This is an optimization exercise on Yosys and OpenROAD, whose aim is small area, a short achievable clock period and few clock cycles per item, not a production implementation. At most, simulation tests tie the RTL to the original design; equivalence was not proved. Not every run is shown, and edits may drop behaviour that the tests do not exercise. The RTL of runs 2 to 7 was laid out without a check of its function.

Fig. 1: run 1, PDN straps and rails
(1.5 px per um) Pins as bars on the die edge.
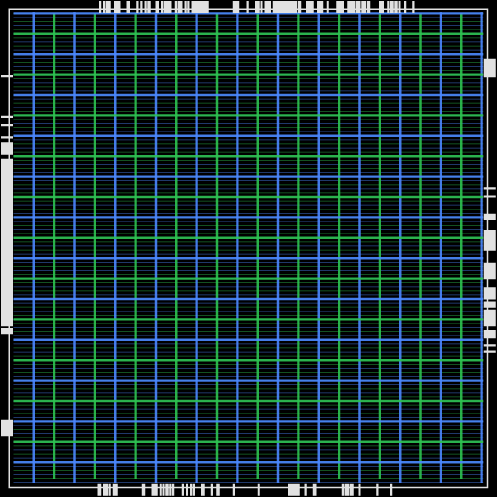
Fig. 2: run 1, placement view
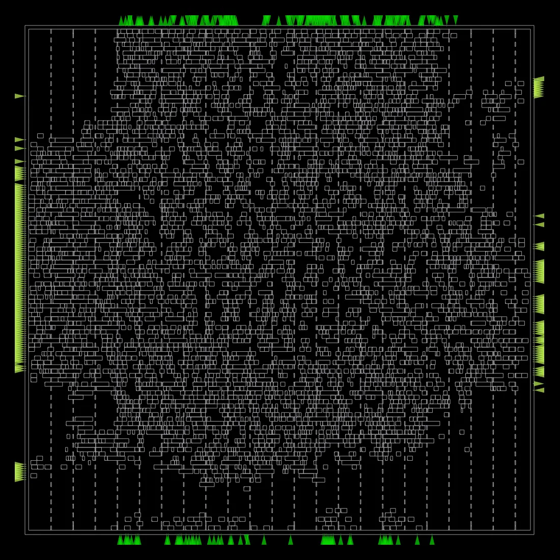
Fig. 3: run 1, metal layers overlaid
(1.5 px per um) Only two layers are drawn.
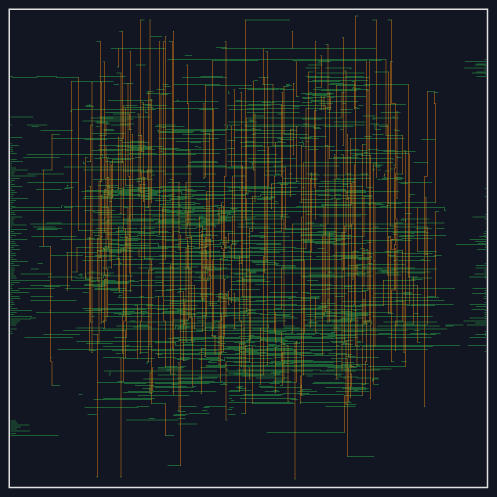
Fig. 4: run 1, routing view
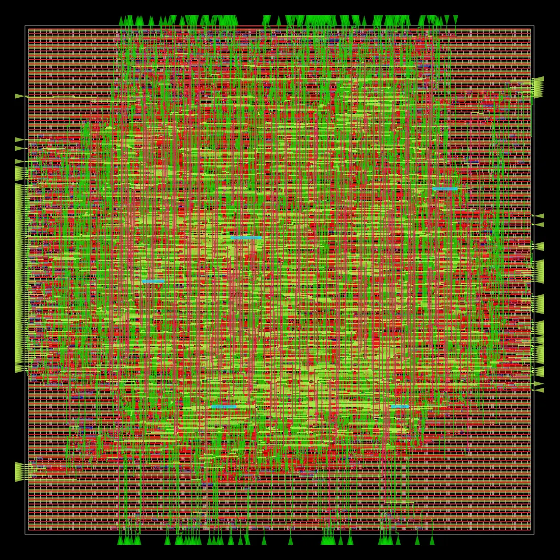
**design/flow/design.v**
```verilog
module Qarma64(
    input clk,
    input reset_n,
    input [63:0] in,
    input [63:0] tweak,
    input [127:0] key,
    output [63:0] out,
    output ready);
  localparam STATE_BUSY = 0;
  localparam STATE_IDLE = 1;
  reg state;
  reg [16:0] round;
  reg [63:0] buf_tweak;
  reg [63:0] buf_out;
  reg [63:0] buf_in;
  assign out = buf_out;
  assign ready = state == STATE_IDLE;
  function [3:0] Sbox (input [3:0] x);
  begin
    Sbox = {
      ~((x[3] | ~x[0]) & ~(~(x[1] & x[3]) & x[2])),
      ((x[1] ^ x[0]) | (x[1] ^ x[3])) ^ x[1],
      ~(~(x[1] & ~x[2]) & ~((x[3] ^ x[0]) & ~(x[3] & x[2]))),
      ~((x[3] ^ x[1]) | ~(x[1] | x[2])) | ((x[0] ^ x[3]) & x[2])
    };
  end
  endfunction
  function [63:0] SubCells (input [63:0] buf_state);
    integer i;
  begin
    for (i = 0; i < 16; i = i + 1)
    begin
      SubCells[i*4+:4] = Sbox(buf_state[i*4+:4]);
    end
  end
  endfunction
  function [63:0] ShuffleCells (input [63:0] buf_state);
  begin
    ShuffleCells[63:60] = buf_state[63:60];
    ShuffleCells[59:56] = buf_state[19:16];
    ShuffleCells[55:52] = buf_state[39:36];
    ShuffleCells[51:48] = buf_state[11:8];
    ShuffleCells[47:44] = buf_state[23:20];
    ShuffleCells[43:40] = buf_state[59:56];
    ShuffleCells[39:36] = buf_state[15:12];
    ShuffleCells[35:32] = buf_state[35:32];
    ShuffleCells[31:28] = buf_state[43:40];
    ShuffleCells[27:24] = buf_state[7:4];
    ShuffleCells[23:20] = buf_state[51:48];
    ShuffleCells[19:16] = buf_state[31:28];
    ShuffleCells[15:12] = buf_state[3:0];
    ShuffleCells[11:8] = buf_state[47:44];
    ShuffleCells[7:4] = buf_state[27:24];
    ShuffleCells[3:0] = buf_state[55:52];
  end
  endfunction
  function [63:0] ShuffleCellsBackwards (input [63:0] buf_state);
  begin
    ShuffleCellsBackwards[63:60] = buf_state[63:60];
    ShuffleCellsBackwards[59:56] = buf_state[43:40];
    ShuffleCellsBackwards[55:52] = buf_state[3:0];
    ShuffleCellsBackwards[51:48] = buf_state[23:20];
    ShuffleCellsBackwards[47:44] = buf_state[11:8];
    ShuffleCellsBackwards[43:40] = buf_state[31:28];
    ShuffleCellsBackwards[39:36] = buf_state[55:52];
    ShuffleCellsBackwards[35:32] = buf_state[35:32];
    ShuffleCellsBackwards[31:28] = buf_state[19:16];
    ShuffleCellsBackwards[27:24] = buf_state[7:4];
    ShuffleCellsBackwards[23:20] = buf_state[47:44];
    ShuffleCellsBackwards[19:16] = buf_state[59:56];
    ShuffleCellsBackwards[15:12] = buf_state[39:36];
    ShuffleCellsBackwards[11:8] = buf_state[51:48];
    ShuffleCellsBackwards[7:4] = buf_state[27:24];
    ShuffleCellsBackwards[3:0] = buf_state[15:12];
  end 
  endfunction
  function [63:0] MixColumns (input [63:0] buf_state);
  begin
    MixColumns[3:0] = { buf_state[18:16], buf_state[19:19] } ^ { buf_state[33:32], buf_state[35:34] } ^ { buf_state[50:48], buf_state[51:51] };
    MixColumns[19:16] = { buf_state[2:0], buf_state[3:3] } ^ { buf_state[34:32], buf_state[35:35] } ^ { buf_state[49:48], buf_state[51:50] };
    MixColumns[35:32] = { buf_state[1:0], buf_state[3:2] } ^ { buf_state[18:16], buf_state[19:19] } ^ { buf_state[50:48], buf_state[51:51] };
    MixColumns[51:48] = { buf_state[2:0], buf_state[3:3] } ^ { buf_state[17:16], buf_state[19:18] } ^ { buf_state[34:32], buf_state[35:35] };
    MixColumns[7:4] = { buf_state[22:20], buf_state[23:23] } ^ { buf_state[37:36], buf_state[39:38] } ^ { buf_state[54:52], buf_state[55:55] };
    MixColumns[23:20] = { buf_state[6:4], buf_state[7:7] } ^ { buf_state[38:36], buf_state[39:39] } ^ { buf_state[53:52], buf_state[55:54] };
    MixColumns[39:36] = { buf_state[5:4], buf_state[7:6] } ^ { buf_state[22:20], buf_state[23:23] } ^ { buf_state[54:52], buf_state[55:55] };
    MixColumns[55:52] = { buf_state[6:4], buf_state[7:7] } ^ { buf_state[21:20], buf_state[23:22] } ^ { buf_state[38:36], buf_state[39:39] };
    MixColumns[11:8] = { buf_state[26:24], buf_state[27:27] } ^ { buf_state[41:40], buf_state[43:42] } ^ { buf_state[58:56], buf_state[59:59] };
    MixColumns[27:24] = { buf_state[10:8], buf_state[11:11] } ^ { buf_state[42:40], buf_state[43:43] } ^ { buf_state[57:56], buf_state[59:58] };
    MixColumns[43:40] = { buf_state[9:8], buf_state[11:10] } ^ { buf_state[26:24], buf_state[27:27] } ^ { buf_state[58:56], buf_state[59:59] };
    MixColumns[59:56] = { buf_state[10:8], buf_state[11:11] } ^ { buf_state[25:24], buf_state[27:26] } ^ { buf_state[42:40], buf_state[43:43] };
    MixColumns[15:12] = { buf_state[30:28], buf_state[31:31] } ^ { buf_state[45:44], buf_state[47:46] } ^ { buf_state[62:60], buf_state[63:63] };
    MixColumns[31:28] = { buf_state[14:12], buf_state[15:15] } ^ { buf_state[46:44], buf_state[47:47] } ^ { buf_state[61:60], buf_state[63:62] };
    MixColumns[47:44] = { buf_state[13:12], buf_state[15:14] } ^ { buf_state[30:28], buf_state[31:31] } ^ { buf_state[62:60], buf_state[63:63] };
    MixColumns[63:60] = { buf_state[14:12], buf_state[15:15] } ^ { buf_state[29:28], buf_state[31:30] } ^ { buf_state[46:44], buf_state[47:47] };
  end
  endfunction
  function [3:0] LfsrForward (input [3:0] nibble);
  begin
    LfsrForward = { nibble[0] ^ nibble[1], nibble[3], nibble[2], nibble[1] };
  end
  endfunction
  function [3:0] LfsrBackwards (input [3:0] nibble);
  begin
    LfsrBackwards = { nibble[2], nibble[1], nibble[0], nibble[0] ^ nibble[3] };
  end
  endfunction
  function [63:0] TweakForward (input [63:0] buf_state);
  begin
    TweakForward[47:44] = LfsrForward(buf_state[63:60]);
    TweakForward[43:40] = buf_state[59:56];
    TweakForward[39:36] = buf_state[55:52];
    TweakForward[35:32] = buf_state[51:48];
    TweakForward[19:16] = LfsrForward(buf_state[47:44]);
    TweakForward[59:56] = LfsrForward(buf_state[43:40]);
    TweakForward[63:60] = LfsrForward(buf_state[39:36]);
    TweakForward[31:28] = LfsrForward(buf_state[35:32]);
    TweakForward[15:12] = buf_state[31:28];
    TweakForward[11:8] = LfsrForward(buf_state[27:24]);
    TweakForward[7:4] = buf_state[23:20];
    TweakForward[3:0] = buf_state[19:16];
    TweakForward[27:24] = buf_state[15:12];
    TweakForward[23:20] = buf_state[11:8];
    TweakForward[55:52] = buf_state[7:4];
    TweakForward[51:48] = LfsrForward(buf_state[3:0]);
  end
  endfunction
  function [63:0] TweakBackwards (input [63:0] buf_state);
  begin
    TweakBackwards[63:60] = LfsrBackwards(buf_state[47:44]);
    TweakBackwards[59:56] = buf_state[43:40];
    TweakBackwards[55:52] = buf_state[39:36];
    TweakBackwards[51:48] = buf_state[35:32];
    TweakBackwards[47:44] = LfsrBackwards(buf_state[19:16]);
    TweakBackwards[43:40] = LfsrBackwards(buf_state[59:56]);
    TweakBackwards[39:36] = LfsrBackwards(buf_state[63:60]);
    TweakBackwards[35:32] = LfsrBackwards(buf_state[31:28]);
    TweakBackwards[31:28] = buf_state[15:12];
    TweakBackwards[27:24] = LfsrBackwards(buf_state[11:8]);
    TweakBackwards[23:20] = buf_state[7:4];
    TweakBackwards[19:16] = buf_state[3:0];
    TweakBackwards[15:12] = buf_state[27:24];
    TweakBackwards[11:8] = buf_state[23:20];
    TweakBackwards[7:4] = buf_state[55:52];
    TweakBackwards[3:0] = LfsrBackwards(buf_state[51:48]);
  end
  endfunction
  wire [63:0] shared_circuit_in;
  wire [63:0] shared_circuit;
  wire is_fwd;
  assign is_fwd = (tmp == 0);
  wire is_bwd;
  assign is_bwd = (tmp2 == 0);
  assign shared_circuit_in =
    is_fwd ? round_forward_step1 :      
    is_bwd ? round_inv_circuit_step0 :  
    buf_in;                             
  wire [63:0] shared_circuit_step0 = (is_fwd || round[8]) ? ShuffleCells(shared_circuit_in) : shared_circuit_in;
  wire [63:0] shared_circuit_step1 = MixColumns(shared_circuit_step0);
  wire [63:0] shared_circuit_step2 = round[8] ? (shared_circuit_step1 ^ k1) : shared_circuit_step1;
  assign shared_circuit = (is_bwd || round[8]) ? ShuffleCellsBackwards(shared_circuit_step2) : shared_circuit_step2;
  wire [63:0] round_forward_round_key = round[7] ? (buf_tweak ^ w1) : (k0 ^ round_key ^ buf_tweak);
  wire [63:0] round_forward_step1 = buf_in ^ round_forward_round_key;
  wire [63:0] round_forward_step2 = round[0] ? round_forward_step1 : shared_circuit;  
  wire [63:0] round_circuit;
  assign round_circuit = SubCells(round_forward_step2);  
  wire [63:0] round_reverse_round_key = round[9] ? (buf_tweak ^ w0) : (k1 ^ round_key ^ buf_tweak ^ 64'hC0AC29B7C97C50DD);
  wire [63:0] round_inv_circuit_step0 = SubCells(buf_in);  
  wire [63:0] round_inv_circuit_step1 = round[16] ? round_inv_circuit_step0 : shared_circuit;  
  wire [63:0] round_inv_circuit;
  assign round_inv_circuit = round_inv_circuit_step1 ^ round_reverse_round_key;
  wire [63:0] pseudo_reflect_circuit;
  assign pseudo_reflect_circuit = shared_circuit;  
  wire [63:0] tweak_circuit;
  assign tweak_circuit = TweakForward(buf_tweak);
  wire [63:0] tweak_inv_circuit;
  assign tweak_inv_circuit = TweakBackwards(buf_tweak);
  wire [63:0] w0;
  assign w0 = key[127:64];
  wire [63:0] w1;
  assign w1 = { key[64], key[127:66], key[65] ^ key[127] };  
  wire [63:0] k0;
  assign k0 = key[63:0];
  wire [63:0] k1;
  assign k1 = key[63:0];
  reg tmp;
  reg tmp2;
  wire [63:0] round_key;
  assign round_key =
    (round[1] || round[15]) ? 64'h13198A2E03707344 :
    (round[2] || round[14]) ? 64'hA4093822299F31D0 :
    (round[3] || round[13]) ? 64'h082EFA98EC4E6C89 :
    (round[4] || round[12]) ? 64'h452821E638D01377 :
    (round[5] || round[11]) ? 64'hBE5466CF34E90C6C :
    (round[6] || round[10]) ? 64'h3F84D5B5B5470917 :
    0;
  always @(posedge clk)
  begin
    if (!reset_n)
    begin
      state <= STATE_BUSY;
      buf_out <= 0;
      buf_tweak <= tweak;
      buf_in <= in ^ w0;
      round <= 1;
      tmp <= 0;
      tmp2 <= 1;
    end
    else
    begin
      case (state)
          STATE_BUSY:
          begin
              if (tmp == 0) begin
                if (!round[7])
                  buf_tweak <= tweak_circuit;
                buf_in <= round_circuit;
              end
              if (tmp2 == 0) begin
                buf_in <= round_inv_circuit;
                buf_tweak <= tweak_inv_circuit;
              end
              if (round[7]) begin
                tmp <= 1;
              end
              if (round[8]) begin
                buf_in <= pseudo_reflect_circuit;
                tmp2 <= 0;
              end
              if (round[16]) begin
                buf_out <= round_inv_circuit ^ w1;
                state <= STATE_IDLE;
              end
              round <= round << 1;
          end
      endcase
    end
  end
endmodule
```
**design/flow/run.sh**
```bash
#!/bin/bash
# synth_recipe.tcl (not shown) runs the flow's synth.tcl, then flattens the netlist and writes it again
# the make line also repeats each setting of config.mk as NAME=value (left out here)
make -C /OpenROAD-flow-scripts/flow DESIGN_CONFIG=/design/flow/config.mk WORK_HOME=/design/flow/orfs CLKGATE_MAP_FILE= SYNTH_SCRIPT=/design/flow/synth_recipe.tcl finish
```
**design/flow/config.mk**
```make
export PLATFORM = sky130hd
export DESIGN_NAME = Qarma64
export DESIGN_NICKNAME = Qarma64
export VERILOG_FILES = /design/flow/design.v
export SDC_FILE = /design/flow/constraint.sdc
export NUM_CORES = 4
export LEC_CHECK = 0
export CAP_MARGIN = 20
export CORE_MARGIN = 2
export CORE_UTILIZATION = 30
export SLEW_MARGIN = 20
```
**design/flow/constraint.sdc**
```tcl
create_clock -name core_clock -period 5.5 [get_ports {clk}]
set_input_delay 1.1000 -clock core_clock [delete_from_list [all_inputs] [get_ports {clk}]]
set_output_delay 1.1000 -clock core_clock [all_outputs]
set_load 0.01 [all_outputs]
```
==> metrics.log, run 1 <==
INFO  metric crit_path_max_fanout = 16
INFO  metric globalRoute.busiestLayer = met2
INFO  metric worst_hold_path.endpoint = buf_out[48]$_SDFFE_PN0P_
INFO  metric final-max-slew-violation-count = 0
INFO  metric start_kind = flop
INFO  metric clock_tree.root_cell = sky130_fd_sc_hd__clkbuf_16
INFO  metric synth_nets = 4061
INFO  metric cts_resized = 0
INFO  metric grt_start_max_net_pins = 78
INFO  metric met3_usage = 0.0986
INFO  metric setup_ws = 0.416 ns
INFO  metric layout.cells.most_common = sky130_fd_sc_hd__buf_4
INFO  metric finalWorstPathRequiredPeriod = 5.08 ns
INFO  metric cts_tree = yes
INFO  metric cpPeakStageDelay = about 0.6 ns
INFO  metric post-cts-setup-buffer-count = 0
INFO  metric syn-mean-instance-area = 7.84 um^2
INFO  metric ys_seq_area_frac = 0.187
INFO  metric buffer_ports.inserted = 322
INFO  metric cts_htree_levels = 1
INFO  metric critical_path_arrival = 5.46 ns
INFO  metric detailedRoute.firstIterationViolations = 4441
INFO  metric syn_to_final_growth = 26.9%
INFO  metric highest_delay_cell_along_the_critical_path = sky130_fd_sc_hd__a21oi_2
INFO  metric hold_path_depth = 2
INFO  metric synth.most_common_cell = sky130_fd_sc_hd__xnor2_1
INFO  metric design.final.nets = 4525
INFO  metric main_combinational_cell_family_by_area_after_synthesis = compound AO/OA/AOI/OAI gates
INFO  metric timing.setup.tns = 0 ns
INFO  metric wire_length_of_the_first_global_routing_pass = 253000 um
INFO  metric clk_pin_slew = 0.07 ns
INFO  metric cp-endpoint = buf_in[33]$_DFFE_PP_
INFO  metric clk-insertion-delay-late = 0.65 ns
INFO  metric pre_antenna_drt_iters = 6
INFO  metric drc = 0
INFO  metric synth-simple-area-share = 0.195
INFO  metric timing.hold.worst.start = buf_out[48]$_SDFFE_PN0P_
INFO  metric numClockSinks = roughly 210
INFO  metric final-hold-violation-count = 0
INFO  metric cpMostUsedCell = sky130_fd_sc_hd__o21ai_0
INFO  metric adder_cell_fraction_of_synth_area = 0.0195
INFO  metric synthMuxAreaShare = 0.0665
INFO  metric maxClockFrequency = slightly below 200 MHz
INFO  metric max_cap_violations = 0
INFO  metric cts.path.max_buffers = 3
INFO  metric dp_hpwl = roughly 150000 um
INFO  metric vias_in_the_first_global_route = 31.9k
INFO  metric synthDistinctLibCells = roughly 130
INFO  metric drive_above_1_share = 0.154
INFO  metric grtUsageMet1 = 0.435
INFO  metric grt-ovfl-total = 0
INFO  metric rrSetupSlack = 0.42 ns
INFO  metric fillcell_total = 10.3k
INFO  metric finClkSkew = about 0.022 ns
INFO  metric setup_viol = 0
INFO  metric ios = 323
INFO  metric globalRouteMet2Util = 0.524
INFO  metric netlist.top_cell.by_area = sky130_fd_sc_hd__edfxtp_1
INFO  metric final_cycle_utilization_of_the_critical_path = 0.924
INFO  metric ys_ff_latch = 212
INFO  metric dp.cells = roughly 5.5k
INFO  metric place_ws = 0.143 ns
INFO  metric grt_setup_unrepaired = false
INFO  metric startpoint = round[3]$_SDFFE_PN0N_
INFO  metric post_drt_via_cell_ratio = 6.16
INFO  metric max_slew.worst_pin.slew = 1.23 ns
INFO  metric grt_antenna_before_repair = 10
INFO  metric synth_compound_gate_area_share = 0.267
INFO  metric holdCritPathClass = reg2reg
INFO  metric yosys_warnings = 1
INFO  metric worst_reg2reg_endpoint = buf_in[33]$_DFFE_PP_
INFO  metric ys_dominant_reg_cell = sky130_fd_sc_hd__edfxtp_1
INFO  metric slew_headroom = 0.171
INFO  metric antenna_violating_nets_post_route = 0
INFO  metric worst_case_reg_to_reg_path_depth = 17
INFO  metric cts_buffers = 31
INFO  metric async_flop_share = 0
INFO  metric die-area = 0.101 mm^2
INFO  metric run_status = no timing/DRC/antenna violations
INFO  metric timing.setup.critical_path_class = reg2reg
INFO  metric finish.instance_area = around 0.037 mm^2
INFO  metric critical_path_required = 5.88 ns
INFO  metric layout.cells.non_filler = 5549
INFO  metric syn_area = 0.0295 mm^2
INFO  metric floorplan.initialDensity = 0.301
INFO  metric xor_xnor_cell_area_share_of_the_yosys_netlist = 0.215
INFO  metric syn_inst = 3767
INFO  metric post_synth_most_frequent_cells = sky130_fd_sc_hd__xnor2_1, sky130_fd_sc_hd__nor2_1, sky130_fd_sc_hd__nand2_1
INFO  metric gpl.final_weighted_congestion = 1.11
INFO  metric synth-edff-count = 128
INFO  metric rr_startpoint = round[3]$_SDFFE_PN0N_
INFO  metric crit_chain = or2_1 -> buf_12 -> a21oi_2 -> o211ai_2 -> xnor2_2 -> xor2_1 -> mux2i_1 -> xnor2_1 -> nand2_1 -> o21ai_0 -> inv_1 -> ha_1 -> inv_1 -> o21ai_0 -> o21ai_0 -> a21oi_1 -> a221oi_1
Testbench counts for the RTL of run 1, summed over its fixed seeds: cycles 21,600, items 1,200.
Back to the opening pictures, Fig. 1:
- blue: VSS
- green: VDD
- met4 straps: 23
- met1 rails: 116
- signal pins: 323
- rows: 115
- met5 straps: 23
placeable core area: 0.0980 mm^2
Die W: 318 um
vertical die dimension: 318 um

Back to the opening pictures, Fig. 2:
number of cell rows: 115
n_taps: 1287
number of flip-flops and latches: 212

Back to the opening pictures, Fig. 3:
- orange: met4 (wire length 16700 um)
- green: met3 (wire length 21.8 mm)
total routing resource utilization after global routing: 0.352
drt wl/cell: 33.4 um
vias post-DR: 34.2k
wirelength, routed: 185000 um

Back to the opening pictures, Fig. 4:
routed metal-1 wire length: 70300 um
highest metal used: met5
Met2 Routed Length: 76500 um
met3 routed WL: 21800 um

==> run 1: worst max-delay path: cells and delay by family, from the launching register on <==
kind,cells,cell delay (ns)
AO/OA/AOI/OAI,7,1.54
AND/OR/NAND/NOR,2,0.53
adder cells (fa/ha/maj),1,0.32
buffers and inverters,3,0.39
flip-flops,1,0.48
multiplexers,1,0.26
XOR/XNOR,3,1.25
==> run 1: layout make-up <==
cell class / count / area [um^2] / share of cell area
diodes: 6 / 15.0 / 0.000401
clock buffers: 37 / 861 / 0.0230
clock inverters: 21 / 171 / 0.00457
inverters: 67 / 256 / 0.00684
multi-input cells: 3197 / 22600 / 0.604
flip-flops and latches: 212 / 5550 / 0.148
well taps: 1287 / 1610 / 0.0430
repair buffers: 722 / 6370 / 0.170
==> run 1: flip-flops by register name, summed over array words and instances, names as in the netlist <==
register and count:
buf_in 64, buf_out 64, buf_tweak 64, round 17, state 1, tmp 1
tmp2 1
==> run 1: stage by stage <==
stage	hold WS [ns]	util
after floorplan	0.476	-
after global placement	0.442	0.372
after detailed placement	0.444	0.372
after CTS	0.451	0.382
after global routing	0.467	0.382
final	0.452	0.382
==> run 2, diff against run 1 <==
--- a/design/flow/design.v
+++ b/design/flow/design.v
@@ -6,15 +6,6 @@
     input [127:0] key,
     output [63:0] out,
     output ready);
-  localparam STATE_BUSY = 0;
-  localparam STATE_IDLE = 1;
-  reg state;
-  reg [16:0] round;
-  reg [63:0] buf_tweak;
-  reg [63:0] buf_out;
-  reg [63:0] buf_in;
-  assign out = buf_out;
-  assign ready = state == STATE_IDLE;
   function [3:0] Sbox (input [3:0] x);
   begin
     Sbox = {
@@ -144,95 +135,81 @@
     TweakBackwards[3:0] = LfsrBackwards(buf_state[51:48]);
   end
   endfunction
-  wire [63:0] shared_circuit_in;
-  wire [63:0] shared_circuit;
-  wire is_fwd;
-  assign is_fwd = (tmp == 0);
-  wire is_bwd;
-  assign is_bwd = (tmp2 == 0);
-  assign shared_circuit_in =
-    is_fwd ? round_forward_step1 :      
-    is_bwd ? round_inv_circuit_step0 :  
-    buf_in;                             
-  wire [63:0] shared_circuit_step0 = (is_fwd || round[8]) ? ShuffleCells(shared_circuit_in) : shared_circuit_in;
-  wire [63:0] shared_circuit_step1 = MixColumns(shared_circuit_step0);
-  wire [63:0] shared_circuit_step2 = round[8] ? (shared_circuit_step1 ^ k1) : shared_circuit_step1;
-  assign shared_circuit = (is_bwd || round[8]) ? ShuffleCellsBackwards(shared_circuit_step2) : shared_circuit_step2;
-  wire [63:0] round_forward_round_key = round[7] ? (buf_tweak ^ w1) : (k0 ^ round_key ^ buf_tweak);
-  wire [63:0] round_forward_step1 = buf_in ^ round_forward_round_key;
-  wire [63:0] round_forward_step2 = round[0] ? round_forward_step1 : shared_circuit;  
-  wire [63:0] round_circuit;
-  assign round_circuit = SubCells(round_forward_step2);  
-  wire [63:0] round_reverse_round_key = round[9] ? (buf_tweak ^ w0) : (k1 ^ round_key ^ buf_tweak ^ 64'hC0AC29B7C97C50DD);
-  wire [63:0] round_inv_circuit_step0 = SubCells(buf_in);  
-  wire [63:0] round_inv_circuit_step1 = round[16] ? round_inv_circuit_step0 : shared_circuit;  
-  wire [63:0] round_inv_circuit;
-  assign round_inv_circuit = round_inv_circuit_step1 ^ round_reverse_round_key;
-  wire [63:0] pseudo_reflect_circuit;
-  assign pseudo_reflect_circuit = shared_circuit;  
-  wire [63:0] tweak_circuit;
-  assign tweak_circuit = TweakForward(buf_tweak);
-  wire [63:0] tweak_inv_circuit;
-  assign tweak_inv_circuit = TweakBackwards(buf_tweak);
-  wire [63:0] w0;
-  assign w0 = key[127:64];
-  wire [63:0] w1;
-  assign w1 = { key[64], key[127:66], key[65] ^ key[127] };  
-  wire [63:0] k0;
-  assign k0 = key[63:0];
-  wire [63:0] k1;
-  assign k1 = key[63:0];
-  reg tmp;
-  reg tmp2;
-  wire [63:0] round_key;
-  assign round_key =
-    (round[1] || round[15]) ? 64'h13198A2E03707344 :
-    (round[2] || round[14]) ? 64'hA4093822299F31D0 :
-    (round[3] || round[13]) ? 64'h082EFA98EC4E6C89 :
-    (round[4] || round[12]) ? 64'h452821E638D01377 :
-    (round[5] || round[11]) ? 64'hBE5466CF34E90C6C :
-    (round[6] || round[10]) ? 64'h3F84D5B5B5470917 :
-    0;
+  localparam [63:0] ALPHA = 64'hC0AC29B7C97C50DD;
+  function [63:0] RC (input [3:0] i);
+  begin
+    case (i)
+      4'd1: RC = 64'h13198A2E03707344;
+      4'd2: RC = 64'hA4093822299F31D0;
+      4'd3: RC = 64'h082EFA98EC4E6C89;
+      4'd4: RC = 64'h452821E638D01377;
+      4'd5: RC = 64'hBE5466CF34E90C6C;
+      4'd6: RC = 64'h3F84D5B5B5470917;
+      default: RC = 64'h0;
+    endcase
+  end
+  endfunction
+  wire [63:0] w0 = key[127:64];
+  wire [63:0] w1 = { key[64], key[127:66], key[65] ^ key[127] };
+  wire [63:0] k0 = key[63:0];
+  wire [63:0] tk0 = ShuffleCells(k0);
+  wire [63:0] tw0 = ShuffleCells(w0);
+  wire [63:0] tw1 = ShuffleCells(w1);
+  reg [63:0] R;      
+  reg [63:0] T;      
+  reg [4:0] ctr;     
+  reg rdy;
+  assign out = ShuffleCellsBackwards(T);
+  assign ready = rdy;
+  wire load = !reset_n;
+  wire [63:0] t_fwd = ShuffleCells(TweakForward(ShuffleCellsBackwards(T)));
+  wire [63:0] t_bwd = ShuffleCells(TweakBackwards(ShuffleCellsBackwards(T)));
+  wire e_fwd   = (ctr >= 5'd1) && (ctr <= 5'd6);
+  wire e7      = (ctr == 5'd7);
+  wire e9      = (ctr == 5'd9);
+  wire e10     = (ctr == 5'd10);
+  wire e_bwd   = (ctr >= 5'd11) && (ctr <= 5'd16);
+  wire e16     = (ctr == 5'd16);
+  wire p_tau   = (ctr >= 5'd1) && (ctr <= 5'd8);
+  wire p_taui  = (ctr >= 5'd9) && (ctr <= 5'd15);
+  wire [63:0] c_post = ShuffleCells(RC(ctr[3:0]));             
+  wire [63:0] c_pre  = ShuffleCells(RC(5'd17 - ctr) ^ ALPHA);   
+  wire [63:0] kpre =
+      e9    ? k0 :
+      e10   ? (tw0 ^ t_fwd) :
+      e_bwd ? (tk0 ^ c_pre ^ t_fwd) :
+      64'h0;
+  wire [63:0] kpost =
+      e_fwd ? (tk0 ^ c_post ^ T) :
+      e7    ? (tw1 ^ T) :
+      e16   ? (tk0 ^ tw1 ^ ShuffleCells(ALPHA) ^ T) :
+      64'h0;
+  wire [63:0] a = R ^ kpre;
+  wire [63:0] b = p_tau ? ShuffleCells(a) : p_taui ? ShuffleCellsBackwards(a) : a;
+  wire [63:0] s = SubCells(b);
+  wire [63:0] x = s ^ kpost;
+  wire [63:0] m = MixColumns(x);
   always @(posedge clk)
   begin
-    if (!reset_n)
+    if (load)
     begin
-      state <= STATE_BUSY;
-      buf_out <= 0;
-      buf_tweak <= tweak;
-      buf_in <= in ^ w0;
-      round <= 1;
-      tmp <= 0;
-      tmp2 <= 1;
+      R <= in ^ w0 ^ k0 ^ tweak;
+      T <= ShuffleCells(TweakForward(tweak));
+      ctr <= 5'd1;
+      rdy <= 1'b0;
     end
-    else
+    else if (!rdy)
     begin
-      case (state)
-          STATE_BUSY:
-          begin
-              if (tmp == 0) begin
-                if (!round[7])
-                  buf_tweak <= tweak_circuit;
-                buf_in <= round_circuit;
-              end
-              if (tmp2 == 0) begin
-                buf_in <= round_inv_circuit;
-                buf_tweak <= tweak_inv_circuit;
-              end
-              if (round[7]) begin
-                tmp <= 1;
-              end
-              if (round[8]) begin
-                buf_in <= pseudo_reflect_circuit;
-                tmp2 <= 0;
-              end
-              if (round[16]) begin
-                buf_out <= round_inv_circuit ^ w1;
-                state <= STATE_IDLE;
-              end
-              round <= round << 1;
-          end
-      endcase
+      R <= m;
+      if (e16)
+        T <= x;
+      else if (e_fwd || ctr == 5'd8)
+        T <= t_fwd;
+      else
+        T <= t_bwd;
+      ctr <= ctr + 5'd1;
+      if (e16)
+        rdy <= 1'b1;
     end
   end
 endmodule
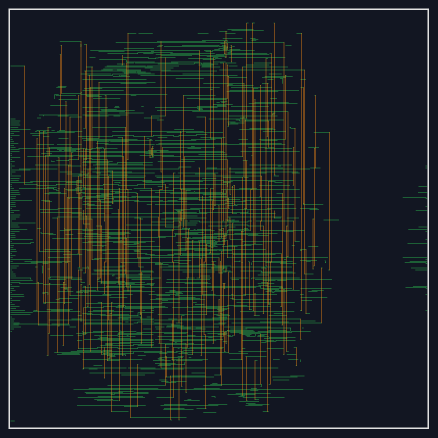
Fig. 5. Metal layers overlaid (run 2).
(1.5 px per um) Only two layers are drawn.
- green: met3 (wire length 15900 um)
- orange: met4 (wire length 11400 um)
wirelength, routed: 142000 um
vias post-DR: 25.7k

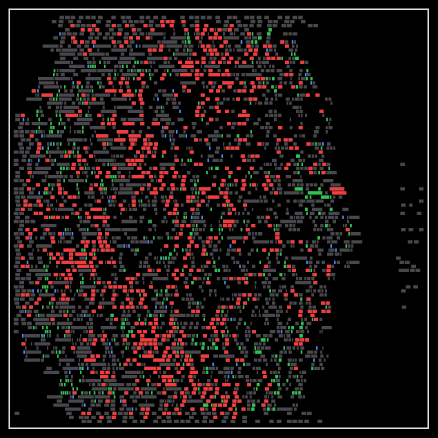
Fig. 6. Gate-type map (run 2).
(1.5 px per um)
- red: XOR/XNOR gates (cells 780)
- green: NAND gates (cells 383)
- blue: inverters (cells 76; where all over the die)
final std cells w/o fill: 4219
multi-input gate share of total cell area: 0.597
most common library cell in the layout ignoring fill and taps: sky130_fd_sc_hd__xnor2_1

==> run 2 against run 1 <==
  * Setup slack lost 0.28 ns
  * Register-to-register slack worse by 0.28 ns
  * Non-clock buffer count decreased by 95
==> metrics.log, run 2 <==
INFO  metric critical_path_arrival = 5.63 ns (+0.17 ns)
INFO  metric run_status = no timing/DRC/antenna violations
INFO  metric met2_wirelength = 58000 um (-24%)
INFO  metric crit_chain = inv_1 -> ha_1 -> nor3_1 -> o31ai_1 -> a221o_1 -> and4_1 -> nor3_1 -> buf_4 -> a222oi_1 -> ha_1 -> or4_4 -> a22oi_4 -> xor2_2 -> xnor3_1 -> mux2_2
INFO  metric rr_startpoint = ctr[1]$_SDFFE_PN0N_
INFO  metric synthMuxAreaShare = 0.0221 (-0.0444)
INFO  metric design.final.nets = 3524 (-22%)
INFO  metric grt-ovfl-total = 0 (unchanged)
INFO  metric cts_htree_levels = 4 (+3)
INFO  metric die-area = 0.0775 mm^2 (-23%)
INFO  metric diode_count = 3 (-3)
INFO  metric detailedRoute.firstIterationViolations = 4389 (-1.2%)
INFO  metric async_flop_share = 0 (unchanged)
INFO  metric highest_delay_cell_along_the_critical_path = sky130_fd_sc_hd__nor3_1
INFO  metric timing.hold.worst.start = ctr[1]$_SDFFE_PN0N_
INFO  metric clk-insertion-delay-late = 0.53 ns (-0.12 ns)
INFO  metric dp.cells = 4184 (-24%)
INFO  metric multiInputGateArea = 0.0173 mm^2 (-24%)
INFO  metric critical_path.n_buffers_inverters = 2 (-1)
INFO  metric cpPeakStageDelay = 0.67 ns (+0.07 ns)
INFO  metric whs = 0.613 ns (+0.161 ns)
INFO  metric cp.depth = 15 (-2)
INFO  metric timing.critical_path.max_delay_family = simple AND/OR/NAND/NOR gates
INFO  metric cts_buffers = 17 (-45%)
INFO  metric maxClockFrequency = 186 MHz (-5.2%)
INFO  metric n_clock_buffer = 17 (-54%)
INFO  metric adder_cell_fraction_of_synth_area = 0.0204 (+0.000906)
INFO  metric timing.setup.tns = 0 ns (unchanged)
INFO  metric finalWorstPathRequiredPeriod = 5.36 ns (+0.279 ns)
INFO  metric drt-met1-wl = 56300 um (-20%)
INFO  metric globalRouteMet2Util = 0.517 (-0.00736)
INFO  metric signal_buffers_share_of_area = 0.194 (+0.0238)
INFO  metric final_cycle_utilization_of_the_critical_path = 0.975 (+0.0506)
INFO  metric slew_headroom = 0.171 (about the same)
INFO  metric timing.setup.critical_path_class = reg2reg
INFO  metric ios = 323 (unchanged)
INFO  metric synth_compound_gate_area_share = 0.216 (-0.0511)
INFO  metric multi_input_gates = 2378 (-26%)
INFO  metric post_synth_most_frequent_cells = sky130_fd_sc_hd__xnor2_1, sky130_fd_sc_hd__nand2_1, sky130_fd_sc_hd__xor2_1
INFO  metric ys_dominant_reg_cell = sky130_fd_sc_hd__edfxtp_1
INFO  metric synth_nets = 3162 (-22%)
INFO  metric final_core_util = 0.389 (+0.00642)
INFO  metric critical_path_required = 5.77 ns (-0.11 ns)
INFO  metric max_slew.worst_pin.slew = 1.23 ns (-0.00421 ns)
INFO  metric taps = 969 (-25%)
INFO  metric die_w = 278 um (-12%)
INFO  metric clock_tree.root_cell = sky130_fd_sc_hd__clkbuf_16
INFO  metric holdCritPathClass = reg2reg
INFO  metric biggestRegsByFlops = R x64, T x64, ctr x5
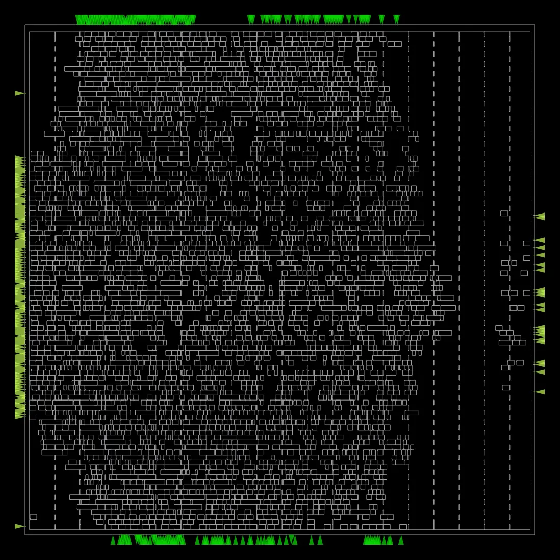
Fig. 7. Placement view (run 2).
number of flip-flops and latches: 134
share of the final layout cell area in sequential cells: 0.137

==> run 2: cell types whose count changed in the layout (fill, tap and decap cells not counted), sizes merged, moves of 32 or more <==
cell,change
nand2b,-32
xnor2,+99
mux2i,-128
dfxtp,-78
buf,-95
a211oi,-38
o31ai,-51
a21oi,-101
nand2,-68
nor2,-159
o21ai,-100
nor2b,-43
==> run 2: through the flow <==
step / worst slack [ns] / cell area [um^2]
finish: 0.138 / 29000
global route: 0.00639 / 28900
CTS: 0.214 / 28900
detailed placement: -0.108 / 28400
global placement: -0.157 / 28400
floorplan: 0.329 / 22600
==> run 2: repair_timing <==
action                     4_1_cts  5_1_grt
resized for setup                0        1
setup endpoints to repair        0        1
buffers inserted                 0        0
==> run 2: final timing paths <==
kind	slack, ns	to
worst max-delay path	0.14	R[53]$_DFFE_PP_
worst min-delay path	0.61	ctr[1]$_SDFFE_PN0N_
worst max register to register	0.14	R[53]$_DFFE_PP_
worst min register to register	0.61	ctr[1]$_SDFFE_PN0N_
==> run 3, diff against run 2 <==
--- a/design/flow/design.v
+++ b/design/flow/design.v
@@ -157,59 +157,80 @@
   wire [63:0] tw1 = ShuffleCells(w1);
   reg [63:0] R;      
   reg [63:0] T;      
-  reg [4:0] ctr;     
+  reg [16:1] st;     
   reg rdy;
+  reg f_pre_k9;      
+  reg f_pre_w;       
+  reg f_pre_k;       
+  reg f_pre_t;       
+  reg f_post_k;      
+  reg f_post_w;      
+  reg f_post_t;      
+  reg f_tau;         
+  reg f_taui;        
+  reg f_tfwd;        
+  reg f_last;        
   assign out = ShuffleCellsBackwards(T);
   assign ready = rdy;
   wire load = !reset_n;
   wire [63:0] t_fwd = ShuffleCells(TweakForward(ShuffleCellsBackwards(T)));
   wire [63:0] t_bwd = ShuffleCells(TweakBackwards(ShuffleCellsBackwards(T)));
-  wire e_fwd   = (ctr >= 5'd1) && (ctr <= 5'd6);
-  wire e7      = (ctr == 5'd7);
-  wire e9      = (ctr == 5'd9);
-  wire e10     = (ctr == 5'd10);
-  wire e_bwd   = (ctr >= 5'd11) && (ctr <= 5'd16);
-  wire e16     = (ctr == 5'd16);
-  wire p_tau   = (ctr >= 5'd1) && (ctr <= 5'd8);
-  wire p_taui  = (ctr >= 5'd9) && (ctr <= 5'd15);
-  wire [63:0] c_post = ShuffleCells(RC(ctr[3:0]));             
-  wire [63:0] c_pre  = ShuffleCells(RC(5'd17 - ctr) ^ ALPHA);   
+  wire [63:0] c_pre =     
+      ({64{st[11]}} & ShuffleCells(RC(4'd6) ^ ALPHA)) |
+      ({64{st[12]}} & ShuffleCells(RC(4'd5) ^ ALPHA)) |
+      ({64{st[13]}} & ShuffleCells(RC(4'd4) ^ ALPHA)) |
+      ({64{st[14]}} & ShuffleCells(RC(4'd3) ^ ALPHA)) |
+      ({64{st[15]}} & ShuffleCells(RC(4'd2) ^ ALPHA)) |
+      ({64{st[16]}} & ShuffleCells(RC(4'd1) ^ ALPHA));
+  wire [63:0] c_post =    
+      ({64{st[1]}} & ShuffleCells(RC(4'd1))) |
+      ({64{st[2]}} & ShuffleCells(RC(4'd2))) |
+      ({64{st[3]}} & ShuffleCells(RC(4'd3))) |
+      ({64{st[4]}} & ShuffleCells(RC(4'd4))) |
+      ({64{st[5]}} & ShuffleCells(RC(4'd5))) |
+      ({64{st[6]}} & ShuffleCells(RC(4'd6))) |
+      ({64{st[16]}} & ShuffleCells(ALPHA));
   wire [63:0] kpre =
-      e9    ? k0 :
-      e10   ? (tw0 ^ t_fwd) :
-      e_bwd ? (tk0 ^ c_pre ^ t_fwd) :
-      64'h0;
+      ({64{f_pre_k9}} & k0) ^ ({64{f_pre_w}} & tw0) ^ ({64{f_pre_k}} & tk0) ^
+      ({64{f_pre_t}} & t_fwd) ^ c_pre;
   wire [63:0] kpost =
-      e_fwd ? (tk0 ^ c_post ^ T) :
-      e7    ? (tw1 ^ T) :
-      e16   ? (tk0 ^ tw1 ^ ShuffleCells(ALPHA) ^ T) :
-      64'h0;
+      ({64{f_post_k}} & tk0) ^ ({64{f_post_w}} & tw1) ^
+      ({64{f_post_t}} & T) ^ c_post;
   wire [63:0] a = R ^ kpre;
-  wire [63:0] b = p_tau ? ShuffleCells(a) : p_taui ? ShuffleCellsBackwards(a) : a;
+  wire [63:0] b = f_tau ? ShuffleCells(a) : f_taui ? ShuffleCellsBackwards(a) : a;
   wire [63:0] s = SubCells(b);
   wire [63:0] x = s ^ kpost;
   wire [63:0] m = MixColumns(x);
+  wire [16:1] st_n = load ? 16'd1 : {st[15:1], 1'b0};
   always @(posedge clk)
   begin
     if (load)
-    begin
       R <= in ^ w0 ^ k0 ^ tweak;
+    else
+      R <= m;
+    if (load)
       T <= ShuffleCells(TweakForward(tweak));
-      ctr <= 5'd1;
+    else if (f_last)
+      T <= x;
+    else if (f_tfwd)
+      T <= t_fwd;
+    else if (!rdy)
+      T <= t_bwd;
+    if (load)
       rdy <= 1'b0;
-    end
-    else if (!rdy)
-    begin
-      R <= m;
-      if (e16)
-        T <= x;
-      else if (e_fwd || ctr == 5'd8)
-        T <= t_fwd;
-      else
-        T <= t_bwd;
-      ctr <= ctr + 5'd1;
-      if (e16)
-        rdy <= 1'b1;
-    end
+    else if (f_last)
+      rdy <= 1'b1;
+    st       <= st_n;
+    f_pre_k9 <= st_n[9];
+    f_pre_w  <= st_n[10];
+    f_pre_k  <= |st_n[16:11];
+    f_pre_t  <= |st_n[16:10];
+    f_post_k <= (|st_n[6:1]) | st_n[16];
+    f_post_w <= st_n[7] | st_n[16];
+    f_post_t <= (|st_n[7:1]) | st_n[16];
+    f_tau    <= |st_n[8:1];
+    f_taui   <= |st_n[15:9];
+    f_tfwd   <= (|st_n[6:1]) | st_n[8];
+    f_last   <= st_n[16];
   end
 endmodule
--- a/design/flow/config.mk
+++ b/design/flow/config.mk
@@ -5,7 +5,9 @@
 export SDC_FILE = /design/flow/constraint.sdc
 export NUM_CORES = 4
 export LEC_CHECK = 0
+export ABC_CLOCK_PERIOD_IN_PS = 2500
 export CAP_MARGIN = 20
 export CORE_MARGIN = 2
 export CORE_UTILIZATION = 30
+export SETUP_SLACK_MARGIN = 2.8
 export SLEW_MARGIN = 20
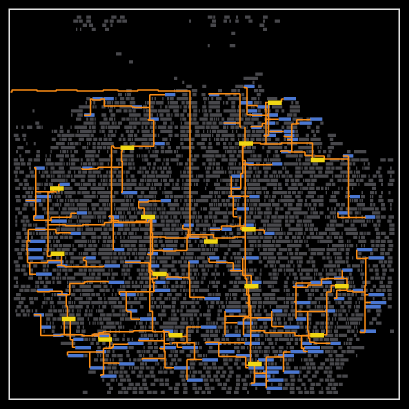
Fig. 8. Clock wires, drivers and flops (run 3).
(1.5 px per um)
- orange: clock wires (length 3280 um)
- blue: flip-flops (count 153)
- yellow: cells driving clock nets (count 17)
- routed clock nets: 18
- flops lie: all over the die
Skew-Pair Late Insertion Delay: 0.52 ns

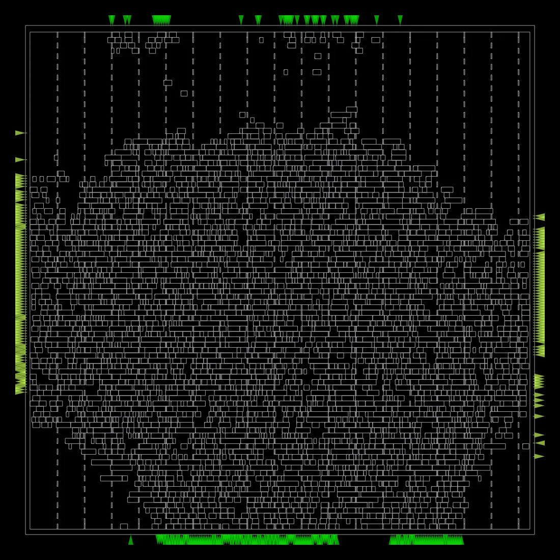
Fig. 9. Placement view (run 3).
number of flip-flops and latches: 153
placeable core area: 0.0643 mm^2
final std cells w/o fill: 3984
number of cell rows: 93

==> run 3 against run 2 <==
  * Fmax increased by 47%
  * Cell area increased by 11%
  * Synthesized cell count decreased by 15%
  * Setup slack improved by 1.7 ns
  * Die area decreased by 13%
  * Register-to-register slack improved by 1.7 ns
  * Sequential share of layout area decreased by 2.0 points
  * First-iteration DRC count decreased by 23%
  * Utilization increased by 11 points
  * Highest routed layer unchanged
==> metrics.log, run 3 <==
INFO  metric synth_compound_gate_area_share = 0.106 (-0.111)
INFO  metric detailedRoute.firstIterationViolations = 3376 (-23%)
INFO  metric ys_seq_area_frac = 0.190
INFO  metric layout.cells.most_common = sky130_fd_sc_hd__nand2_1
INFO  metric finClkSkew = 0.0149 ns
INFO  metric critical_path.n_buffers_inverters = 6 (+4)
INFO  metric grt_antenna_before_repair = 12
INFO  metric grt_start_max_net_pins = 146
INFO  metric grt-ovfl-total = 0 (unchanged)
INFO  metric seq_area_frac = 0.117 (-0.0202)
INFO  metric cts_resized = 736 (+736)
INFO  metric maxClockFrequency = 274 MHz (+47%)
INFO  metric post-cts-setup-buffer-count = 272 (+272)
INFO  metric netlist.top_cell.by_area = sky130_fd_sc_hd__xnor2_1
INFO  metric die-area = 0.0671 mm^2 (-13%)
INFO  metric final-max-slew-violation-count = 0
INFO  metric design.final.nets = 3389 (-3.8%)
INFO  metric timing.setup.critical_path_class = in2reg
INFO  metric max_slew.worst_pin.slew = 1.17 ns (-0.0586 ns)
INFO  metric rr_startpoint = st[11]$_DFF_P_
INFO  metric wl = 121000 um (-14%)
INFO  metric drc = 0
INFO  metric syn_inst = roughly 2.5k
INFO  metric worst_hold_path.endpoint = f_tfwd$_DFF_P_
INFO  metric timing.setup.tns = 0 ns (unchanged)
INFO  metric critical_path_required = 5.75 ns (-0.02 ns)
INFO  metric synthMuxAreaShare = 0.0250 (+0.00296)
INFO  metric critical_path_arrival = 3.90 ns (-1.73 ns)
INFO  metric cpPeakStageDelay = 0.43 ns (-0.24 ns)
INFO  metric signal_buffers_share_of_area = 0.233 (+0.0391)
INFO  metric startpoint = key[79]
INFO  metric async_flop_share = 0 (unchanged)
INFO  metric ios = 323 (unchanged)
INFO  metric timing.critical_path.max_delay_family = compound AO/OA/AOI/OAI gates
INFO  metric multi_input_area_share = 0.593 (-0.00397)
INFO  metric buffers_excl_clock = approximately 790
INFO  metric holdCritPathClass = reg2reg
INFO  metric final_core_util = 0.499 (+0.110)
INFO  metric vias = 22.6k (-12%)
INFO  metric ys_dominant_reg_cell = sky130_fd_sc_hd__dfxtp_1
INFO  metric cp.depth = 15 (unchanged)
INFO  metric cts_tree = yes
INFO  metric diode_count = 3 (unchanged)
INFO  metric crit_chain = clkdlybuf4s15_1 -> nand2_1 -> xnor2_2 -> xnor2_2 -> a222oi_1 -> buf_4 -> inv_2 -> ha_4 -> inv_2 -> a221oi_4 -> xnor2_4 -> buf_6 -> buf_6 -> a21oi_4 -> a21oi_2
INFO  metric adder_cell_fraction_of_synth_area = 0.0188 (-0.00160)
INFO  metric vias_in_the_first_global_route = roughly 21k
INFO  metric taps = 855 (-12%)
INFO  metric run_status = no timing/DRC/antenna violations
INFO  metric biggestRegsByFlops = R x64, T x64, st x16
INFO  metric placed_area = 0.0250 mm^2 (-12%)
INFO  metric highest_delay_cell_along_the_critical_path = sky130_fd_sc_hd__a221oi_4
INFO  metric synth-edff-count = between 60 and 70
INFO  metric cts.path.max_buffers = 2
INFO  metric worst_reg2reg_endpoint = T[12]$_DFFE_PP_
INFO  metric whs = 0.451 ns (-0.162 ns)
INFO  metric n_clock_buffer = 17 (unchanged)
INFO  metric wire_length_of_the_first_global_routing_pass = 161000 um
INFO  metric synth_nets = 2729 (-14%)
INFO  metric max_cap_violations = 0
INFO  metric dp.cells = 3564 (-15%)
INFO  metric timing.hold.worst.start = st[7]$_DFF_P_
INFO  metric finalWorstPathRequiredPeriod = 3.65 ns (-1.72 ns)
INFO  metric slew_headroom = 0.218 (+0.0466)
INFO  metric regArea = 0.00375 mm^2
INFO  metric clock_network_area_fraction = 0.0169
INFO  metric yosys_warnings = 1
INFO  metric cp-endpoint = T[12]$_DFFE_PP_
INFO  metric post-synth-top-area-fraction = 0.196
INFO  metric cts_buffers = 17 (unchanged)
INFO  metric multi_input_gates = 2097 (-12%)
INFO  metric clock_tree.root_cell = sky130_fd_sc_hd__clkbuf_16
INFO  metric grt_setup_unrepaired = true
INFO  metric post_synth_most_frequent_cells = sky130_fd_sc_hd__nand2_1, sky130_fd_sc_hd__xnor2_1, sky130_fd_sc_hd__xor2_1
INFO  metric rrSetupSlack = 1.87 ns (+1.73 ns)
INFO  metric hold_path_depth = 1
INFO  metric place_ws = 0.440 ns (+0.548 ns)
INFO  metric floorplan.initialDensity = 0.303
INFO  metric hold_buffers = 0
INFO  metric finish.instance_area = 0.0321 mm^2 (+11%)
INFO  metric final_cycle_utilization_of_the_critical_path = 0.663 (-0.312)
INFO  metric setup_ws = 1.85 ns (+1.72 ns)
INFO  metric grt.total_usage = 0.344
INFO  metric multiInputGateArea = 0.0190 mm^2 (+10%)
INFO  metric worst_case_reg_to_reg_path_depth = 16
INFO  metric cts_htree_levels = 4 (unchanged)
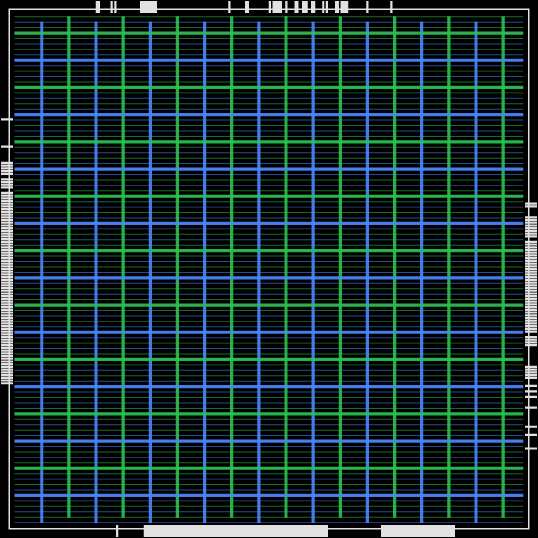
Fig. 10. PDN straps and rails (run 3).
(2 px per um) Pins as bars on the die edge.
- blue: VSS
- green: VDD
- rows: 93
- met4 straps: 18
- met1 rails: 94
- signal pins: 323
- met5 straps: 18
Die W: 259 um
vertical die dimension: 259 um

==> run 3: worst register-to-register path, cell delays in order, from the launching register on <==
cell and delay (ns):
sky130_fd_sc_hd__dfxtp_4 0.36, sky130_fd_sc_hd__buf_8 0.12, sky130_fd_sc_hd__buf_12 0.12, sky130_fd_sc_hd__nor4_4 0.32, sky130_fd_sc_hd__xor2_1 0.19, sky130_fd_sc_hd__xnor3_1 0.27, sky130_fd_sc_hd__a222oi_1 0.32, sky130_fd_sc_hd__buf_4 0.18
sky130_fd_sc_hd__inv_2 0.04, sky130_fd_sc_hd__ha_4 0.25, sky130_fd_sc_hd__inv_2 0.04, sky130_fd_sc_hd__a221oi_4 0.43, sky130_fd_sc_hd__xnor2_4 0.20, sky130_fd_sc_hd__buf_6 0.16, sky130_fd_sc_hd__buf_6 0.11, sky130_fd_sc_hd__a21oi_4 0.20
sky130_fd_sc_hd__a21oi_2 0.08
==> run 3: metal layers <==
metal / GRT usage / vias up / share of wire
li1: - / 9371 / -
met5: 0 / - / 0.00072
met1: 0.423 / 10800 / 0.35
met3: 0.0943 / 528 / 0.14
met4: 0.269 / 14 / 0.098
met2: 0.508 / 1883 / 0.42
==> run 4, diff against run 3 <==
==> design/flow/config.mk (replaced) <==
export PLATFORM = sky130hd
export DESIGN_NAME = Qarma64
export DESIGN_NICKNAME = Qarma64
export VERILOG_FILES = /design/flow/design.v
export SDC_FILE = /design/flow/constraint.sdc
export NUM_CORES = 4
export LEC_CHECK = 0
export ABC_CLOCK_PERIOD_IN_PS = 1800
export CAP_MARGIN = 20
export CORE_MARGIN = 2
export CORE_UTILIZATION = 30
export SETUP_SLACK_MARGIN = 3.4
export SLEW_MARGIN = 20
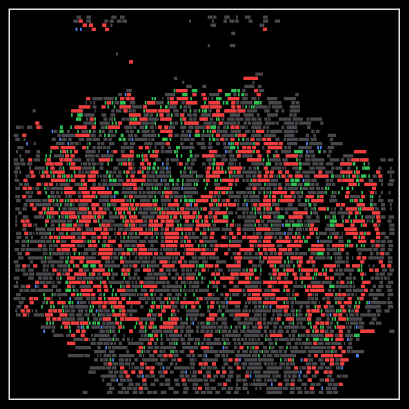
Fig. 11. Gate-type map (run 4).
(1.5 px per um)
- red: XOR/XNOR gates (cells 806)
- blue: inverters (cells 59; where all over the die)
- green: NAND gates (cells 604)
multi-input gate share of total cell area: 0.572
final std cells w/o fill: 4078

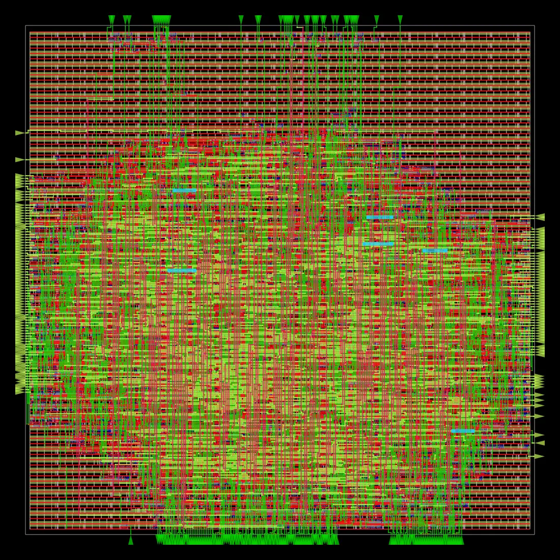
Fig. 12. Routing view (run 4).
vias post-DR: 23.2k
Met2 Routed Length: 51700 um
wirelength, routed: 125000 um
met3 routed WL: 18600 um

==> run 4 against run 3 <==
  * Register-to-register slack got worse by 0.05 ns
  * Area after synthesis did not move
  * Clock-buffer cell count unchanged
==> metrics.log, run 4 <==
INFO  metric max_slew.worst_pin.slew = 1.19 ns (+0.0168 ns)
INFO  metric floorplan.die.height = 259 um (unchanged)
INFO  metric netlist.top_cell.by_area = sky130_fd_sc_hd__xnor2_1
INFO  metric slew_headroom = 0.205 (-0.0128)
INFO  metric cts_tree = yes
INFO  metric seq_cell_count = 153 (unchanged)
INFO  metric seq_area_frac = 0.112 (-0.00461)
INFO  metric drt-met1-wl = 42100 um (+0.56%)
INFO  metric met3_usage = 0.121 (+0.0267)
INFO  metric finClkSkew = 0.0202 ns (+0.00529 ns)
INFO  metric cts.path.max_buffers = 2 (unchanged)
INFO  metric worst_hold_path.endpoint = f_tfwd$_DFF_P_
INFO  metric design.final.nets = 3479 (+2.7%)
INFO  metric wire_length_of_the_first_global_routing_pass = 164000 um (+2.0%)
INFO  metric max_cap_violations = 0 (unchanged)
INFO  metric highest_delay_cell_along_the_critical_path = sky130_fd_sc_hd__xnor3_2
INFO  metric grt-ovfl-total = 0 (unchanged)
INFO  metric timing.setup.critical_path_class = reg2reg
INFO  metric placed_area = 0.0250 mm^2 (unchanged)
INFO  metric run_status = no timing/DRC/antenna violations
INFO  metric hold_path_depth = 1 (unchanged)
INFO  metric critical_path.n_buffers_inverters = 3 (-3)
INFO  metric maxUsedRoutingLayer = met5
INFO  metric grtUsageMet1 = 0.420 (-0.00321)
INFO  metric synth_nets = 2729 (unchanged)
INFO  metric detailedRoute.firstIterationViolations = 3513 (+4.1%)
INFO  metric drc = 0 (unchanged)
INFO  metric finalWorstPathRequiredPeriod = 3.68 ns (+0.0356 ns)
INFO  metric ys_dominant_reg_cell = sky130_fd_sc_hd__dfxtp_1
INFO  metric ys_seq_area_frac = 0.190 (unchanged)
INFO  metric floorplan.rows = 93 (unchanged)
INFO  metric crit_chain = buf_8 -> buf_12 -> nor4_4 -> buf_4 -> xor2_1 -> xnor3_2 -> nand2_1 -> and3_4 -> ha_4 -> a22oi_2 -> xnor2_4 -> xor3_2 -> xnor2_2 -> a21oi_1
INFO  metric grt_antenna_before_repair = 13 (+1)
INFO  metric grt_setup_unrepaired = true
INFO  metric yosys_warnings = 1 (unchanged)
INFO  metric signal_buffers_share_of_area = 0.260 (+0.0273)
INFO  metric hold_buffers = 0 (unchanged)
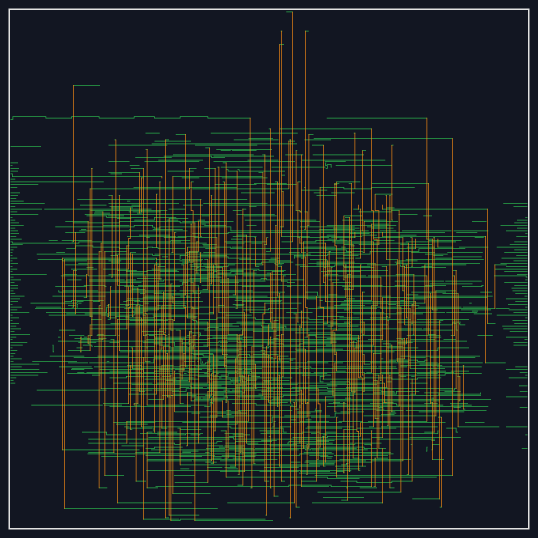
Fig. 13. Metal layers overlaid (run 4).
(2 px per um) Only two layers are drawn.
- green: met3 (wire length 18600 um)
- orange: met4 (wire length 12700 um)
total routing resource utilization after global routing: 0.352
drt wl/cell: 30.7 um

[run 4: cell types whose count changed in the layout (fill, tap and decap cells not counted), sizes merged]
cell	delta
dlygate4sd2	-45
buf	+150
clkdlybuf4s15	-7
diode	+4
dlymetal6s2s	-1
clkdlybuf4s50	-7
[run 4: cells by family (layout without fill, tap and decap cells)]
group	count (synthesis)	in the layout	share of synthesized area
AO/OA/AOI/OAI	323	323	0.106
XOR/XNOR	806	806	0.425
adder cells (fa/ha/maj)	32	32	0.0188
buffers and inverters	203	966	0.0424
flip-flops	153	153	0.190
multiplexers	48	48	0.0250
other	0	7	0
AND/OR/NAND/NOR	888	888	0.193
[run 4: per-stage QoR]
stage	hold slack, ns	std cells	util
global placement	0.435	3564	0.389
CTS	0.446	3936	0.478
floorplan	0.409	2453	-
detailed placement	0.421	3564	0.389
finish	0.451	4078	0.520
global route	0.460	4072	0.520
[run 4: what timing repair did]
| item | CTS | global route |
|---|---|---|
| resized for setup | 1015 | 456 |
| hold endpoints to repair | 0 | 0 |
| buffers inserted | 339 | 128 |
| endpoints found under the setup margin | 259 | 246 |
| gates cloned | 1 | 7 |
| pin swaps | 222 | 251 |
==> run 5, diff against run 4 <==
--- a/design/flow/design.v
+++ b/design/flow/design.v
@@ -162,7 +162,6 @@
   reg f_pre_k9;      
   reg f_pre_w;       
   reg f_pre_k;       
-  reg f_pre_t;       
   reg f_post_k;      
   reg f_post_w;      
   reg f_post_t;      
@@ -170,18 +169,19 @@
   reg f_taui;        
   reg f_tfwd;        
   reg f_last;        
+  reg f_g;           
   assign out = ShuffleCellsBackwards(T);
   assign ready = rdy;
   wire load = !reset_n;
   wire [63:0] t_fwd = ShuffleCells(TweakForward(ShuffleCellsBackwards(T)));
   wire [63:0] t_bwd = ShuffleCells(TweakBackwards(ShuffleCellsBackwards(T)));
-  wire [63:0] c_pre =     
-      ({64{st[11]}} & ShuffleCells(RC(4'd6) ^ ALPHA)) |
-      ({64{st[12]}} & ShuffleCells(RC(4'd5) ^ ALPHA)) |
-      ({64{st[13]}} & ShuffleCells(RC(4'd4) ^ ALPHA)) |
-      ({64{st[14]}} & ShuffleCells(RC(4'd3) ^ ALPHA)) |
-      ({64{st[15]}} & ShuffleCells(RC(4'd2) ^ ALPHA)) |
-      ({64{st[16]}} & ShuffleCells(RC(4'd1) ^ ALPHA));
+  wire [63:0] c_g =       
+      ({64{st[10]}} & ShuffleCells(RC(4'd6) ^ ALPHA)) |
+      ({64{st[11]}} & ShuffleCells(RC(4'd5) ^ ALPHA)) |
+      ({64{st[12]}} & ShuffleCells(RC(4'd4) ^ ALPHA)) |
+      ({64{st[13]}} & ShuffleCells(RC(4'd3) ^ ALPHA)) |
+      ({64{st[14]}} & ShuffleCells(RC(4'd2) ^ ALPHA)) |
+      ({64{st[15]}} & ShuffleCells(RC(4'd1) ^ ALPHA));
   wire [63:0] c_post =    
       ({64{st[1]}} & ShuffleCells(RC(4'd1))) |
       ({64{st[2]}} & ShuffleCells(RC(4'd2))) |
@@ -191,21 +191,21 @@
       ({64{st[6]}} & ShuffleCells(RC(4'd6))) |
       ({64{st[16]}} & ShuffleCells(ALPHA));
   wire [63:0] kpre =
-      ({64{f_pre_k9}} & k0) ^ ({64{f_pre_w}} & tw0) ^ ({64{f_pre_k}} & tk0) ^
-      ({64{f_pre_t}} & t_fwd) ^ c_pre;
+      ({64{f_pre_k9}} & k0) | ({64{f_pre_w}} & tw0) | ({64{f_pre_k}} & tk0);
   wire [63:0] kpost =
       ({64{f_post_k}} & tk0) ^ ({64{f_post_w}} & tw1) ^
       ({64{f_post_t}} & T) ^ c_post;
+  wire [63:0] g = ({64{f_g}} & T) ^ c_g;
   wire [63:0] a = R ^ kpre;
   wire [63:0] b = f_tau ? ShuffleCells(a) : f_taui ? ShuffleCellsBackwards(a) : a;
   wire [63:0] s = SubCells(b);
   wire [63:0] x = s ^ kpost;
-  wire [63:0] m = MixColumns(x);
+  wire [63:0] m = MixColumns(x) ^ g;
   wire [16:1] st_n = load ? 16'd1 : {st[15:1], 1'b0};
   always @(posedge clk)
   begin
     if (load)
-      R <= in ^ w0 ^ k0 ^ tweak;
+      R <= ShuffleCells(in ^ tweak ^ w0);
     else
       R <= m;
     if (load)
@@ -223,14 +223,14 @@
     st       <= st_n;
     f_pre_k9 <= st_n[9];
     f_pre_w  <= st_n[10];
-    f_pre_k  <= |st_n[16:11];
-    f_pre_t  <= |st_n[16:10];
+    f_pre_k  <= st_n[1] | (|st_n[16:11]);
     f_post_k <= (|st_n[6:1]) | st_n[16];
     f_post_w <= st_n[7] | st_n[16];
     f_post_t <= (|st_n[7:1]) | st_n[16];
-    f_tau    <= |st_n[8:1];
+    f_tau    <= |st_n[8:2];
     f_taui   <= |st_n[15:9];
     f_tfwd   <= (|st_n[6:1]) | st_n[8];
     f_last   <= st_n[16];
+    f_g      <= |st_n[15:9];
   end
 endmodule
==> design/flow/config.mk (replaced) <==
export PLATFORM = sky130hd
export DESIGN_NAME = Qarma64
export DESIGN_NICKNAME = Qarma64
export VERILOG_FILES = /design/flow/design.v
export SDC_FILE = /design/flow/constraint.sdc
export NUM_CORES = 4
export LEC_CHECK = 0
export ABC_AREA = 1
export ABC_CLOCK_PERIOD_IN_PS = 2800
export CAP_MARGIN = 20
export CORE_MARGIN = 2
export CORE_UTILIZATION = 45
export SETUP_SLACK_MARGIN = 2.6
export SLEW_MARGIN = 20
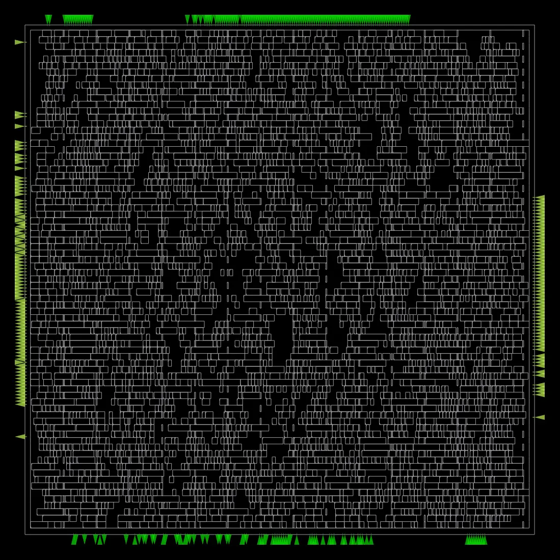
Fig. 14. Placement view (run 5).
n_taps: 592
final std cells w/o fill: 4365
placeable core area: 0.0439 mm^2
number of cell rows: 77

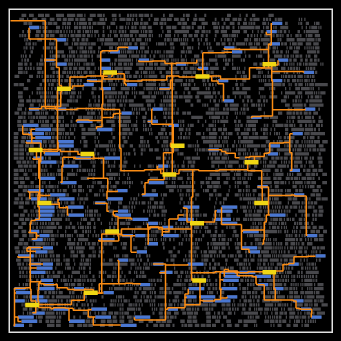
Fig. 15. Clock wires, drivers and flops (run 5).
(1.5 px per um)
- yellow: cells driving clock nets (count 17)
- orange: clock wires (length 3080 um)
- blue: flip-flops (count 152)
- routed clock nets: 18
- flops lie: all over the die
Skew-Pair Late Insertion Delay: 0.53 ns

==> run 5 against run 4 <==
  * Global-route usage rose by 17 points
  * Worst hold slack improved by 0.051 ns
  * Wire length rose by 1.6%
  * Area after synthesis rose by 2.0%
  * Still clean on timing, DRC and antenna
  * Register-to-register slack improved by 0.69 ns
  * Critical endpoint is now R[28]$_DFF_P_
  * Critical path type unchanged
  * Utilization rose by 13 points
  * Sequential share of layout area rose by 1.9 points
  * Flip-flop and latch count fell by 1
  * Synthesized cell count rose by 37%
==> metrics.log, run 5 <==
INFO  metric xor_xnor_cell_area_share_of_the_yosys_netlist = 0.210 (-0.216)
INFO  metric dp.cells = 4187 (+17%)
INFO  metric cts_tree = yes
INFO  metric cts_resized = 568 (-44%)
INFO  metric ys_seq_area_frac = 0.185 (-0.00473)
INFO  metric worst_hold_path.endpoint = st[9]$_DFF_P_
INFO  metric synth-simple-area-share = 0.433 (+0.240)
INFO  metric detail_route.wl_per_cell = 29.2 um (-5.1%)
INFO  metric drt-met1-wl = 43300 um (+2.8%)
INFO  metric timing.hold.worst.start = st[8]$_DFF_P_
INFO  metric grt-ovfl-total = 0 (unchanged)
INFO  metric finalWorstPathRequiredPeriod = 3.00 ns (-0.685 ns)
INFO  metric adder_cell_fraction_of_synth_area = 0.0151 (-0.00370)
INFO  metric drc = 0 (unchanged)
INFO  metric highest_delay_cell_along_the_critical_path = sky130_fd_sc_hd__dfxtp_4
INFO  metric max_slew.worst_pin.slew = 1.14 ns (-0.0455 ns)
INFO  metric maxUsedRoutingLayer = met5
INFO  metric placed_area = 0.0236 mm^2 (-5.7%)
INFO  metric wire_length_of_the_first_global_routing_pass = 171000 um (+3.9%)
INFO  metric finClkSkew = 0.0196 ns (-0.000556 ns)
INFO  metric dr_wl_met3 = 20000 um (+7.4%)
INFO  metric main_combinational_cell_family_by_area_after_synthesis = simple AND/OR/NAND/NOR gates
INFO  metric critical_path.n_buffers_inverters = 2 (-1)
INFO  metric critical_path_arrival = 3.45 ns
INFO  metric grt_setup_unrepaired = true
INFO  metric ys_dominant_reg_cell = sky130_fd_sc_hd__dfxtp_1
INFO  metric yosys_warnings = 1 (unchanged)
INFO  metric run_status = no timing/DRC/antenna violations
INFO  metric async_flop_share = 0
INFO  metric rr_startpoint = f_post_w$_DFF_P_
INFO  metric grt_antenna_before_repair = 11 (-2)
INFO  metric timing.setup.critical_path_class = reg2reg
INFO  metric netlist.top_cell.by_area = sky130_fd_sc_hd__nand2_1
INFO  metric whs = 0.502 ns (+0.0510 ns)
INFO  metric synth_nets = 3649 (+34%)
INFO  metric crit_chain = buf_4 -> nand2_1 -> xnor2_1 -> xor2_1 -> inv_1 -> nand2_1 -> nand2_1 -> nand2_1 -> nand2_1 -> nand2_1 -> nand3_2 -> nand2_1
INFO  metric max_cap_violations = 0 (unchanged)
INFO  metric synth_compound_gate_area_share = 0.0726 (-0.0331)
INFO  metric vias = 27.1k (+17%)
INFO  metric cts_buffers = 17
INFO  metric slew_headroom = 0.235 (+0.0302)
INFO  metric crit_path_max_fanout = 19
INFO  metric design.final.nets = 4030 (+16%)
INFO  metric detailedRoute.firstIterationViolations = 4305 (+23%)
INFO  metric synthMuxAreaShare = 0 (-0.0250)
INFO  metric final_core_util = 0.646 (+0.126)
INFO  metric grt.total_usage = 0.522 (+0.170)
INFO  metric post-cts-setup-buffer-count = 71 (-79%)
INFO  metric grtUsageMet1 = 0.626 (+0.206)
INFO  metric hold_buffers = 0 (unchanged)
INFO  metric place_ws = 1.14 ns
INFO  metric hold_path_depth = 2 (+1)
INFO  metric met3_usage = 0.202 (+0.0813)
INFO  metric cts.path.max_buffers = 2 (unchanged)
INFO  metric met2_wirelength = 49800 um (-3.7%)
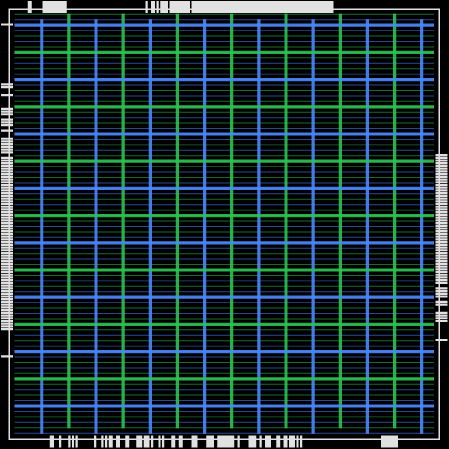
Fig. 16. PDN straps and rails (run 5).
(2 px per um) Pins as bars on the die edge.
- blue: VSS
- green: VDD
- rows: 77
- met1 rails: 78
- signal pins: 323
- met5 straps: 15
- met4 straps: 15
Die W: 214 um
vertical die dimension: 214 um

-- run 5: how the worst max path moves through the flow --
stage	from	end	slack (ns)	cells past startpoint
2_1_floorplan	reset_n	T[0]$_DFFE_PP_	1.25	4
3_3_place_gp	key[108]	R[26]$_DFF_P_	1.16	17
3_5_place_dp	key[108]	R[26]$_DFF_P_	1.14	17
4_1_cts	key[104]	R[26]$_DFF_P_	2.54	18
5_1_grt	f_pre_k$_DFF_P_	R[12]$_DFF_P_	2.43	18
6_report	f_post_w$_DFF_P_	R[28]$_DFF_P_	2.50	12
-- run 5: layout make-up --
class                      instances  area (um^2)  share of cell area
antenna                           12         30.0             0.00106
clock buffer                      18          450              0.0159
clock inverter                    14          168             0.00590
inverter                         266         1020              0.0359
multi-input combinational       2821        17800               0.625
sequential                       152         3720               0.131
tap                              592          741              0.0261
timing repair buffer             490         4520               0.159
-- run 5: worst min-delay path: stages, from the launching register on --
cell	delay, ns
sky130_fd_sc_hd__dfxtp_1	0.31
sky130_fd_sc_hd__nand2_1	0.10
sky130_fd_sc_hd__inv_1	0.06
==> run 6, diff against run 5 <==
--- a/design/flow/design.v
+++ b/design/flow/design.v
@@ -159,9 +159,10 @@
   reg [63:0] T;      
   reg [16:1] st;     
   reg rdy;
-  reg f_pre_k9;      
-  reg f_pre_w;       
-  reg f_pre_k;       
+  reg f_g_k9;        
+  reg f_g_w;         
+  reg f_g_k;         
+  reg f_g;           
   reg f_post_k;      
   reg f_post_w;      
   reg f_post_t;      
@@ -169,68 +170,89 @@
   reg f_taui;        
   reg f_tfwd;        
   reg f_last;        
-  reg f_g;           
   assign out = ShuffleCellsBackwards(T);
   assign ready = rdy;
   wire load = !reset_n;
   wire [63:0] t_fwd = ShuffleCells(TweakForward(ShuffleCellsBackwards(T)));
   wire [63:0] t_bwd = ShuffleCells(TweakBackwards(ShuffleCellsBackwards(T)));
-  wire [63:0] c_g =       
-      ({64{st[10]}} & ShuffleCells(RC(4'd6) ^ ALPHA)) |
-      ({64{st[11]}} & ShuffleCells(RC(4'd5) ^ ALPHA)) |
-      ({64{st[12]}} & ShuffleCells(RC(4'd4) ^ ALPHA)) |
-      ({64{st[13]}} & ShuffleCells(RC(4'd3) ^ ALPHA)) |
-      ({64{st[14]}} & ShuffleCells(RC(4'd2) ^ ALPHA)) |
-      ({64{st[15]}} & ShuffleCells(RC(4'd1) ^ ALPHA));
-  wire [63:0] c_post =    
-      ({64{st[1]}} & ShuffleCells(RC(4'd1))) |
-      ({64{st[2]}} & ShuffleCells(RC(4'd2))) |
-      ({64{st[3]}} & ShuffleCells(RC(4'd3))) |
-      ({64{st[4]}} & ShuffleCells(RC(4'd4))) |
-      ({64{st[5]}} & ShuffleCells(RC(4'd5))) |
-      ({64{st[6]}} & ShuffleCells(RC(4'd6))) |
-      ({64{st[16]}} & ShuffleCells(ALPHA));
-  wire [63:0] kpre =
-      ({64{f_pre_k9}} & k0) | ({64{f_pre_w}} & tw0) | ({64{f_pre_k}} & tk0);
+  function [63:0] TF (input [63:0] v);    
+  begin
+    TF = ShuffleCells(TweakForward(ShuffleCellsBackwards(v)));
+  end
+  endfunction
+  function [63:0] TB (input [63:0] v);    
+  begin
+    TB = ShuffleCells(TweakBackwards(ShuffleCellsBackwards(v)));
+  end
+  endfunction
+  function [63:0] D (input [4:0] e);
+  begin
+    case (e)
+      5'd1, 5'd2, 5'd3, 5'd4, 5'd5, 5'd6: D = ShuffleCells(RC(e[3:0]));
+      5'd10, 5'd11, 5'd12, 5'd13, 5'd14, 5'd15:
+        D = ShuffleCells(RC(5'd16 - e) ^ ALPHA);
+      5'd16: D = ShuffleCells(ALPHA);
+      default: D = 64'h0;
+    endcase
+  end
+  endfunction
+  wire [63:0] dstep =
+      ({64{st[1]}}  & (TF(D(5'd1)) ^ D(5'd2))) |
+      ({64{st[2]}}  & (TF(D(5'd2)) ^ D(5'd3))) |
+      ({64{st[3]}}  & (TF(D(5'd3)) ^ D(5'd4))) |
+      ({64{st[4]}}  & (TF(D(5'd4)) ^ D(5'd5))) |
+      ({64{st[5]}}  & (TF(D(5'd5)) ^ D(5'd6))) |
+      ({64{st[6]}}  & (TF(D(5'd6)) ^ D(5'd7))) |
+      ({64{st[9]}}  & (TB(D(5'd9)) ^ D(5'd10))) |
+      ({64{st[10]}} & (TB(D(5'd10)) ^ D(5'd11))) |
+      ({64{st[11]}} & (TB(D(5'd11)) ^ D(5'd12))) |
+      ({64{st[12]}} & (TB(D(5'd12)) ^ D(5'd13))) |
+      ({64{st[13]}} & (TB(D(5'd13)) ^ D(5'd14))) |
+      ({64{st[14]}} & (TB(D(5'd14)) ^ D(5'd15))) |
+      ({64{st[15]}} & (TB(D(5'd15)) ^ D(5'd16)));
   wire [63:0] kpost =
       ({64{f_post_k}} & tk0) ^ ({64{f_post_w}} & tw1) ^
-      ({64{f_post_t}} & T) ^ c_post;
-  wire [63:0] g = ({64{f_g}} & T) ^ c_g;
-  wire [63:0] a = R ^ kpre;
-  wire [63:0] b = f_tau ? ShuffleCells(a) : f_taui ? ShuffleCellsBackwards(a) : a;
-  wire [63:0] s = SubCells(b);
+      ({64{f_post_t}} & T);
+  wire [63:0] g =
+      (({64{f_g_k9}} & k0) | ({64{f_g_w}} & tw0) | ({64{f_g_k}} & tk0)) ^
+      ({64{f_g}} & T);
+  wire [63:0] s = SubCells(R);
   wire [63:0] x = s ^ kpost;
   wire [63:0] m = MixColumns(x) ^ g;
+  wire [63:0] r_next =
+      f_tau  ? ShuffleCells(m) :
+      f_taui ? ShuffleCellsBackwards(m) :
+      m;
   wire [16:1] st_n = load ? 16'd1 : {st[15:1], 1'b0};
   always @(posedge clk)
   begin
     if (load)
-      R <= ShuffleCells(in ^ tweak ^ w0);
+      R <= ShuffleCells(in ^ tweak ^ w0 ^ k0);
     else
-      R <= m;
+      R <= r_next;
     if (load)
-      T <= ShuffleCells(TweakForward(tweak));
+      T <= ShuffleCells(TweakForward(tweak)) ^ D(5'd1);
     else if (f_last)
       T <= x;
     else if (f_tfwd)
-      T <= t_fwd;
+      T <= t_fwd ^ dstep;
     else if (!rdy)
-      T <= t_bwd;
+      T <= t_bwd ^ dstep;
     if (load)
       rdy <= 1'b0;
     else if (f_last)
       rdy <= 1'b1;
     st       <= st_n;
-    f_pre_k9 <= st_n[9];
-    f_pre_w  <= st_n[10];
-    f_pre_k  <= st_n[1] | (|st_n[16:11]);
+    f_g_k9   <= st_n[8];
+    f_g_w    <= st_n[9];
+    f_g_k    <= |st_n[15:10];
+    f_g      <= |st_n[15:9];
     f_post_k <= (|st_n[6:1]) | st_n[16];
     f_post_w <= st_n[7] | st_n[16];
     f_post_t <= (|st_n[7:1]) | st_n[16];
-    f_tau    <= |st_n[8:2];
-    f_taui   <= |st_n[15:9];
+    f_tau    <= |st_n[7:1];
+    f_taui   <= |st_n[14:8];
     f_tfwd   <= (|st_n[6:1]) | st_n[8];
     f_last   <= st_n[16];
-    f_g      <= |st_n[15:9];
   end
 endmodule
==> design/flow/config.mk (replaced) <==
export PLATFORM = sky130hd
export DESIGN_NAME = Qarma64
export DESIGN_NICKNAME = Qarma64
export VERILOG_FILES = /design/flow/design.v
export SDC_FILE = /design/flow/constraint.sdc
export NUM_CORES = 4
export LEC_CHECK = 0
export ABC_CLOCK_PERIOD_IN_PS = 2500
export CAP_MARGIN = 20
export CORE_MARGIN = 2
export CORE_UTILIZATION = 45
export SETUP_SLACK_MARGIN = 2.9
export SLEW_MARGIN = 20
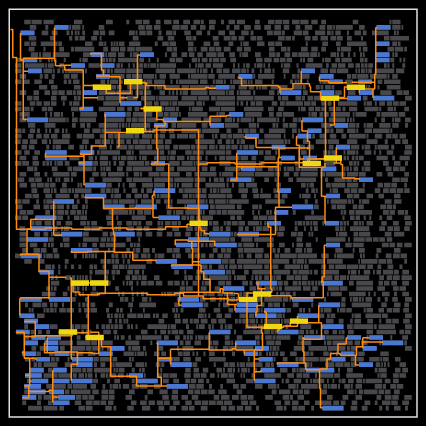
Fig. 17. Clock wires, drivers and flops (run 6).
(2 px per um)
- yellow: cells driving clock nets (count 17)
- orange: clock wires (length 2830 um)
- blue: flip-flops (count 153)
- routed clock nets: 18
- flops lie: all over the die
Fin Clk Skew: 0.0179 ns
Skew-Pair Late Insertion Delay: 0.48 ns

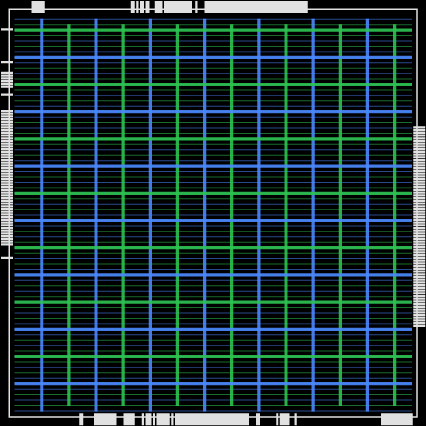
Fig. 18. PDN straps and rails (run 6).
(2 px per um) Pins as bars on the die edge.
- blue: VSS
- green: VDD
- signal pins: 323
- met4 straps: 14
- met1 rails: 73
- rows: 72
Die W: 203 um
placeable core area: 0.0389 mm^2
vertical die dimension: 203 um

==> run 6 against run 5 <==
  * Critical path type is now in2reg
  * Clock skew decreased by 0.0017 ns
  * Area after synthesis is 10% lower
  * Clock-buffer cell count is 1 lower
  * Still clean on timing, DRC and antenna
  * Via count decreased by 27%
==> metrics.log, run 6 <==
INFO  metric run_status = no timing/DRC/antenna violations
INFO  metric regArea = 0.00374 mm^2 (+0.44%)
INFO  metric cts_tree = yes
INFO  metric yosys_warnings = 1 (unchanged)
INFO  metric post-cts-setup-buffer-count = 171 (+140%)
INFO  metric multiInputGateArea = 0.0156 mm^2 (-12%)
INFO  metric grt_start_max_net_pins = 81
INFO  metric globalRoute.busiestLayer = met2
INFO  metric crit_chain = buf_4 -> inv_2 -> or4b_4
INFO  metric grtUsageMet1 = 0.614 (-0.0118)
INFO  metric ys_seq_area_frac = 0.207 (+0.0224)
INFO  metric timing.setup.tns = 0 ns
INFO  metric critical_path_arrival = 2.88 ns (-0.57 ns)
INFO  metric detailedRoute.firstIterationViolations = 3819 (-11%)
INFO  metric pre_antenna_drt_iters = 10
INFO  metric wire_length_of_the_first_global_routing_pass = 139000 um (-18%)
INFO  metric drt-met1-wl = 35700 um (-17%)
INFO  metric hold_buffers = 0 (unchanged)
INFO  metric critical_path.n_buffers_inverters = 2 (unchanged)
INFO  metric final-max-slew-violation-count = 0
INFO  metric drc = 0 (unchanged)
INFO  metric met2_wirelength = 42400 um (-15%)
INFO  metric grt-ovfl-total = 0 (unchanged)
INFO  metric slew_headroom = 0.336 (+0.101)
INFO  metric wl = 105000 um
INFO  metric ys_ff_latch = 153
INFO  metric timing.setup.critical_path_class = in2reg
INFO  metric grt.total_usage = 0.487 (-0.0351)
INFO  metric crit_path_max_fanout = 50 (+31)
INFO  metric dp.cells = 2822 (-33%)
INFO  metric max_cap_violations = 0 (unchanged)
INFO  metric clock_tree.root_cell = sky130_fd_sc_hd__clkbuf_16
INFO  metric floorplan.rows = 72 (-6.5%)
INFO  metric placed_area = 0.0214 mm^2 (-9.3%)
INFO  metric cts_resized = 648 (+14%)
INFO  metric finalWorstPathRequiredPeriod = 2.78 ns (-0.220 ns)
INFO  metric maxUsedRoutingLayer = met5
INFO  metric floorplan.initialDensity = 0.459
INFO  metric cts_buffers = 17 (unchanged)
INFO  metric buffer_ports.inserted = 322
INFO  metric highest_delay_cell_along_the_critical_path = sky130_fd_sc_hd__or4b_4
INFO  metric max_slew.worst_pin.slew = 0.996 ns (-0.147 ns)
INFO  metric detail_route.wl_per_cell = 33.9 um (+16%)
INFO  metric final-hold-violation-count = 0
INFO  metric holdCritPathClass = reg2reg
INFO  metric design.final.nets = 2842 (-29%)
INFO  metric async_flop_share = 0 (unchanged)
INFO  metric synth_nets = 2382 (-35%)
INFO  metric whs = 0.444 ns (-0.0579 ns)
INFO  metric vias = 19.9k (-27%)
INFO  metric grt_antenna_before_repair = 9 (-2)
INFO  metric netlist.top_cell.by_area = sky130_fd_sc_hd__xnor2_1
INFO  metric dr_wl_met3 = 15700 um (-21%)
INFO  metric cts.path.max_buffers = 2 (unchanged)
INFO  metric place_ws = 1.34 ns (+0.201 ns)
INFO  metric post-synth-top-area-fraction = 0.158
INFO  metric ys_dominant_reg_cell = sky130_fd_sc_hd__dfxtp_1
INFO  metric met3_usage = 0.141 (-0.0616)
INFO  metric grt_setup_unrepaired = true
INFO  metric globalRouteMet2Util = 0.714
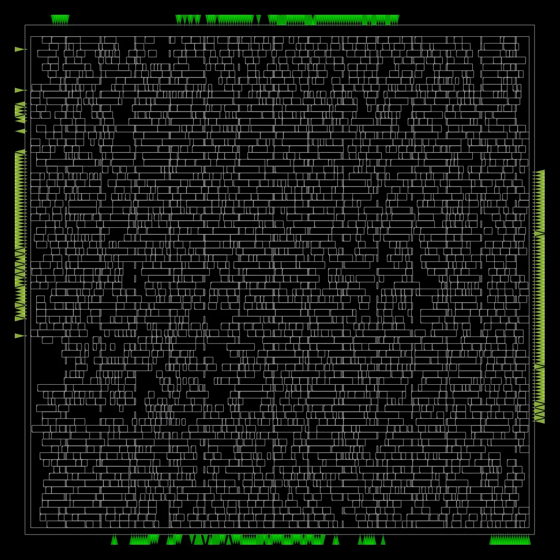
Fig. 19. Placement view (run 6).
final core area utilization: 0.675
share of the final layout cell area in sequential cells: 0.142
final std cells w/o fill: 3087
fillcell total: 3199

## run 6: final cells by class
cell class | count | share of cell area
multi-input cells | 1752 | 0.592
repair buffers | 571 | 0.210
flip-flops and latches | 153 | 0.142
well taps | 518 | 0.0247
clock buffers | 17 | 0.0162
inverters | 57 | 0.00814
clock inverters | 15 | 0.00686
diodes | 4 | 0.000381
## run 6: worst paths after layout
check,start,end,slack (ns),cells past startpoint
max reg2reg,R[47]$_DFF_P_,R[14]$_DFF_P_,2.75,9
max,reset_n,T[22]$_DFFE_PP_,2.72,3
min reg2reg,st[6]$_DFF_P_,f_tfwd$_DFF_P_,0.44,1
min,st[6]$_DFF_P_,f_tfwd$_DFF_P_,0.44,1
## run 6: logic make-up (layout without fill, tap and decap cells)
logic type | count (synthesis) | in the layout | share of synthesized area
adder cells (fa/ha/maj) | 32 | 32 | 0.0224
XOR/XNOR | 627 | 627 | 0.379
buffers and inverters | 188 | 660 | 0.0478
flip-flops | 153 | 153 | 0.207
multiplexers | 104 | 104 | 0.0598
AND/OR/NAND/NOR | 585 | 586 | 0.137
AO/OA/AOI/OAI | 403 | 403 | 0.147
other | 0 | 4 | 0
==> run 7, diff against run 6 <==
--- a/design/flow/design.v
+++ b/design/flow/design.v
@@ -216,9 +216,12 @@
   wire [63:0] g =
       (({64{f_g_k9}} & k0) | ({64{f_g_w}} & tw0) | ({64{f_g_k}} & tk0)) ^
       ({64{f_g}} & T);
-  wire [63:0] s = SubCells(R);
+  wire [63:0] s;
+  wire [63:0] mc;
+  QarmaSubCells u_sub (.i(R), .o(s));
   wire [63:0] x = s ^ kpost;
-  wire [63:0] m = MixColumns(x) ^ g;
+  QarmaMixColumns u_mix (.i(x), .o(mc));
+  wire [63:0] m = mc ^ g;
   wire [63:0] r_next =
       f_tau  ? ShuffleCells(m) :
       f_taui ? ShuffleCellsBackwards(m) :
@@ -256,3 +259,52 @@
     f_last   <= st_n[16];
   end
 endmodule
+module QarmaSubCells(
+    input [63:0] i,
+    output [63:0] o);
+  function [3:0] Sbox (input [3:0] x);
+  begin
+    Sbox = {
+      ~((x[3] | ~x[0]) & ~(~(x[1] & x[3]) & x[2])),
+      ((x[1] ^ x[0]) | (x[1] ^ x[3])) ^ x[1],
+      ~(~(x[1] & ~x[2]) & ~((x[3] ^ x[0]) & ~(x[3] & x[2]))),
+      ~((x[3] ^ x[1]) | ~(x[1] | x[2])) | ((x[0] ^ x[3]) & x[2])
+    };
+  end
+  endfunction
+  function [63:0] SubCells (input [63:0] buf_state);
+    integer i;
+  begin
+    for (i = 0; i < 16; i = i + 1)
+    begin
+      SubCells[i*4+:4] = Sbox(buf_state[i*4+:4]);
+    end
+  end
+  endfunction
+  assign o = SubCells(i);
+endmodule
+module QarmaMixColumns(
+    input [63:0] i,
+    output [63:0] o);
+  function [63:0] MixColumns (input [63:0] buf_state);
+  begin
+    MixColumns[3:0] = { buf_state[18:16], buf_state[19:19] } ^ { buf_state[33:32], buf_state[35:34] } ^ { buf_state[50:48], buf_state[51:51] };
+    MixColumns[19:16] = { buf_state[2:0], buf_state[3:3] } ^ { buf_state[34:32], buf_state[35:35] } ^ { buf_state[49:48], buf_state[51:50] };
+    MixColumns[35:32] = { buf_state[1:0], buf_state[3:2] } ^ { buf_state[18:16], buf_state[19:19] } ^ { buf_state[50:48], buf_state[51:51] };
+    MixColumns[51:48] = { buf_state[2:0], buf_state[3:3] } ^ { buf_state[17:16], buf_state[19:18] } ^ { buf_state[34:32], buf_state[35:35] };
+    MixColumns[7:4] = { buf_state[22:20], buf_state[23:23] } ^ { buf_state[37:36], buf_state[39:38] } ^ { buf_state[54:52], buf_state[55:55] };
+    MixColumns[23:20] = { buf_state[6:4], buf_state[7:7] } ^ { buf_state[38:36], buf_state[39:39] } ^ { buf_state[53:52], buf_state[55:54] };
+    MixColumns[39:36] = { buf_state[5:4], buf_state[7:6] } ^ { buf_state[22:20], buf_state[23:23] } ^ { buf_state[54:52], buf_state[55:55] };
+    MixColumns[55:52] = { buf_state[6:4], buf_state[7:7] } ^ { buf_state[21:20], buf_state[23:22] } ^ { buf_state[38:36], buf_state[39:39] };
+    MixColumns[11:8] = { buf_state[26:24], buf_state[27:27] } ^ { buf_state[41:40], buf_state[43:42] } ^ { buf_state[58:56], buf_state[59:59] };
+    MixColumns[27:24] = { buf_state[10:8], buf_state[11:11] } ^ { buf_state[42:40], buf_state[43:43] } ^ { buf_state[57:56], buf_state[59:58] };
+    MixColumns[43:40] = { buf_state[9:8], buf_state[11:10] } ^ { buf_state[26:24], buf_state[27:27] } ^ { buf_state[58:56], buf_state[59:59] };
+    MixColumns[59:56] = { buf_state[10:8], buf_state[11:11] } ^ { buf_state[25:24], buf_state[27:26] } ^ { buf_state[42:40], buf_state[43:43] };
+    MixColumns[15:12] = { buf_state[30:28], buf_state[31:31] } ^ { buf_state[45:44], buf_state[47:46] } ^ { buf_state[62:60], buf_state[63:63] };
+    MixColumns[31:28] = { buf_state[14:12], buf_state[15:15] } ^ { buf_state[46:44], buf_state[47:47] } ^ { buf_state[61:60], buf_state[63:62] };
+    MixColumns[47:44] = { buf_state[13:12], buf_state[15:14] } ^ { buf_state[30:28], buf_state[31:31] } ^ { buf_state[62:60], buf_state[63:63] };
+    MixColumns[63:60] = { buf_state[14:12], buf_state[15:15] } ^ { buf_state[29:28], buf_state[31:30] } ^ { buf_state[46:44], buf_state[47:47] };
+  end
+  endfunction
+  assign o = MixColumns(i);
+endmodule
--- a/design/flow/config.mk
+++ b/design/flow/config.mk
@@ -11,3 +11,4 @@
 export CORE_UTILIZATION = 45
 export SETUP_SLACK_MARGIN = 2.9
 export SLEW_MARGIN = 20
+export SYNTH_HIERARCHICAL = 1
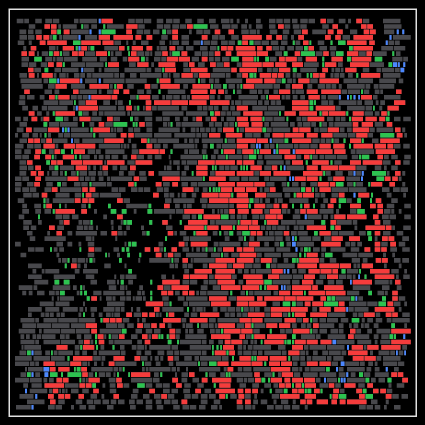
Fig. 20. Gate-type map (run 7).
(2 px per um)
- red: XOR/XNOR gates (cells 660; where all over the die)
- blue: inverters (cells 70; where all over the die)
- green: NAND gates (cells 354; where all over the die)
most common library cell in the layout ignoring fill and taps: sky130_fd_sc_hd__buf_4
final std cells w/o fill: 3121

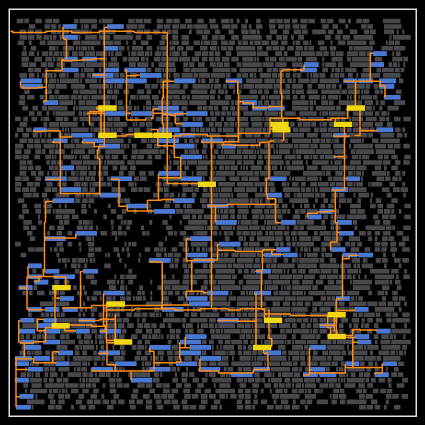
Fig. 21. Clock wires, drivers and flops (run 7).
(2 px per um)
- blue: flip-flops (count 153)
- orange: clock wires (length 2700 um)
- yellow: cells driving clock nets (count 17)
- flops lie: all over the die
Fin Clk Skew: 0.0122 ns

==> run 7 against run 6 <==
  * Die area shrank 0.45%
  * Critical path type unchanged
  * Sequential share of layout area shrank 1.0 points
  * Clock skew shrank 0.0057 ns
  * Clock-buffer cell count is the same
  * Non-clock buffer count grew 89
  * Register-to-register slack lost 0.26 ns
==> metrics.log, run 7 <==
INFO  metric hold_path_depth = 1 (unchanged)
INFO  metric grt_setup_unrepaired = true
INFO  metric wl = 101000 um (-3.7%)
INFO  metric dp.cells = 2780 (-1.5%)
INFO  metric design.final.nets = 2878 (+1.3%)
INFO  metric place_ws = 1.07 ns (-0.270 ns)
INFO  metric vias_in_the_first_global_route = around 19k
INFO  metric multiInputGateArea = 0.0175 mm^2 (+12%)
INFO  metric ios = 323
INFO  metric drc = 0 (unchanged)
INFO  metric maxUsedRoutingLayer = met5
INFO  metric detailedRoute.firstIterationViolations = 3443 (-9.8%)
INFO  metric drt-met1-wl = 35400 um (-0.89%)
INFO  metric die-area = 0.0411 mm^2
INFO  metric grt_start_max_net_pins = 77 (-4.9%)
INFO  metric ys_ff_latch = 153 (unchanged)
INFO  metric ys_seq_area_frac = 0.208 (+0.000949)
INFO  metric clock_tree.root_cell = sky130_fd_sc_hd__clkbuf_16
INFO  metric seq_area_frac = 0.132 (-0.0105)
INFO  metric worst_hold_path.endpoint = f_tfwd$_DFF_P_
INFO  metric max_slew.worst_pin.slew = 1.13 ns (+0.131 ns)
INFO  metric cts_htree_levels = 4
INFO  metric detail_route.wl_per_cell = 32.3 um (-4.7%)
INFO  metric maxClockFrequency = 324 MHz
INFO  metric syn_to_final_growth = 63.4%
INFO  metric timing.setup.tns = 0 ns (unchanged)
INFO  metric diode_count = 2 (-2)
INFO  metric hold_buffers = 0 (unchanged)
INFO  metric most-common-layout-cells = sky130_fd_sc_hd__buf_4, sky130_fd_sc_hd__nand2_1, sky130_fd_sc_hd__xnor2_1, sky130_fd_sc_hd__clkdlybuf4s50_1, sky130_fd_sc_hd__xor2_1
INFO  metric globalRouteMet2Util = 0.655 (-0.0591)
INFO  metric max_cap_violations = 0 (unchanged)
INFO  metric cts_tree = yes
INFO  metric async_flop_share = 0 (unchanged)
INFO  metric timing.hold.worst.start = st[6]$_DFF_P_
INFO  metric grt.total_usage = 0.462 (-0.0252)
INFO  metric cts.path.max_buffers = 2 (unchanged)
INFO  metric post_synth_most_frequent_cells = sky130_fd_sc_hd__nand2_1, sky130_fd_sc_hd__xnor2_1, sky130_fd_sc_hd__xor2_1
INFO  metric biggestRegsByFlops = R x64, T x64, st x15
INFO  metric cts_resized = 938 (+45%)
INFO  metric critical_path_arrival = 3.39 ns (+0.51 ns)
INFO  metric numClockSinks = 153
INFO  metric regArea = 0.00382 mm^2 (+2.3%)
INFO  metric yosys_warnings = 9 (+8)
INFO  metric worst_case_reg_to_reg_path_depth = 11 (+2)
INFO  metric synth-edff-count = 64
INFO  metric grtUsageMet1 = 0.612 (-0.00192)
INFO  metric n_clock_buffer = 17 (unchanged)
INFO  metric finalWorstPathRequiredPeriod = 3.09 ns (+0.308 ns)
INFO  metric seq_cell_count = 153 (unchanged)
INFO  metric run_status = no timing/DRC/antenna violations
INFO  metric multi_input_area_share = 0.603 (+0.0107)
INFO  metric dp_hpwl = 64500 um
INFO  metric cts_buffers = 17 (unchanged)
INFO  metric drive_above_1_share = 0.421
INFO  metric clock_network_area_fraction = 0.0209 (-0.00210)
INFO  metric gpl.final_weighted_congestion = 1.04
INFO  metric yosys-top-cells-area = sky130_fd_sc_hd__xnor2_1, sky130_fd_sc_hd__xor2_1, sky130_fd_sc_hd__edfxtp_1
INFO  metric fillcell_total = 2673 (-16%)
INFO  metric syn_area = 0.0178 mm^2
INFO  metric antenna_violating_nets_post_route = 0
INFO  metric pre_antenna_drt_iters = 9 (-1)
INFO  metric holdCritPathClass = reg2reg
INFO  metric cp-endpoint = R[19]$_DFF_P_
INFO  metric n_all_inverters = 70 (+23%)
INFO  metric slew_headroom = 0.247 (-0.0892)
INFO  metric dr_wl_met3 = 17000 um (+8.0%)
INFO  metric placed_area = 0.0221 mm^2 (+3.4%)
INFO  metric wire_length_of_the_first_global_routing_pass = 135000 um (-2.8%)
INFO  metric syn-mean-instance-area = 8.71 um^2
INFO  metric clk_pin_slew = 0.07 ns
INFO  metric critical_path.endpoint_type = flop
INFO  metric buffers_excl_clock = 660 (+16%)
INFO  metric floorplan.initialDensity = 0.458 (-0.00103)
INFO  metric rrSetupSlack = 2.49 ns (-0.26 ns)
INFO  metric setup_ws = 2.41 ns
INFO  metric post-cts-setup-buffer-count = 245 (+43%)
INFO  metric finish.instance_area = 0.0290 mm^2
INFO  metric post_drt_via_cell_ratio = roughly 6.4
INFO  metric timing.setup.critical_path_class = in2reg
INFO  metric globalRoute.busiestLayer = met2
INFO  metric whs = 0.492 ns (+0.0478 ns)
INFO  metric ys_dominant_reg_cell = sky130_fd_sc_hd__dfxtp_1
INFO  metric critical_path_required = 5.81 ns
INFO  metric netlist.top_cell.by_area = sky130_fd_sc_hd__xnor2_1
INFO  metric startpoint = key[119]
INFO  metric signal_buffers_share_of_area = 0.212 (+0.00284)
INFO  metric setup_viol = 0
INFO  metric synth_nets = 2330 (-2.2%)
INFO  metric vias = 20.1k (+0.97%)
INFO  metric taps = 518 (unchanged)
INFO  metric grt_antenna_before_repair = 6 (-3)
INFO  metric clk-insertion-delay-late = 0.48 ns (about the same)
INFO  metric final-max-slew-violation-count = 0 (unchanged)
INFO  metric worst_reg2reg_endpoint = R[19]$_DFF_P_
INFO  metric crit_path_max_fanout = 3 (-94%)
INFO  metric final-hold-violation-count = 0 (unchanged)
INFO  metric floorplan.rows = 72 (unchanged)
INFO  metric grt-ovfl-total = 0 (unchanged)
INFO  metric met3_usage = 0.164 (+0.0231)
INFO  metric top_area_cell_class = multi-input combinational cells
INFO  metric rr_startpoint = R[35]$_DFF_P_
INFO  metric final_core_util = 0.748 (+0.0725)
INFO  metric synth.most_common_cell = sky130_fd_sc_hd__nand2_1
INFO  metric buffer_ports.inserted = 322 (unchanged)
INFO  metric synthDistinctLibCells = 50
INFO  metric met2_wirelength = 40700 um (-3.8%)
INFO  metric post-synth-top-area-fraction = 0.158 (+0.000230)
INFO  metric multi_input_gates = 1686 (-3.8%)
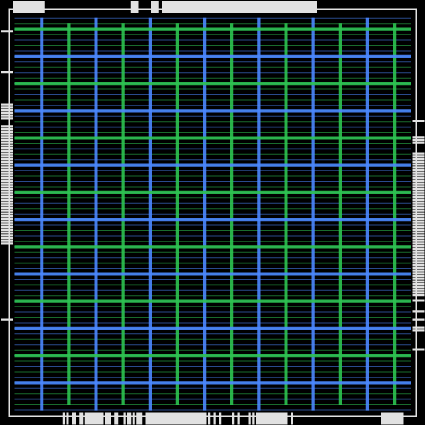
Fig. 22. PDN straps and rails (run 7).
(2 px per um) Pins as bars on the die edge.
- blue: VSS
- green: VDD
- rows: 72
- met4 straps: 14
- met1 rails: 73
- met5 straps: 14
- signal pins: 323
Die W: 203 um
placeable core area: 0.0388 mm^2
vertical die dimension: 203 um

## run 7: critical path, stage by stage
cell,delay [ns]
sky130_fd_sc_hd__clkdlybuf4s15_2,0.28
sky130_fd_sc_hd__nand2_1,0.17
sky130_fd_sc_hd__xor2_4,0.23
sky130_fd_sc_hd__xnor2_4,0.29
sky130_fd_sc_hd__buf_6,0.14
sky130_fd_sc_hd__xor3_1,0.25
sky130_fd_sc_hd__xnor2_2,0.36
sky130_fd_sc_hd__xnor2_2,0.13
sky130_fd_sc_hd__a22oi_1,0.27
sky130_fd_sc_hd__a22oi_1,0.14
## run 7: cell families after synthesis
| family | after synthesis | share of synthesized area |
|---|---|---|
| adder cells (fa/ha/maj) | 32 | 0.0225 |
| buffers and inverters | 201 | 0.0437 |
| XOR/XNOR | 660 | 0.381 |
| multiplexers | 128 | 0.0776 |
| flip-flops | 153 | 0.208 |
| AND/OR/NAND/NOR | 496 | 0.119 |
| AO/OA/AOI/OAI | 370 | 0.148 |
==> run 8, diff against run 7 <==
--- a/design/flow/design.v
+++ b/design/flow/design.v
@@ -209,19 +209,16 @@
       ({64{st[12]}} & (TB(D(5'd12)) ^ D(5'd13))) |
       ({64{st[13]}} & (TB(D(5'd13)) ^ D(5'd14))) |
       ({64{st[14]}} & (TB(D(5'd14)) ^ D(5'd15))) |
-      ({64{st[15]}} & (TB(D(5'd15)) ^ D(5'd16)));
+      ({64{st[15]}} & (TB(D(5'd15)) ^ D(5'd16) ^ tw1));
   wire [63:0] kpost =
-      ({64{f_post_k}} & tk0) ^ ({64{f_post_w}} & tw1) ^
+      (({64{f_post_k}} & tk0) | ({64{f_post_w}} & tw1)) ^
       ({64{f_post_t}} & T);
   wire [63:0] g =
       (({64{f_g_k9}} & k0) | ({64{f_g_w}} & tw0) | ({64{f_g_k}} & tk0)) ^
       ({64{f_g}} & T);
-  wire [63:0] s;
-  wire [63:0] mc;
-  QarmaSubCells u_sub (.i(R), .o(s));
+  wire [63:0] s = SubCells(R);
   wire [63:0] x = s ^ kpost;
-  QarmaMixColumns u_mix (.i(x), .o(mc));
-  wire [63:0] m = mc ^ g;
+  wire [63:0] m = MixColumns(x) ^ g;
   wire [63:0] r_next =
       f_tau  ? ShuffleCells(m) :
       f_taui ? ShuffleCellsBackwards(m) :
@@ -251,7 +248,7 @@
     f_g_k    <= |st_n[15:10];
     f_g      <= |st_n[15:9];
     f_post_k <= (|st_n[6:1]) | st_n[16];
-    f_post_w <= st_n[7] | st_n[16];
+    f_post_w <= st_n[7];
     f_post_t <= (|st_n[7:1]) | st_n[16];
     f_tau    <= |st_n[7:1];
     f_taui   <= |st_n[14:8];
@@ -259,52 +256,3 @@
     f_last   <= st_n[16];
   end
 endmodule
-module QarmaSubCells(
-    input [63:0] i,
-    output [63:0] o);
-  function [3:0] Sbox (input [3:0] x);
-  begin
-    Sbox = {
-      ~((x[3] | ~x[0]) & ~(~(x[1] & x[3]) & x[2])),
-      ((x[1] ^ x[0]) | (x[1] ^ x[3])) ^ x[1],
-      ~(~(x[1] & ~x[2]) & ~((x[3] ^ x[0]) & ~(x[3] & x[2]))),
-      ~((x[3] ^ x[1]) | ~(x[1] | x[2])) | ((x[0] ^ x[3]) & x[2])
-    };
-  end
-  endfunction
-  function [63:0] SubCells (input [63:0] buf_state);
-    integer i;
-  begin
-    for (i = 0; i < 16; i = i + 1)
-    begin
-      SubCells[i*4+:4] = Sbox(buf_state[i*4+:4]);
-    end
-  end
-  endfunction
-  assign o = SubCells(i);
-endmodule
-module QarmaMixColumns(
-    input [63:0] i,
-    output [63:0] o);
-  function [63:0] MixColumns (input [63:0] buf_state);
-  begin
-    MixColumns[3:0] = { buf_state[18:16], buf_state[19:19] } ^ { buf_state[33:32], buf_state[35:34] } ^ { buf_state[50:48], buf_state[51:51] };
-    MixColumns[19:16] = { buf_state[2:0], buf_state[3:3] } ^ { buf_state[34:32], buf_state[35:35] } ^ { buf_state[49:48], buf_state[51:50] };
-    MixColumns[35:32] = { buf_state[1:0], buf_state[3:2] } ^ { buf_state[18:16], buf_state[19:19] } ^ { buf_state[50:48], buf_state[51:51] };
-    MixColumns[51:48] = { buf_state[2:0], buf_state[3:3] } ^ { buf_state[17:16], buf_state[19:18] } ^ { buf_state[34:32], buf_state[35:35] };
-    MixColumns[7:4] = { buf_state[22:20], buf_state[23:23] } ^ { buf_state[37:36], buf_state[39:38] } ^ { buf_state[54:52], buf_state[55:55] };
-    MixColumns[23:20] = { buf_state[6:4], buf_state[7:7] } ^ { buf_state[38:36], buf_state[39:39] } ^ { buf_state[53:52], buf_state[55:54] };
-    MixColumns[39:36] = { buf_state[5:4], buf_state[7:6] } ^ { buf_state[22:20], buf_state[23:23] } ^ { buf_state[54:52], buf_state[55:55] };
-    MixColumns[55:52] = { buf_state[6:4], buf_state[7:7] } ^ { buf_state[21:20], buf_state[23:22] } ^ { buf_state[38:36], buf_state[39:39] };
-    MixColumns[11:8] = { buf_state[26:24], buf_state[27:27] } ^ { buf_state[41:40], buf_state[43:42] } ^ { buf_state[58:56], buf_state[59:59] };
-    MixColumns[27:24] = { buf_state[10:8], buf_state[11:11] } ^ { buf_state[42:40], buf_state[43:43] } ^ { buf_state[57:56], buf_state[59:58] };
-    MixColumns[43:40] = { buf_state[9:8], buf_state[11:10] } ^ { buf_state[26:24], buf_state[27:27] } ^ { buf_state[58:56], buf_state[59:59] };
-    MixColumns[59:56] = { buf_state[10:8], buf_state[11:11] } ^ { buf_state[25:24], buf_state[27:26] } ^ { buf_state[42:40], buf_state[43:43] };
-    MixColumns[15:12] = { buf_state[30:28], buf_state[31:31] } ^ { buf_state[45:44], buf_state[47:46] } ^ { buf_state[62:60], buf_state[63:63] };
-    MixColumns[31:28] = { buf_state[14:12], buf_state[15:15] } ^ { buf_state[46:44], buf_state[47:47] } ^ { buf_state[61:60], buf_state[63:62] };
-    MixColumns[47:44] = { buf_state[13:12], buf_state[15:14] } ^ { buf_state[30:28], buf_state[31:31] } ^ { buf_state[62:60], buf_state[63:63] };
-    MixColumns[63:60] = { buf_state[14:12], buf_state[15:15] } ^ { buf_state[29:28], buf_state[31:30] } ^ { buf_state[46:44], buf_state[47:47] };
-  end
-  endfunction
-  assign o = MixColumns(i);
-endmodule
==> design/flow/flow/run.sh (new file) <==
#!/bin/bash
set -euo pipefail
export BUFFER_PORTS_ARGS="-buffer_cell sky130_fd_sc_hd__buf_2"
bash standard.sh > make_finish.log 2>&1
==> design/flow/standard.sh (new file) <==
#!/bin/bash
# synth_recipe.tcl (not shown) runs the flow's synth.tcl, then flattens the netlist and writes it again
# the make line also repeats each setting of config.mk as NAME=value (left out here)
make -C /OpenROAD-flow-scripts/flow DESIGN_CONFIG=/design/flow/config.mk WORK_HOME=/design/flow/orfs CLKGATE_MAP_FILE= SYNTH_SCRIPT=/design/flow/synth_recipe.tcl "${@:-finish}"
--- a/design/flow/config.mk
+++ b/design/flow/config.mk
@@ -11,4 +11,3 @@
 export CORE_UTILIZATION = 45
 export SETUP_SLACK_MARGIN = 2.9
 export SLEW_MARGIN = 20
-export SYNTH_HIERARCHICAL = 1
removed: design/flow/run.sh
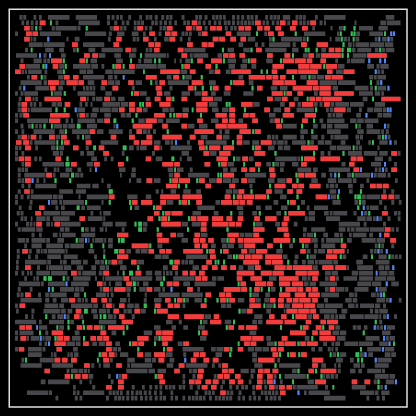
Fig. 23. Gate-type map (run 8).
(2 px per um)
- red: XOR/XNOR gates (cells 618; where all over the die)
- green: NAND gates (cells 294; where all over the die)
- blue: inverters (cells 69; where all over the die)
multi-input gate share of total cell area: 0.642
most common library cell in the layout ignoring fill and taps: sky130_fd_sc_hd__buf_2
final std cells w/o fill: 2852

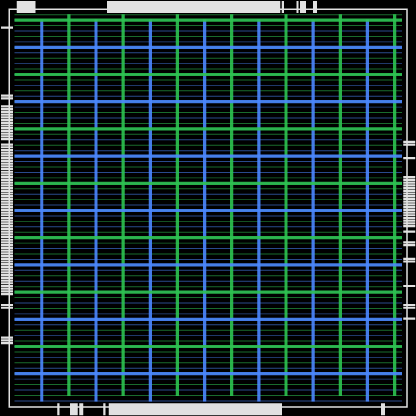
Fig. 24. PDN straps and rails (run 8).
(2 px per um) Pins as bars on the die edge.
- green: VDD
- blue: VSS
- met1 rails: 72
- met4 straps: 14
- signal pins: 323
- rows: 71
Die W: 198 um
placeable core area: 0.0374 mm^2
vertical die dimension: 198 um

==> run 8 against run 7 <==
  * Still clean
  * Flip-flop and latch count fell by 1
  * Setup slack improved by 0.37 ns
  * Wire length fell by 2.3%
  * Area after synthesis fell by 4.5%
  * First-iteration DRC count rose by 12%
  * Utilization fell by 17 points
  * Worst hold slack improved by 0.058 ns
  * Clock skew rose by 0.0016 ns
  * Non-clock buffer count fell by 250
==> metrics.log, run 8 <==
INFO  metric run_status = no timing/DRC/antenna violations
INFO  metric synth.most_common_cell = sky130_fd_sc_hd__xnor2_1
INFO  metric ys_ff_latch = 152 (-0.65%)
INFO  metric netlist.top_cell.by_area = sky130_fd_sc_hd__xnor2_1
INFO  metric cts.path.max_buffers = 2 (unchanged)
INFO  metric hold_path_depth = 2 (+1)
INFO  metric max_cap_violations = 0 (unchanged)
INFO  metric timing.setup.critical_path_class = reg2reg
INFO  metric critical_path_required = 5.69 ns (-0.12 ns)
INFO  metric cts_buffers = 17 (unchanged)
INFO  metric clk-insertion-delay-late = 0.47 ns (about the same)
INFO  metric slew_headroom = 0.256 (+0.00903)
INFO  metric highest_delay_cell_along_the_critical_path = sky130_fd_sc_hd__nor2_1
INFO  metric post-synth-top-area-fraction = 0.202 (+0.0436)
INFO  metric worst_case_reg_to_reg_path_depth = 6 (-5)
INFO  metric ys_seq_area_frac = 0.217 (+0.00870)
INFO  metric worst_hold_path.endpoint = rdy$_SDFFE_PN0P_
INFO  metric maxClockFrequency = 369 MHz (+14%)
INFO  metric syn_area = 0.0170 mm^2 (-4.5%)
INFO  metric post_drt_via_cell_ratio = 6.61 (+2.5%)
INFO  metric final-max-slew-violation-count = 0 (unchanged)
INFO  metric drive_above_1_share = 0.291 (-0.130)
INFO  metric rrSetupSlack = 2.79 ns (+0.30 ns)
INFO  metric critical_path_arrival = 2.90 ns (-0.49 ns)
INFO  metric crit_chain = nor2_1 -> nand2_1 -> a2111oi_0 -> xor2_1 -> mux2i_1 -> o21ai_0
INFO  metric holdCritPathClass = reg2reg
INFO  metric yosys_warnings = 1 (-8)
INFO  metric detailedRoute.firstIterationViolations = 3846 (+12%)
INFO  metric grt.total_usage = 0.487 (+0.0248)
INFO  metric buffer_ports.inserted = 322 (unchanged)
INFO  metric grt-ovfl-total = 0 (unchanged)
INFO  metric whs = 0.550 ns (+0.0580 ns)
INFO  metric critical_path.endpoint_type = flop
INFO  metric placed_area = 0.0189 mm^2 (-15%)
INFO  metric final-hold-violation-count = 0 (unchanged)
INFO  metric wl = 98600 um (-2.3%)
INFO  metric cpPeakStageDelay = 0.66 ns (+0.30 ns)
INFO  metric pre_antenna_drt_iters = 13 (+4)
INFO  metric finClkSkew = 0.0138 ns (+0.00158 ns)
INFO  metric rr_startpoint = st[11]$_DFF_P_
INFO  metric hold_buffers = 0 (unchanged)
INFO  metric numClockSinks = 152 (-0.65%)
INFO  metric detail_route.wl_per_cell = 34.6 um (+6.9%)
INFO  metric design.final.nets = 2617 (-9.1%)
INFO  metric finalWorstPathRequiredPeriod = 2.71 ns (-0.375 ns)
INFO  metric grt_setup_unrepaired = true
INFO  metric yosys-top-cells-area = sky130_fd_sc_hd__xnor2_1, sky130_fd_sc_hd__edfxtp_1, sky130_fd_sc_hd__dfxtp_1
INFO  metric biggestRegsByFlops = R x64, T x64, st x15
INFO  metric cts_tree = yes
INFO  metric startpoint = st[11]$_DFF_P_
INFO  metric max_slew.worst_pin.slew = 1.11 ns (-0.0153 ns)
INFO  metric timing.hold.worst.start = rdy$_SDFFE_PN0P_
INFO  metric post_synth_most_frequent_cells = sky130_fd_sc_hd__xnor2_1, sky130_fd_sc_hd__nand2_1, sky130_fd_sc_hd__xor2_1
INFO  metric timing.setup.tns = 0 ns (unchanged)
INFO  metric gpl.final_weighted_congestion = 1.12 (+7.4%)
Testbench counts for the RTL of run 8, summed over its fixed seeds: cycles 20,400, items 1,200.
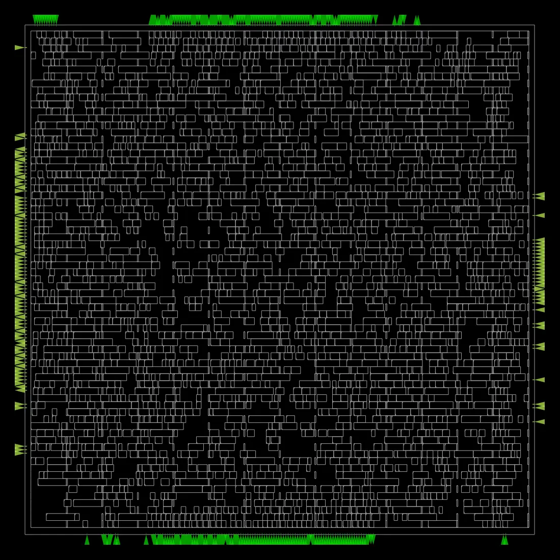
Fig. 25. Placement view (run 8).
final core area utilization: 0.575
number of cell rows: 71
share of the final layout cell area in sequential cells: 0.173

## run 8: cell count changes in the layout (fill, tap and decap cells not counted), sizes merged, moves of 54 or more
cell	before	now
xor3	64	1
xnor2	321	417
nand2	327	269
xor2	274	184
clkdlybuf4s15	54	0
clkdlybuf4s50	160	0
o21ai	32	105
## run 8: cells by family after synthesis
| family | synth area share |
|---|---|
| buffers and inverters | 0.0504 |
| AND/OR/NAND/NOR | 0.105 |
| multiplexers | 0.0673 |
| AO/OA/AOI/OAI | 0.192 |
| adder cells (fa/ha/maj) | 0.0236 |
| XOR/XNOR | 0.344 |
| flip-flops | 0.217 |
## run 8: area by class of cell
type                       count  area [um^2]
antenna                        1         2.50
clock buffer                  18          450
clock inverter                14          145
fill                        3499        15900
inverter                      69          259
multi-input combinational   1677        13800
sequential                   152         3720
tap                          511          639
timing repair buffer         410         2480
## run 8: repair_timing
action,CTS,global route
setup buffers,19,42
cloned,1,0
pin swaps,23,89
gates resized for setup,103,153
endpoints found under the setup margin,162,106
## run 8: per-layer routing
layer  GRT usage  vias up  wire [um]
li1            -     7707          -
met1       0.655     8935      36800
met2       0.680     1810      38900
met3       0.167      392      16300
met4       0.258        4       6590
met5           0        -         32
==> run 9, diff against run 8 <==
==> design/flow/flow/run.sh (replaced) <==
#!/bin/bash
set -euo pipefail
export BUFFER_PORTS_ARGS="-buffer_cell sky130_fd_sc_hd__buf_1"
bash standard.sh > make_finish.log 2>&1
--- a/design/flow/config.mk
+++ b/design/flow/config.mk
@@ -8,6 +8,6 @@
 export ABC_CLOCK_PERIOD_IN_PS = 2500
 export CAP_MARGIN = 20
 export CORE_MARGIN = 2
-export CORE_UTILIZATION = 45
+export CORE_UTILIZATION = 60
 export SETUP_SLACK_MARGIN = 2.9
 export SLEW_MARGIN = 20
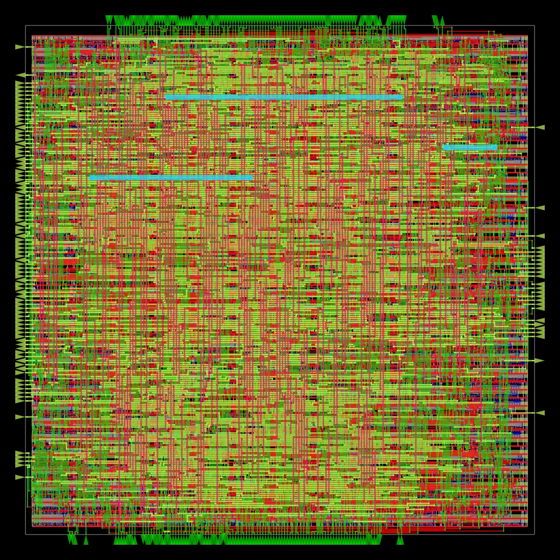
Fig. 26. Routing view (run 9).
drt wl/cell: 34.2 um
total routing resource utilization after global routing: 0.606
met3 routed WL: 18900 um

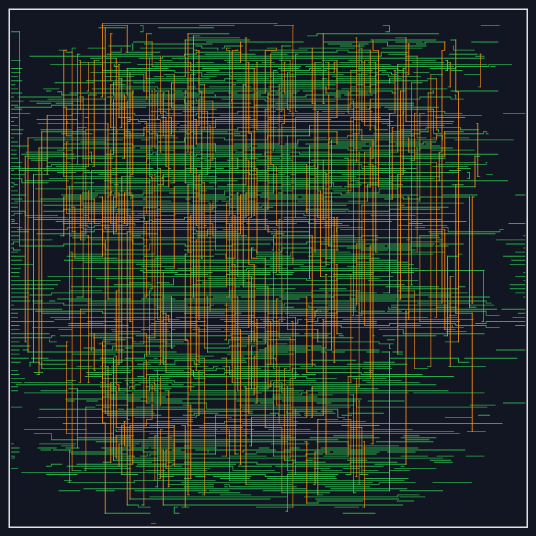
Fig. 27. Metal layers overlaid (run 9).
(3 px per um) Only two layers are drawn.
- green: met3 (wire length 18900 um)
- orange: met4 (wire length 9430 um)
wirelength, routed: 92800 um
vias post-DR: 19.8k

==> run 9 against run 8 <==
  * Still clean
  * Flip-flop and latch count unchanged
  * Final cell count is 4.8% lower
  * Clock-buffer cell count rose by 6
  * Non-clock buffer count down 2
  * Via count up 5.1%
  * Critical path depth fell by 1
  * Register-to-register slack worse by 0.07 ns
  * First-iteration DRC count grew 41%
  * Area after synthesis unchanged
  * Worst hold slack better by 0.018 ns
  * Critical path type unchanged
==> metrics.log, run 9 <==
INFO  metric run_status = no timing/DRC/antenna violations
INFO  metric clk-insertion-delay-late = 0.48 ns (about the same)
INFO  metric yosys-top-cells-area = sky130_fd_sc_hd__xnor2_1, sky130_fd_sc_hd__edfxtp_1, sky130_fd_sc_hd__dfxtp_1
INFO  metric critical_path_required = 5.68 ns (about the same)
INFO  metric timing.hold.worst.start = st[6]$_DFF_P_
INFO  metric core_region_area = 0.0278 mm^2 (-26%)
INFO  metric cts_buffers = 17 (unchanged)
INFO  metric hold_buffers = 0 (unchanged)
INFO  metric diode_count = 0 (-1)
INFO  metric floorplan.die.height = 172 um (-13%)
INFO  metric synth.most_common_cell = sky130_fd_sc_hd__xnor2_1
INFO  metric finClkSkew = 0.0164 ns (+0.00262 ns)
INFO  metric finalWorstPathRequiredPeriod = 2.78 ns (+0.0730 ns)
INFO  metric grtUsageMet1 = 0.718 (+0.0629)
INFO  metric highest_delay_cell_along_the_critical_path = sky130_fd_sc_hd__nor3_1
INFO  metric worst_case_reg_to_reg_path_depth = 5 (-1)
INFO  metric die_w = 172 um (-13%)
INFO  metric final-hold-violation-count = 0 (unchanged)
INFO  metric post_synth_most_frequent_cells = sky130_fd_sc_hd__xnor2_1, sky130_fd_sc_hd__nand2_1, sky130_fd_sc_hd__xor2_1
INFO  metric critical_path.endpoint_type = flop
INFO  metric numClockSinks = 152 (unchanged)
INFO  metric maxClockFrequency = 359 MHz (-2.6%)
INFO  metric grt-ovfl-total = 0 (unchanged)
INFO  metric critical_path_arrival = 2.96 ns (+0.06 ns)
INFO  metric max_cap_violations = 0 (unchanged)
INFO  metric max_slew.worst_pin.slew = 0.901 ns (-0.211 ns)
INFO  metric yosys_warnings = 1 (unchanged)
INFO  metric antenna_violating_nets_post_route = 0
INFO  metric most-common-layout-cells = sky130_fd_sc_hd__xnor2_1, sky130_fd_sc_hd__nand2_1, sky130_fd_sc_hd__buf_1, sky130_fd_sc_hd__xor2_1, sky130_fd_sc_hd__a21oi_1
INFO  metric final_core_util = 0.746 (+0.171)
INFO  metric fillcell_total = 2154 (-38%)
INFO  metric rrSetupSlack = 2.72 ns (-0.07 ns)
INFO  metric whs = 0.569 ns (+0.0185 ns)
INFO  metric placed_area = 0.0183 mm^2 (-3.0%)
INFO  metric crit_chain = nor3_1 -> o2111ai_1 -> xnor2_1 -> o21ai_0 -> a21oi_1
INFO  metric slew_headroom = 0.395 (+0.139)
INFO  metric startpoint = st[1]$_DFF_P_
INFO  metric grt_setup_unrepaired = true
INFO  metric met2_wirelength = 34300 um (-12%)
INFO  metric multiInputGateArea = 0.0136 mm^2 (-1.3%)
INFO  metric holdCritPathClass = reg2reg
INFO  metric floorplan.rows = 61 (-14%)
INFO  metric post_drt_via_cell_ratio = 7.29 (+10%)
INFO  metric hold_path_depth = 1 (-1)
INFO  metric cts.path.max_buffers = 2 (unchanged)
INFO  metric ys_seq_area_frac = 0.217 (unchanged)
INFO  metric maxUsedRoutingLayer = met5
INFO  metric drt-met1-wl = 29900 um (-19%)
INFO  metric buffer_ports.inserted = 322 (unchanged)
INFO  metric gpl.final_weighted_congestion = 1.20 (+6.8%)
INFO  metric final-max-slew-violation-count = 0 (unchanged)
INFO  metric rr_startpoint = st[1]$_DFF_P_
INFO  metric netlist.top_cell.by_area = sky130_fd_sc_hd__xnor2_1
INFO  metric syn_area = 0.0170 mm^2 (unchanged)
INFO  metric timing.setup.critical_path_class = reg2reg
INFO  metric biggestRegsByFlops = R x64, T x64, st x15
INFO  metric cts_tree = yes
INFO  metric regArea = 0.00371 mm^2 (-0.17%)
INFO  metric globalRouteMet2Util = 0.806 (+0.127)
INFO  metric worst_hold_path.endpoint = f_tfwd$_DFF_P_
INFO  metric globalRoute.busiestLayer = met2
INFO  metric post-synth-top-area-fraction = 0.202 (unchanged)
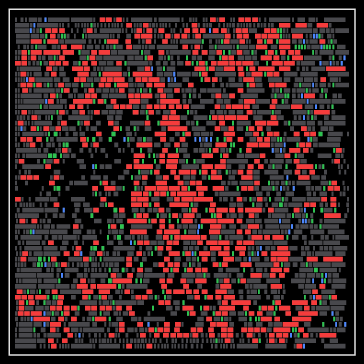
Fig. 28. Gate-type map (run 9).
(2 px per um)
- blue: inverters (cells 69; where all over the die)
- green: NAND gates (cells 294; where all over the die)
- red: XOR/XNOR gates (cells 618; where all over the die)
multi-input gate share of total cell area: 0.658
final std cells w/o fill: 2716
most common library cell in the layout ignoring fill and taps: sky130_fd_sc_hd__xnor2_1

## run 9: changes by cell type in the layout (fill, tap and decap cells not counted), sizes merged
cell,delta
clkbuf,+39
buf,-35
inv,-8
clkinv,+1
clkinvlp,+1
diode,-1
## run 9: cells by family (layout without fill, tap and decap cells)
family,after synthesis,after routing,share of synthesized area
AND/OR/NAND/NOR,431,432,0.105
multiplexers,113,113,0.0673
buffers and inverters,199,509,0.0504
flip-flops,152,152,0.217
adder cells (fa/ha/maj),32,32,0.0236
XOR/XNOR,618,618,0.344
AO/OA/AOI/OAI,482,482,0.192
## run 9: cell type report
cell class / instances / share of cell area
clock buffers: 24 / 0.0258
clock inverters: 8 / 0.00260
inverters: 69 / 0.0125
multi-input cells: 1677 / 0.658
flip-flops and latches: 152 / 0.179
well taps: 378 / 0.0228
repair buffers: 408 / 0.0993
## run 9: timing repair
item / in CTS / in global routing
buffers inserted: 16 / 44
cloned: 0 / 1
pin swaps: 16 / 60
endpoints found under the setup margin: 89 / 137
resized for setup: 104 / 136
==> run 10, diff against run 9 <==
--- a/design/flow/config.mk
+++ b/design/flow/config.mk
@@ -8,6 +8,6 @@
 export ABC_CLOCK_PERIOD_IN_PS = 2500
 export CAP_MARGIN = 20
 export CORE_MARGIN = 2
-export CORE_UTILIZATION = 60
+export CORE_UTILIZATION = 55
 export SETUP_SLACK_MARGIN = 2.9
 export SLEW_MARGIN = 20
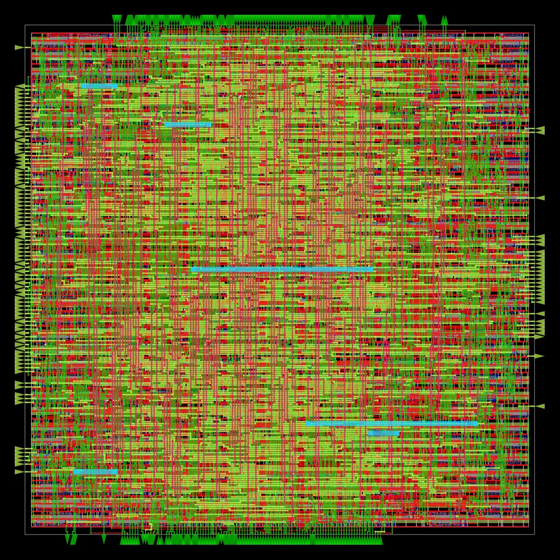
Fig. 29. Routing view (run 10).
vias post-DR: 19.3k
routed metal-1 wire length: 31500 um
met3 routed WL: 17000 um
total routing resource utilization after global routing: 0.543
Met2 Routed Length: 35300 um

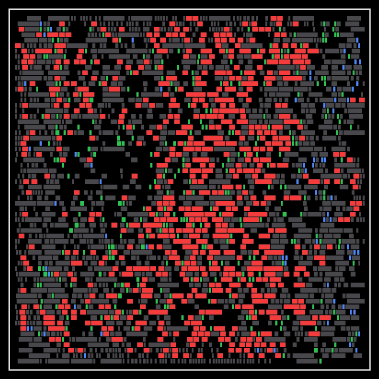
Fig. 30. Gate-type map (run 10).
(2 px per um)
- red: XOR/XNOR gates (cells 618; where all over the die)
- green: NAND gates (cells 294; where all over the die)
- blue: inverters (cells 69; where all over the die)
multi-input gate share of total cell area: 0.658
final std cells w/o fill: 2726

==> run 10 against run 9 <==
  * Sequential share of layout area grew 0.21 points
  * Global-route usage shrank 6.3 points
  * Area after synthesis is the same
  * Synthesized cell count is the same
  * Clock skew is essentially flat
  * Cell area shrank 0.91%
  * Utilization shrank 7.3 points
  * Non-clock buffer count shrank 7
  * Die area grew 8.9%
  * Fmax grew 1.9%
  * Critical path type is now in2reg
==> metrics.log, run 10 <==
INFO  metric fillcell_total = 2578 (+20%)
INFO  metric yosys-top-cells-area = sky130_fd_sc_hd__xnor2_1, sky130_fd_sc_hd__edfxtp_1, sky130_fd_sc_hd__dfxtp_1
INFO  metric syn_area = 0.0170 mm^2 (unchanged)
INFO  metric core_region_area = 0.0305 mm^2 (+9.8%)
INFO  metric max_slew.worst_pin.slew = 1.22 ns (+0.317 ns)
INFO  metric final-hold-violation-count = 0 (unchanged)
INFO  metric netlist.top_cell.by_area = sky130_fd_sc_hd__xnor2_1
INFO  metric maxUsedRoutingLayer = met5
INFO  metric floorplan.die.height = 180 um (+4.3%)
INFO  metric worst_hold_path.endpoint = rdy$_SDFFE_PN0P_
INFO  metric highest_delay_cell_along_the_critical_path = sky130_fd_sc_hd__xnor2_1
INFO  metric finalWorstPathRequiredPeriod = 2.73 ns (-0.0516 ns)
INFO  metric cts_tree = yes
INFO  metric biggestRegsByFlops = R x64, T x64, st x15
INFO  metric final-max-slew-violation-count = 0 (unchanged)
INFO  metric max_cap_violations = 0 (unchanged)
INFO  metric gpl.final_weighted_congestion = 1.14 (-4.8%)
INFO  metric timing.setup.critical_path_class = in2reg
INFO  metric crit_chain = buf_1 -> a22oi_1 -> xnor2_1 -> xnor2_2 -> buf_4 -> xnor2_2 -> xnor2_1 -> a21oi_1
INFO  metric timing.hold.worst.start = rdy$_SDFFE_PN0P_
INFO  metric rrSetupSlack = 2.79 ns (+0.07 ns)
INFO  metric post-cts-setup-buffer-count = 21 (+5)
INFO  metric cts_buffers = 17 (unchanged)
INFO  metric finClkSkew = 0.0163 ns (-0.000120 ns)
INFO  metric maxClockFrequency = 366 MHz (+1.9%)
INFO  metric rr_startpoint = st[4]$_DFF_P_
INFO  metric run_status = no timing/DRC/antenna violations
INFO  metric post_synth_most_frequent_cells = sky130_fd_sc_hd__xnor2_1, sky130_fd_sc_hd__nand2_1, sky130_fd_sc_hd__xor2_1
INFO  metric post_drt_via_cell_ratio = 7.08 (-3.0%)
INFO  metric diode_count = 0 (unchanged)
INFO  metric startpoint = key[93]
INFO  metric globalRouteMet2Util = 0.746 (-0.0606)
INFO  metric ys_seq_area_frac = 0.217 (unchanged)
INFO  metric post-synth-top-area-fraction = 0.202 (unchanged)
INFO  metric globalRoute.busiestLayer = met2
INFO  metric critical_path_required = 5.83 ns (+0.15 ns)
INFO  metric grtUsageMet1 = 0.692 (-0.0260)
INFO  metric hold_buffers = 0 (unchanged)
INFO  metric clk-insertion-delay-late = 0.48 ns (about the same)
INFO  metric antenna_violating_nets_post_route = 0 (unchanged)
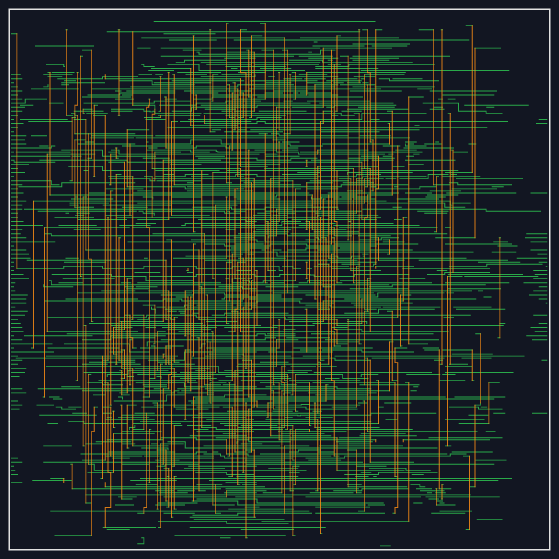
Fig. 31. Metal layers overlaid (run 10).
(3 px per um) Only two layers are drawn.
- green: met3 (wire length 17000 um)
- orange: met4 (wire length 8140 um)
drt wl/cell: 33.8 um
wirelength, routed: 92000 um

==> run 10: cell types whose count changed in the layout (fill, tap and decap cells not counted), sizes merged <==
cell | before | now
clkbuf | 58 | 52
inv | 71 | 77
buf | 374 | 365
bufbuf | 0 | 1
or4b | 2 | 1
clkinv | 5 | 6
==> run 10: area by class of cell <==
class	instances	area, um^2	area share
clock buffers	17	425	0.0207
clock inverters	15	129	0.00627
inverters	69	259	0.0126
multi-input cells	1676	13500	0.658
flip-flops and latches	152	3720	0.181
well taps	396	495	0.0241
repair buffers	401	2000	0.0972
==> run 10: kinds of logic after synthesis <==
family	synth area share
fa+ha+maj	0.0236
compound gates	0.192
flops	0.217
buf+inv	0.0504
simple gates	0.105
xor+xnor	0.344
mux	0.0673
==> run 10: through the flow <==
| stage | setup slack (ns) | area [um^2] | hold slack (ns) |
|---|---|---|---|
| after floorplan | 2.93 | 17000 | 0.512 |
| after global placement | 1.93 | 18300 | 0.510 |
| after detailed placement | 1.87 | 18300 | 0.511 |
| after CTS | 2.85 | 19700 | 0.520 |
| after global routing | 2.84 | 20500 | 0.580 |
| final | 2.77 | 20500 | 0.528 |

==> afterwards: timing with drivers on the ports <==
The results above use ideal ports. As a check the final layouts listed here were re-extracted and re-timed, cells and wires unchanged. Step 1 sets driving cells, clkbuf_16 on the clock port and buf_2 on the other inputs (assumed; they add their load-dependent delay and slew). Step 2 moves the port delays by t, midway between the first and last clock arrival at a register: inputs arrive t later, outputs are due t later. That takes back most of the time a late clock gives input paths. Three values: no drivers, after step 1, after step 2; two values: the first two.
run	shift t [ns]	slack for setup (ns)	cell pins on the clock port's net
run 1	0.716	0.416 / 0.416 / 0.014	1
run 2	0.585	0.138 / 0.138 / -0.194	1
run 3	0.572	1.853 / 1.869 / 1.311	1
run 4	0.568	1.817 / 1.817 / 1.250	1
run 5	0.581	2.502 / 2.454 / 2.000	1
run 6	0.532	2.723 / 2.749 / 2.227	1
run 7	0.524	2.415 / 2.446 / 1.922	1
run 8	0.519	2.790 / 2.790 / 2.294	1
run 9	0.526	2.717 / 2.717 / 2.282	1
run 10	0.532	2.768 / 2.786 / 2.263	1
Met with ideal ports but missed after step 2: setup timing in run 2. The setup slack of run 4, which loses most, moves by 0.000 ns with the drivers and by -0.567 ns with both steps.
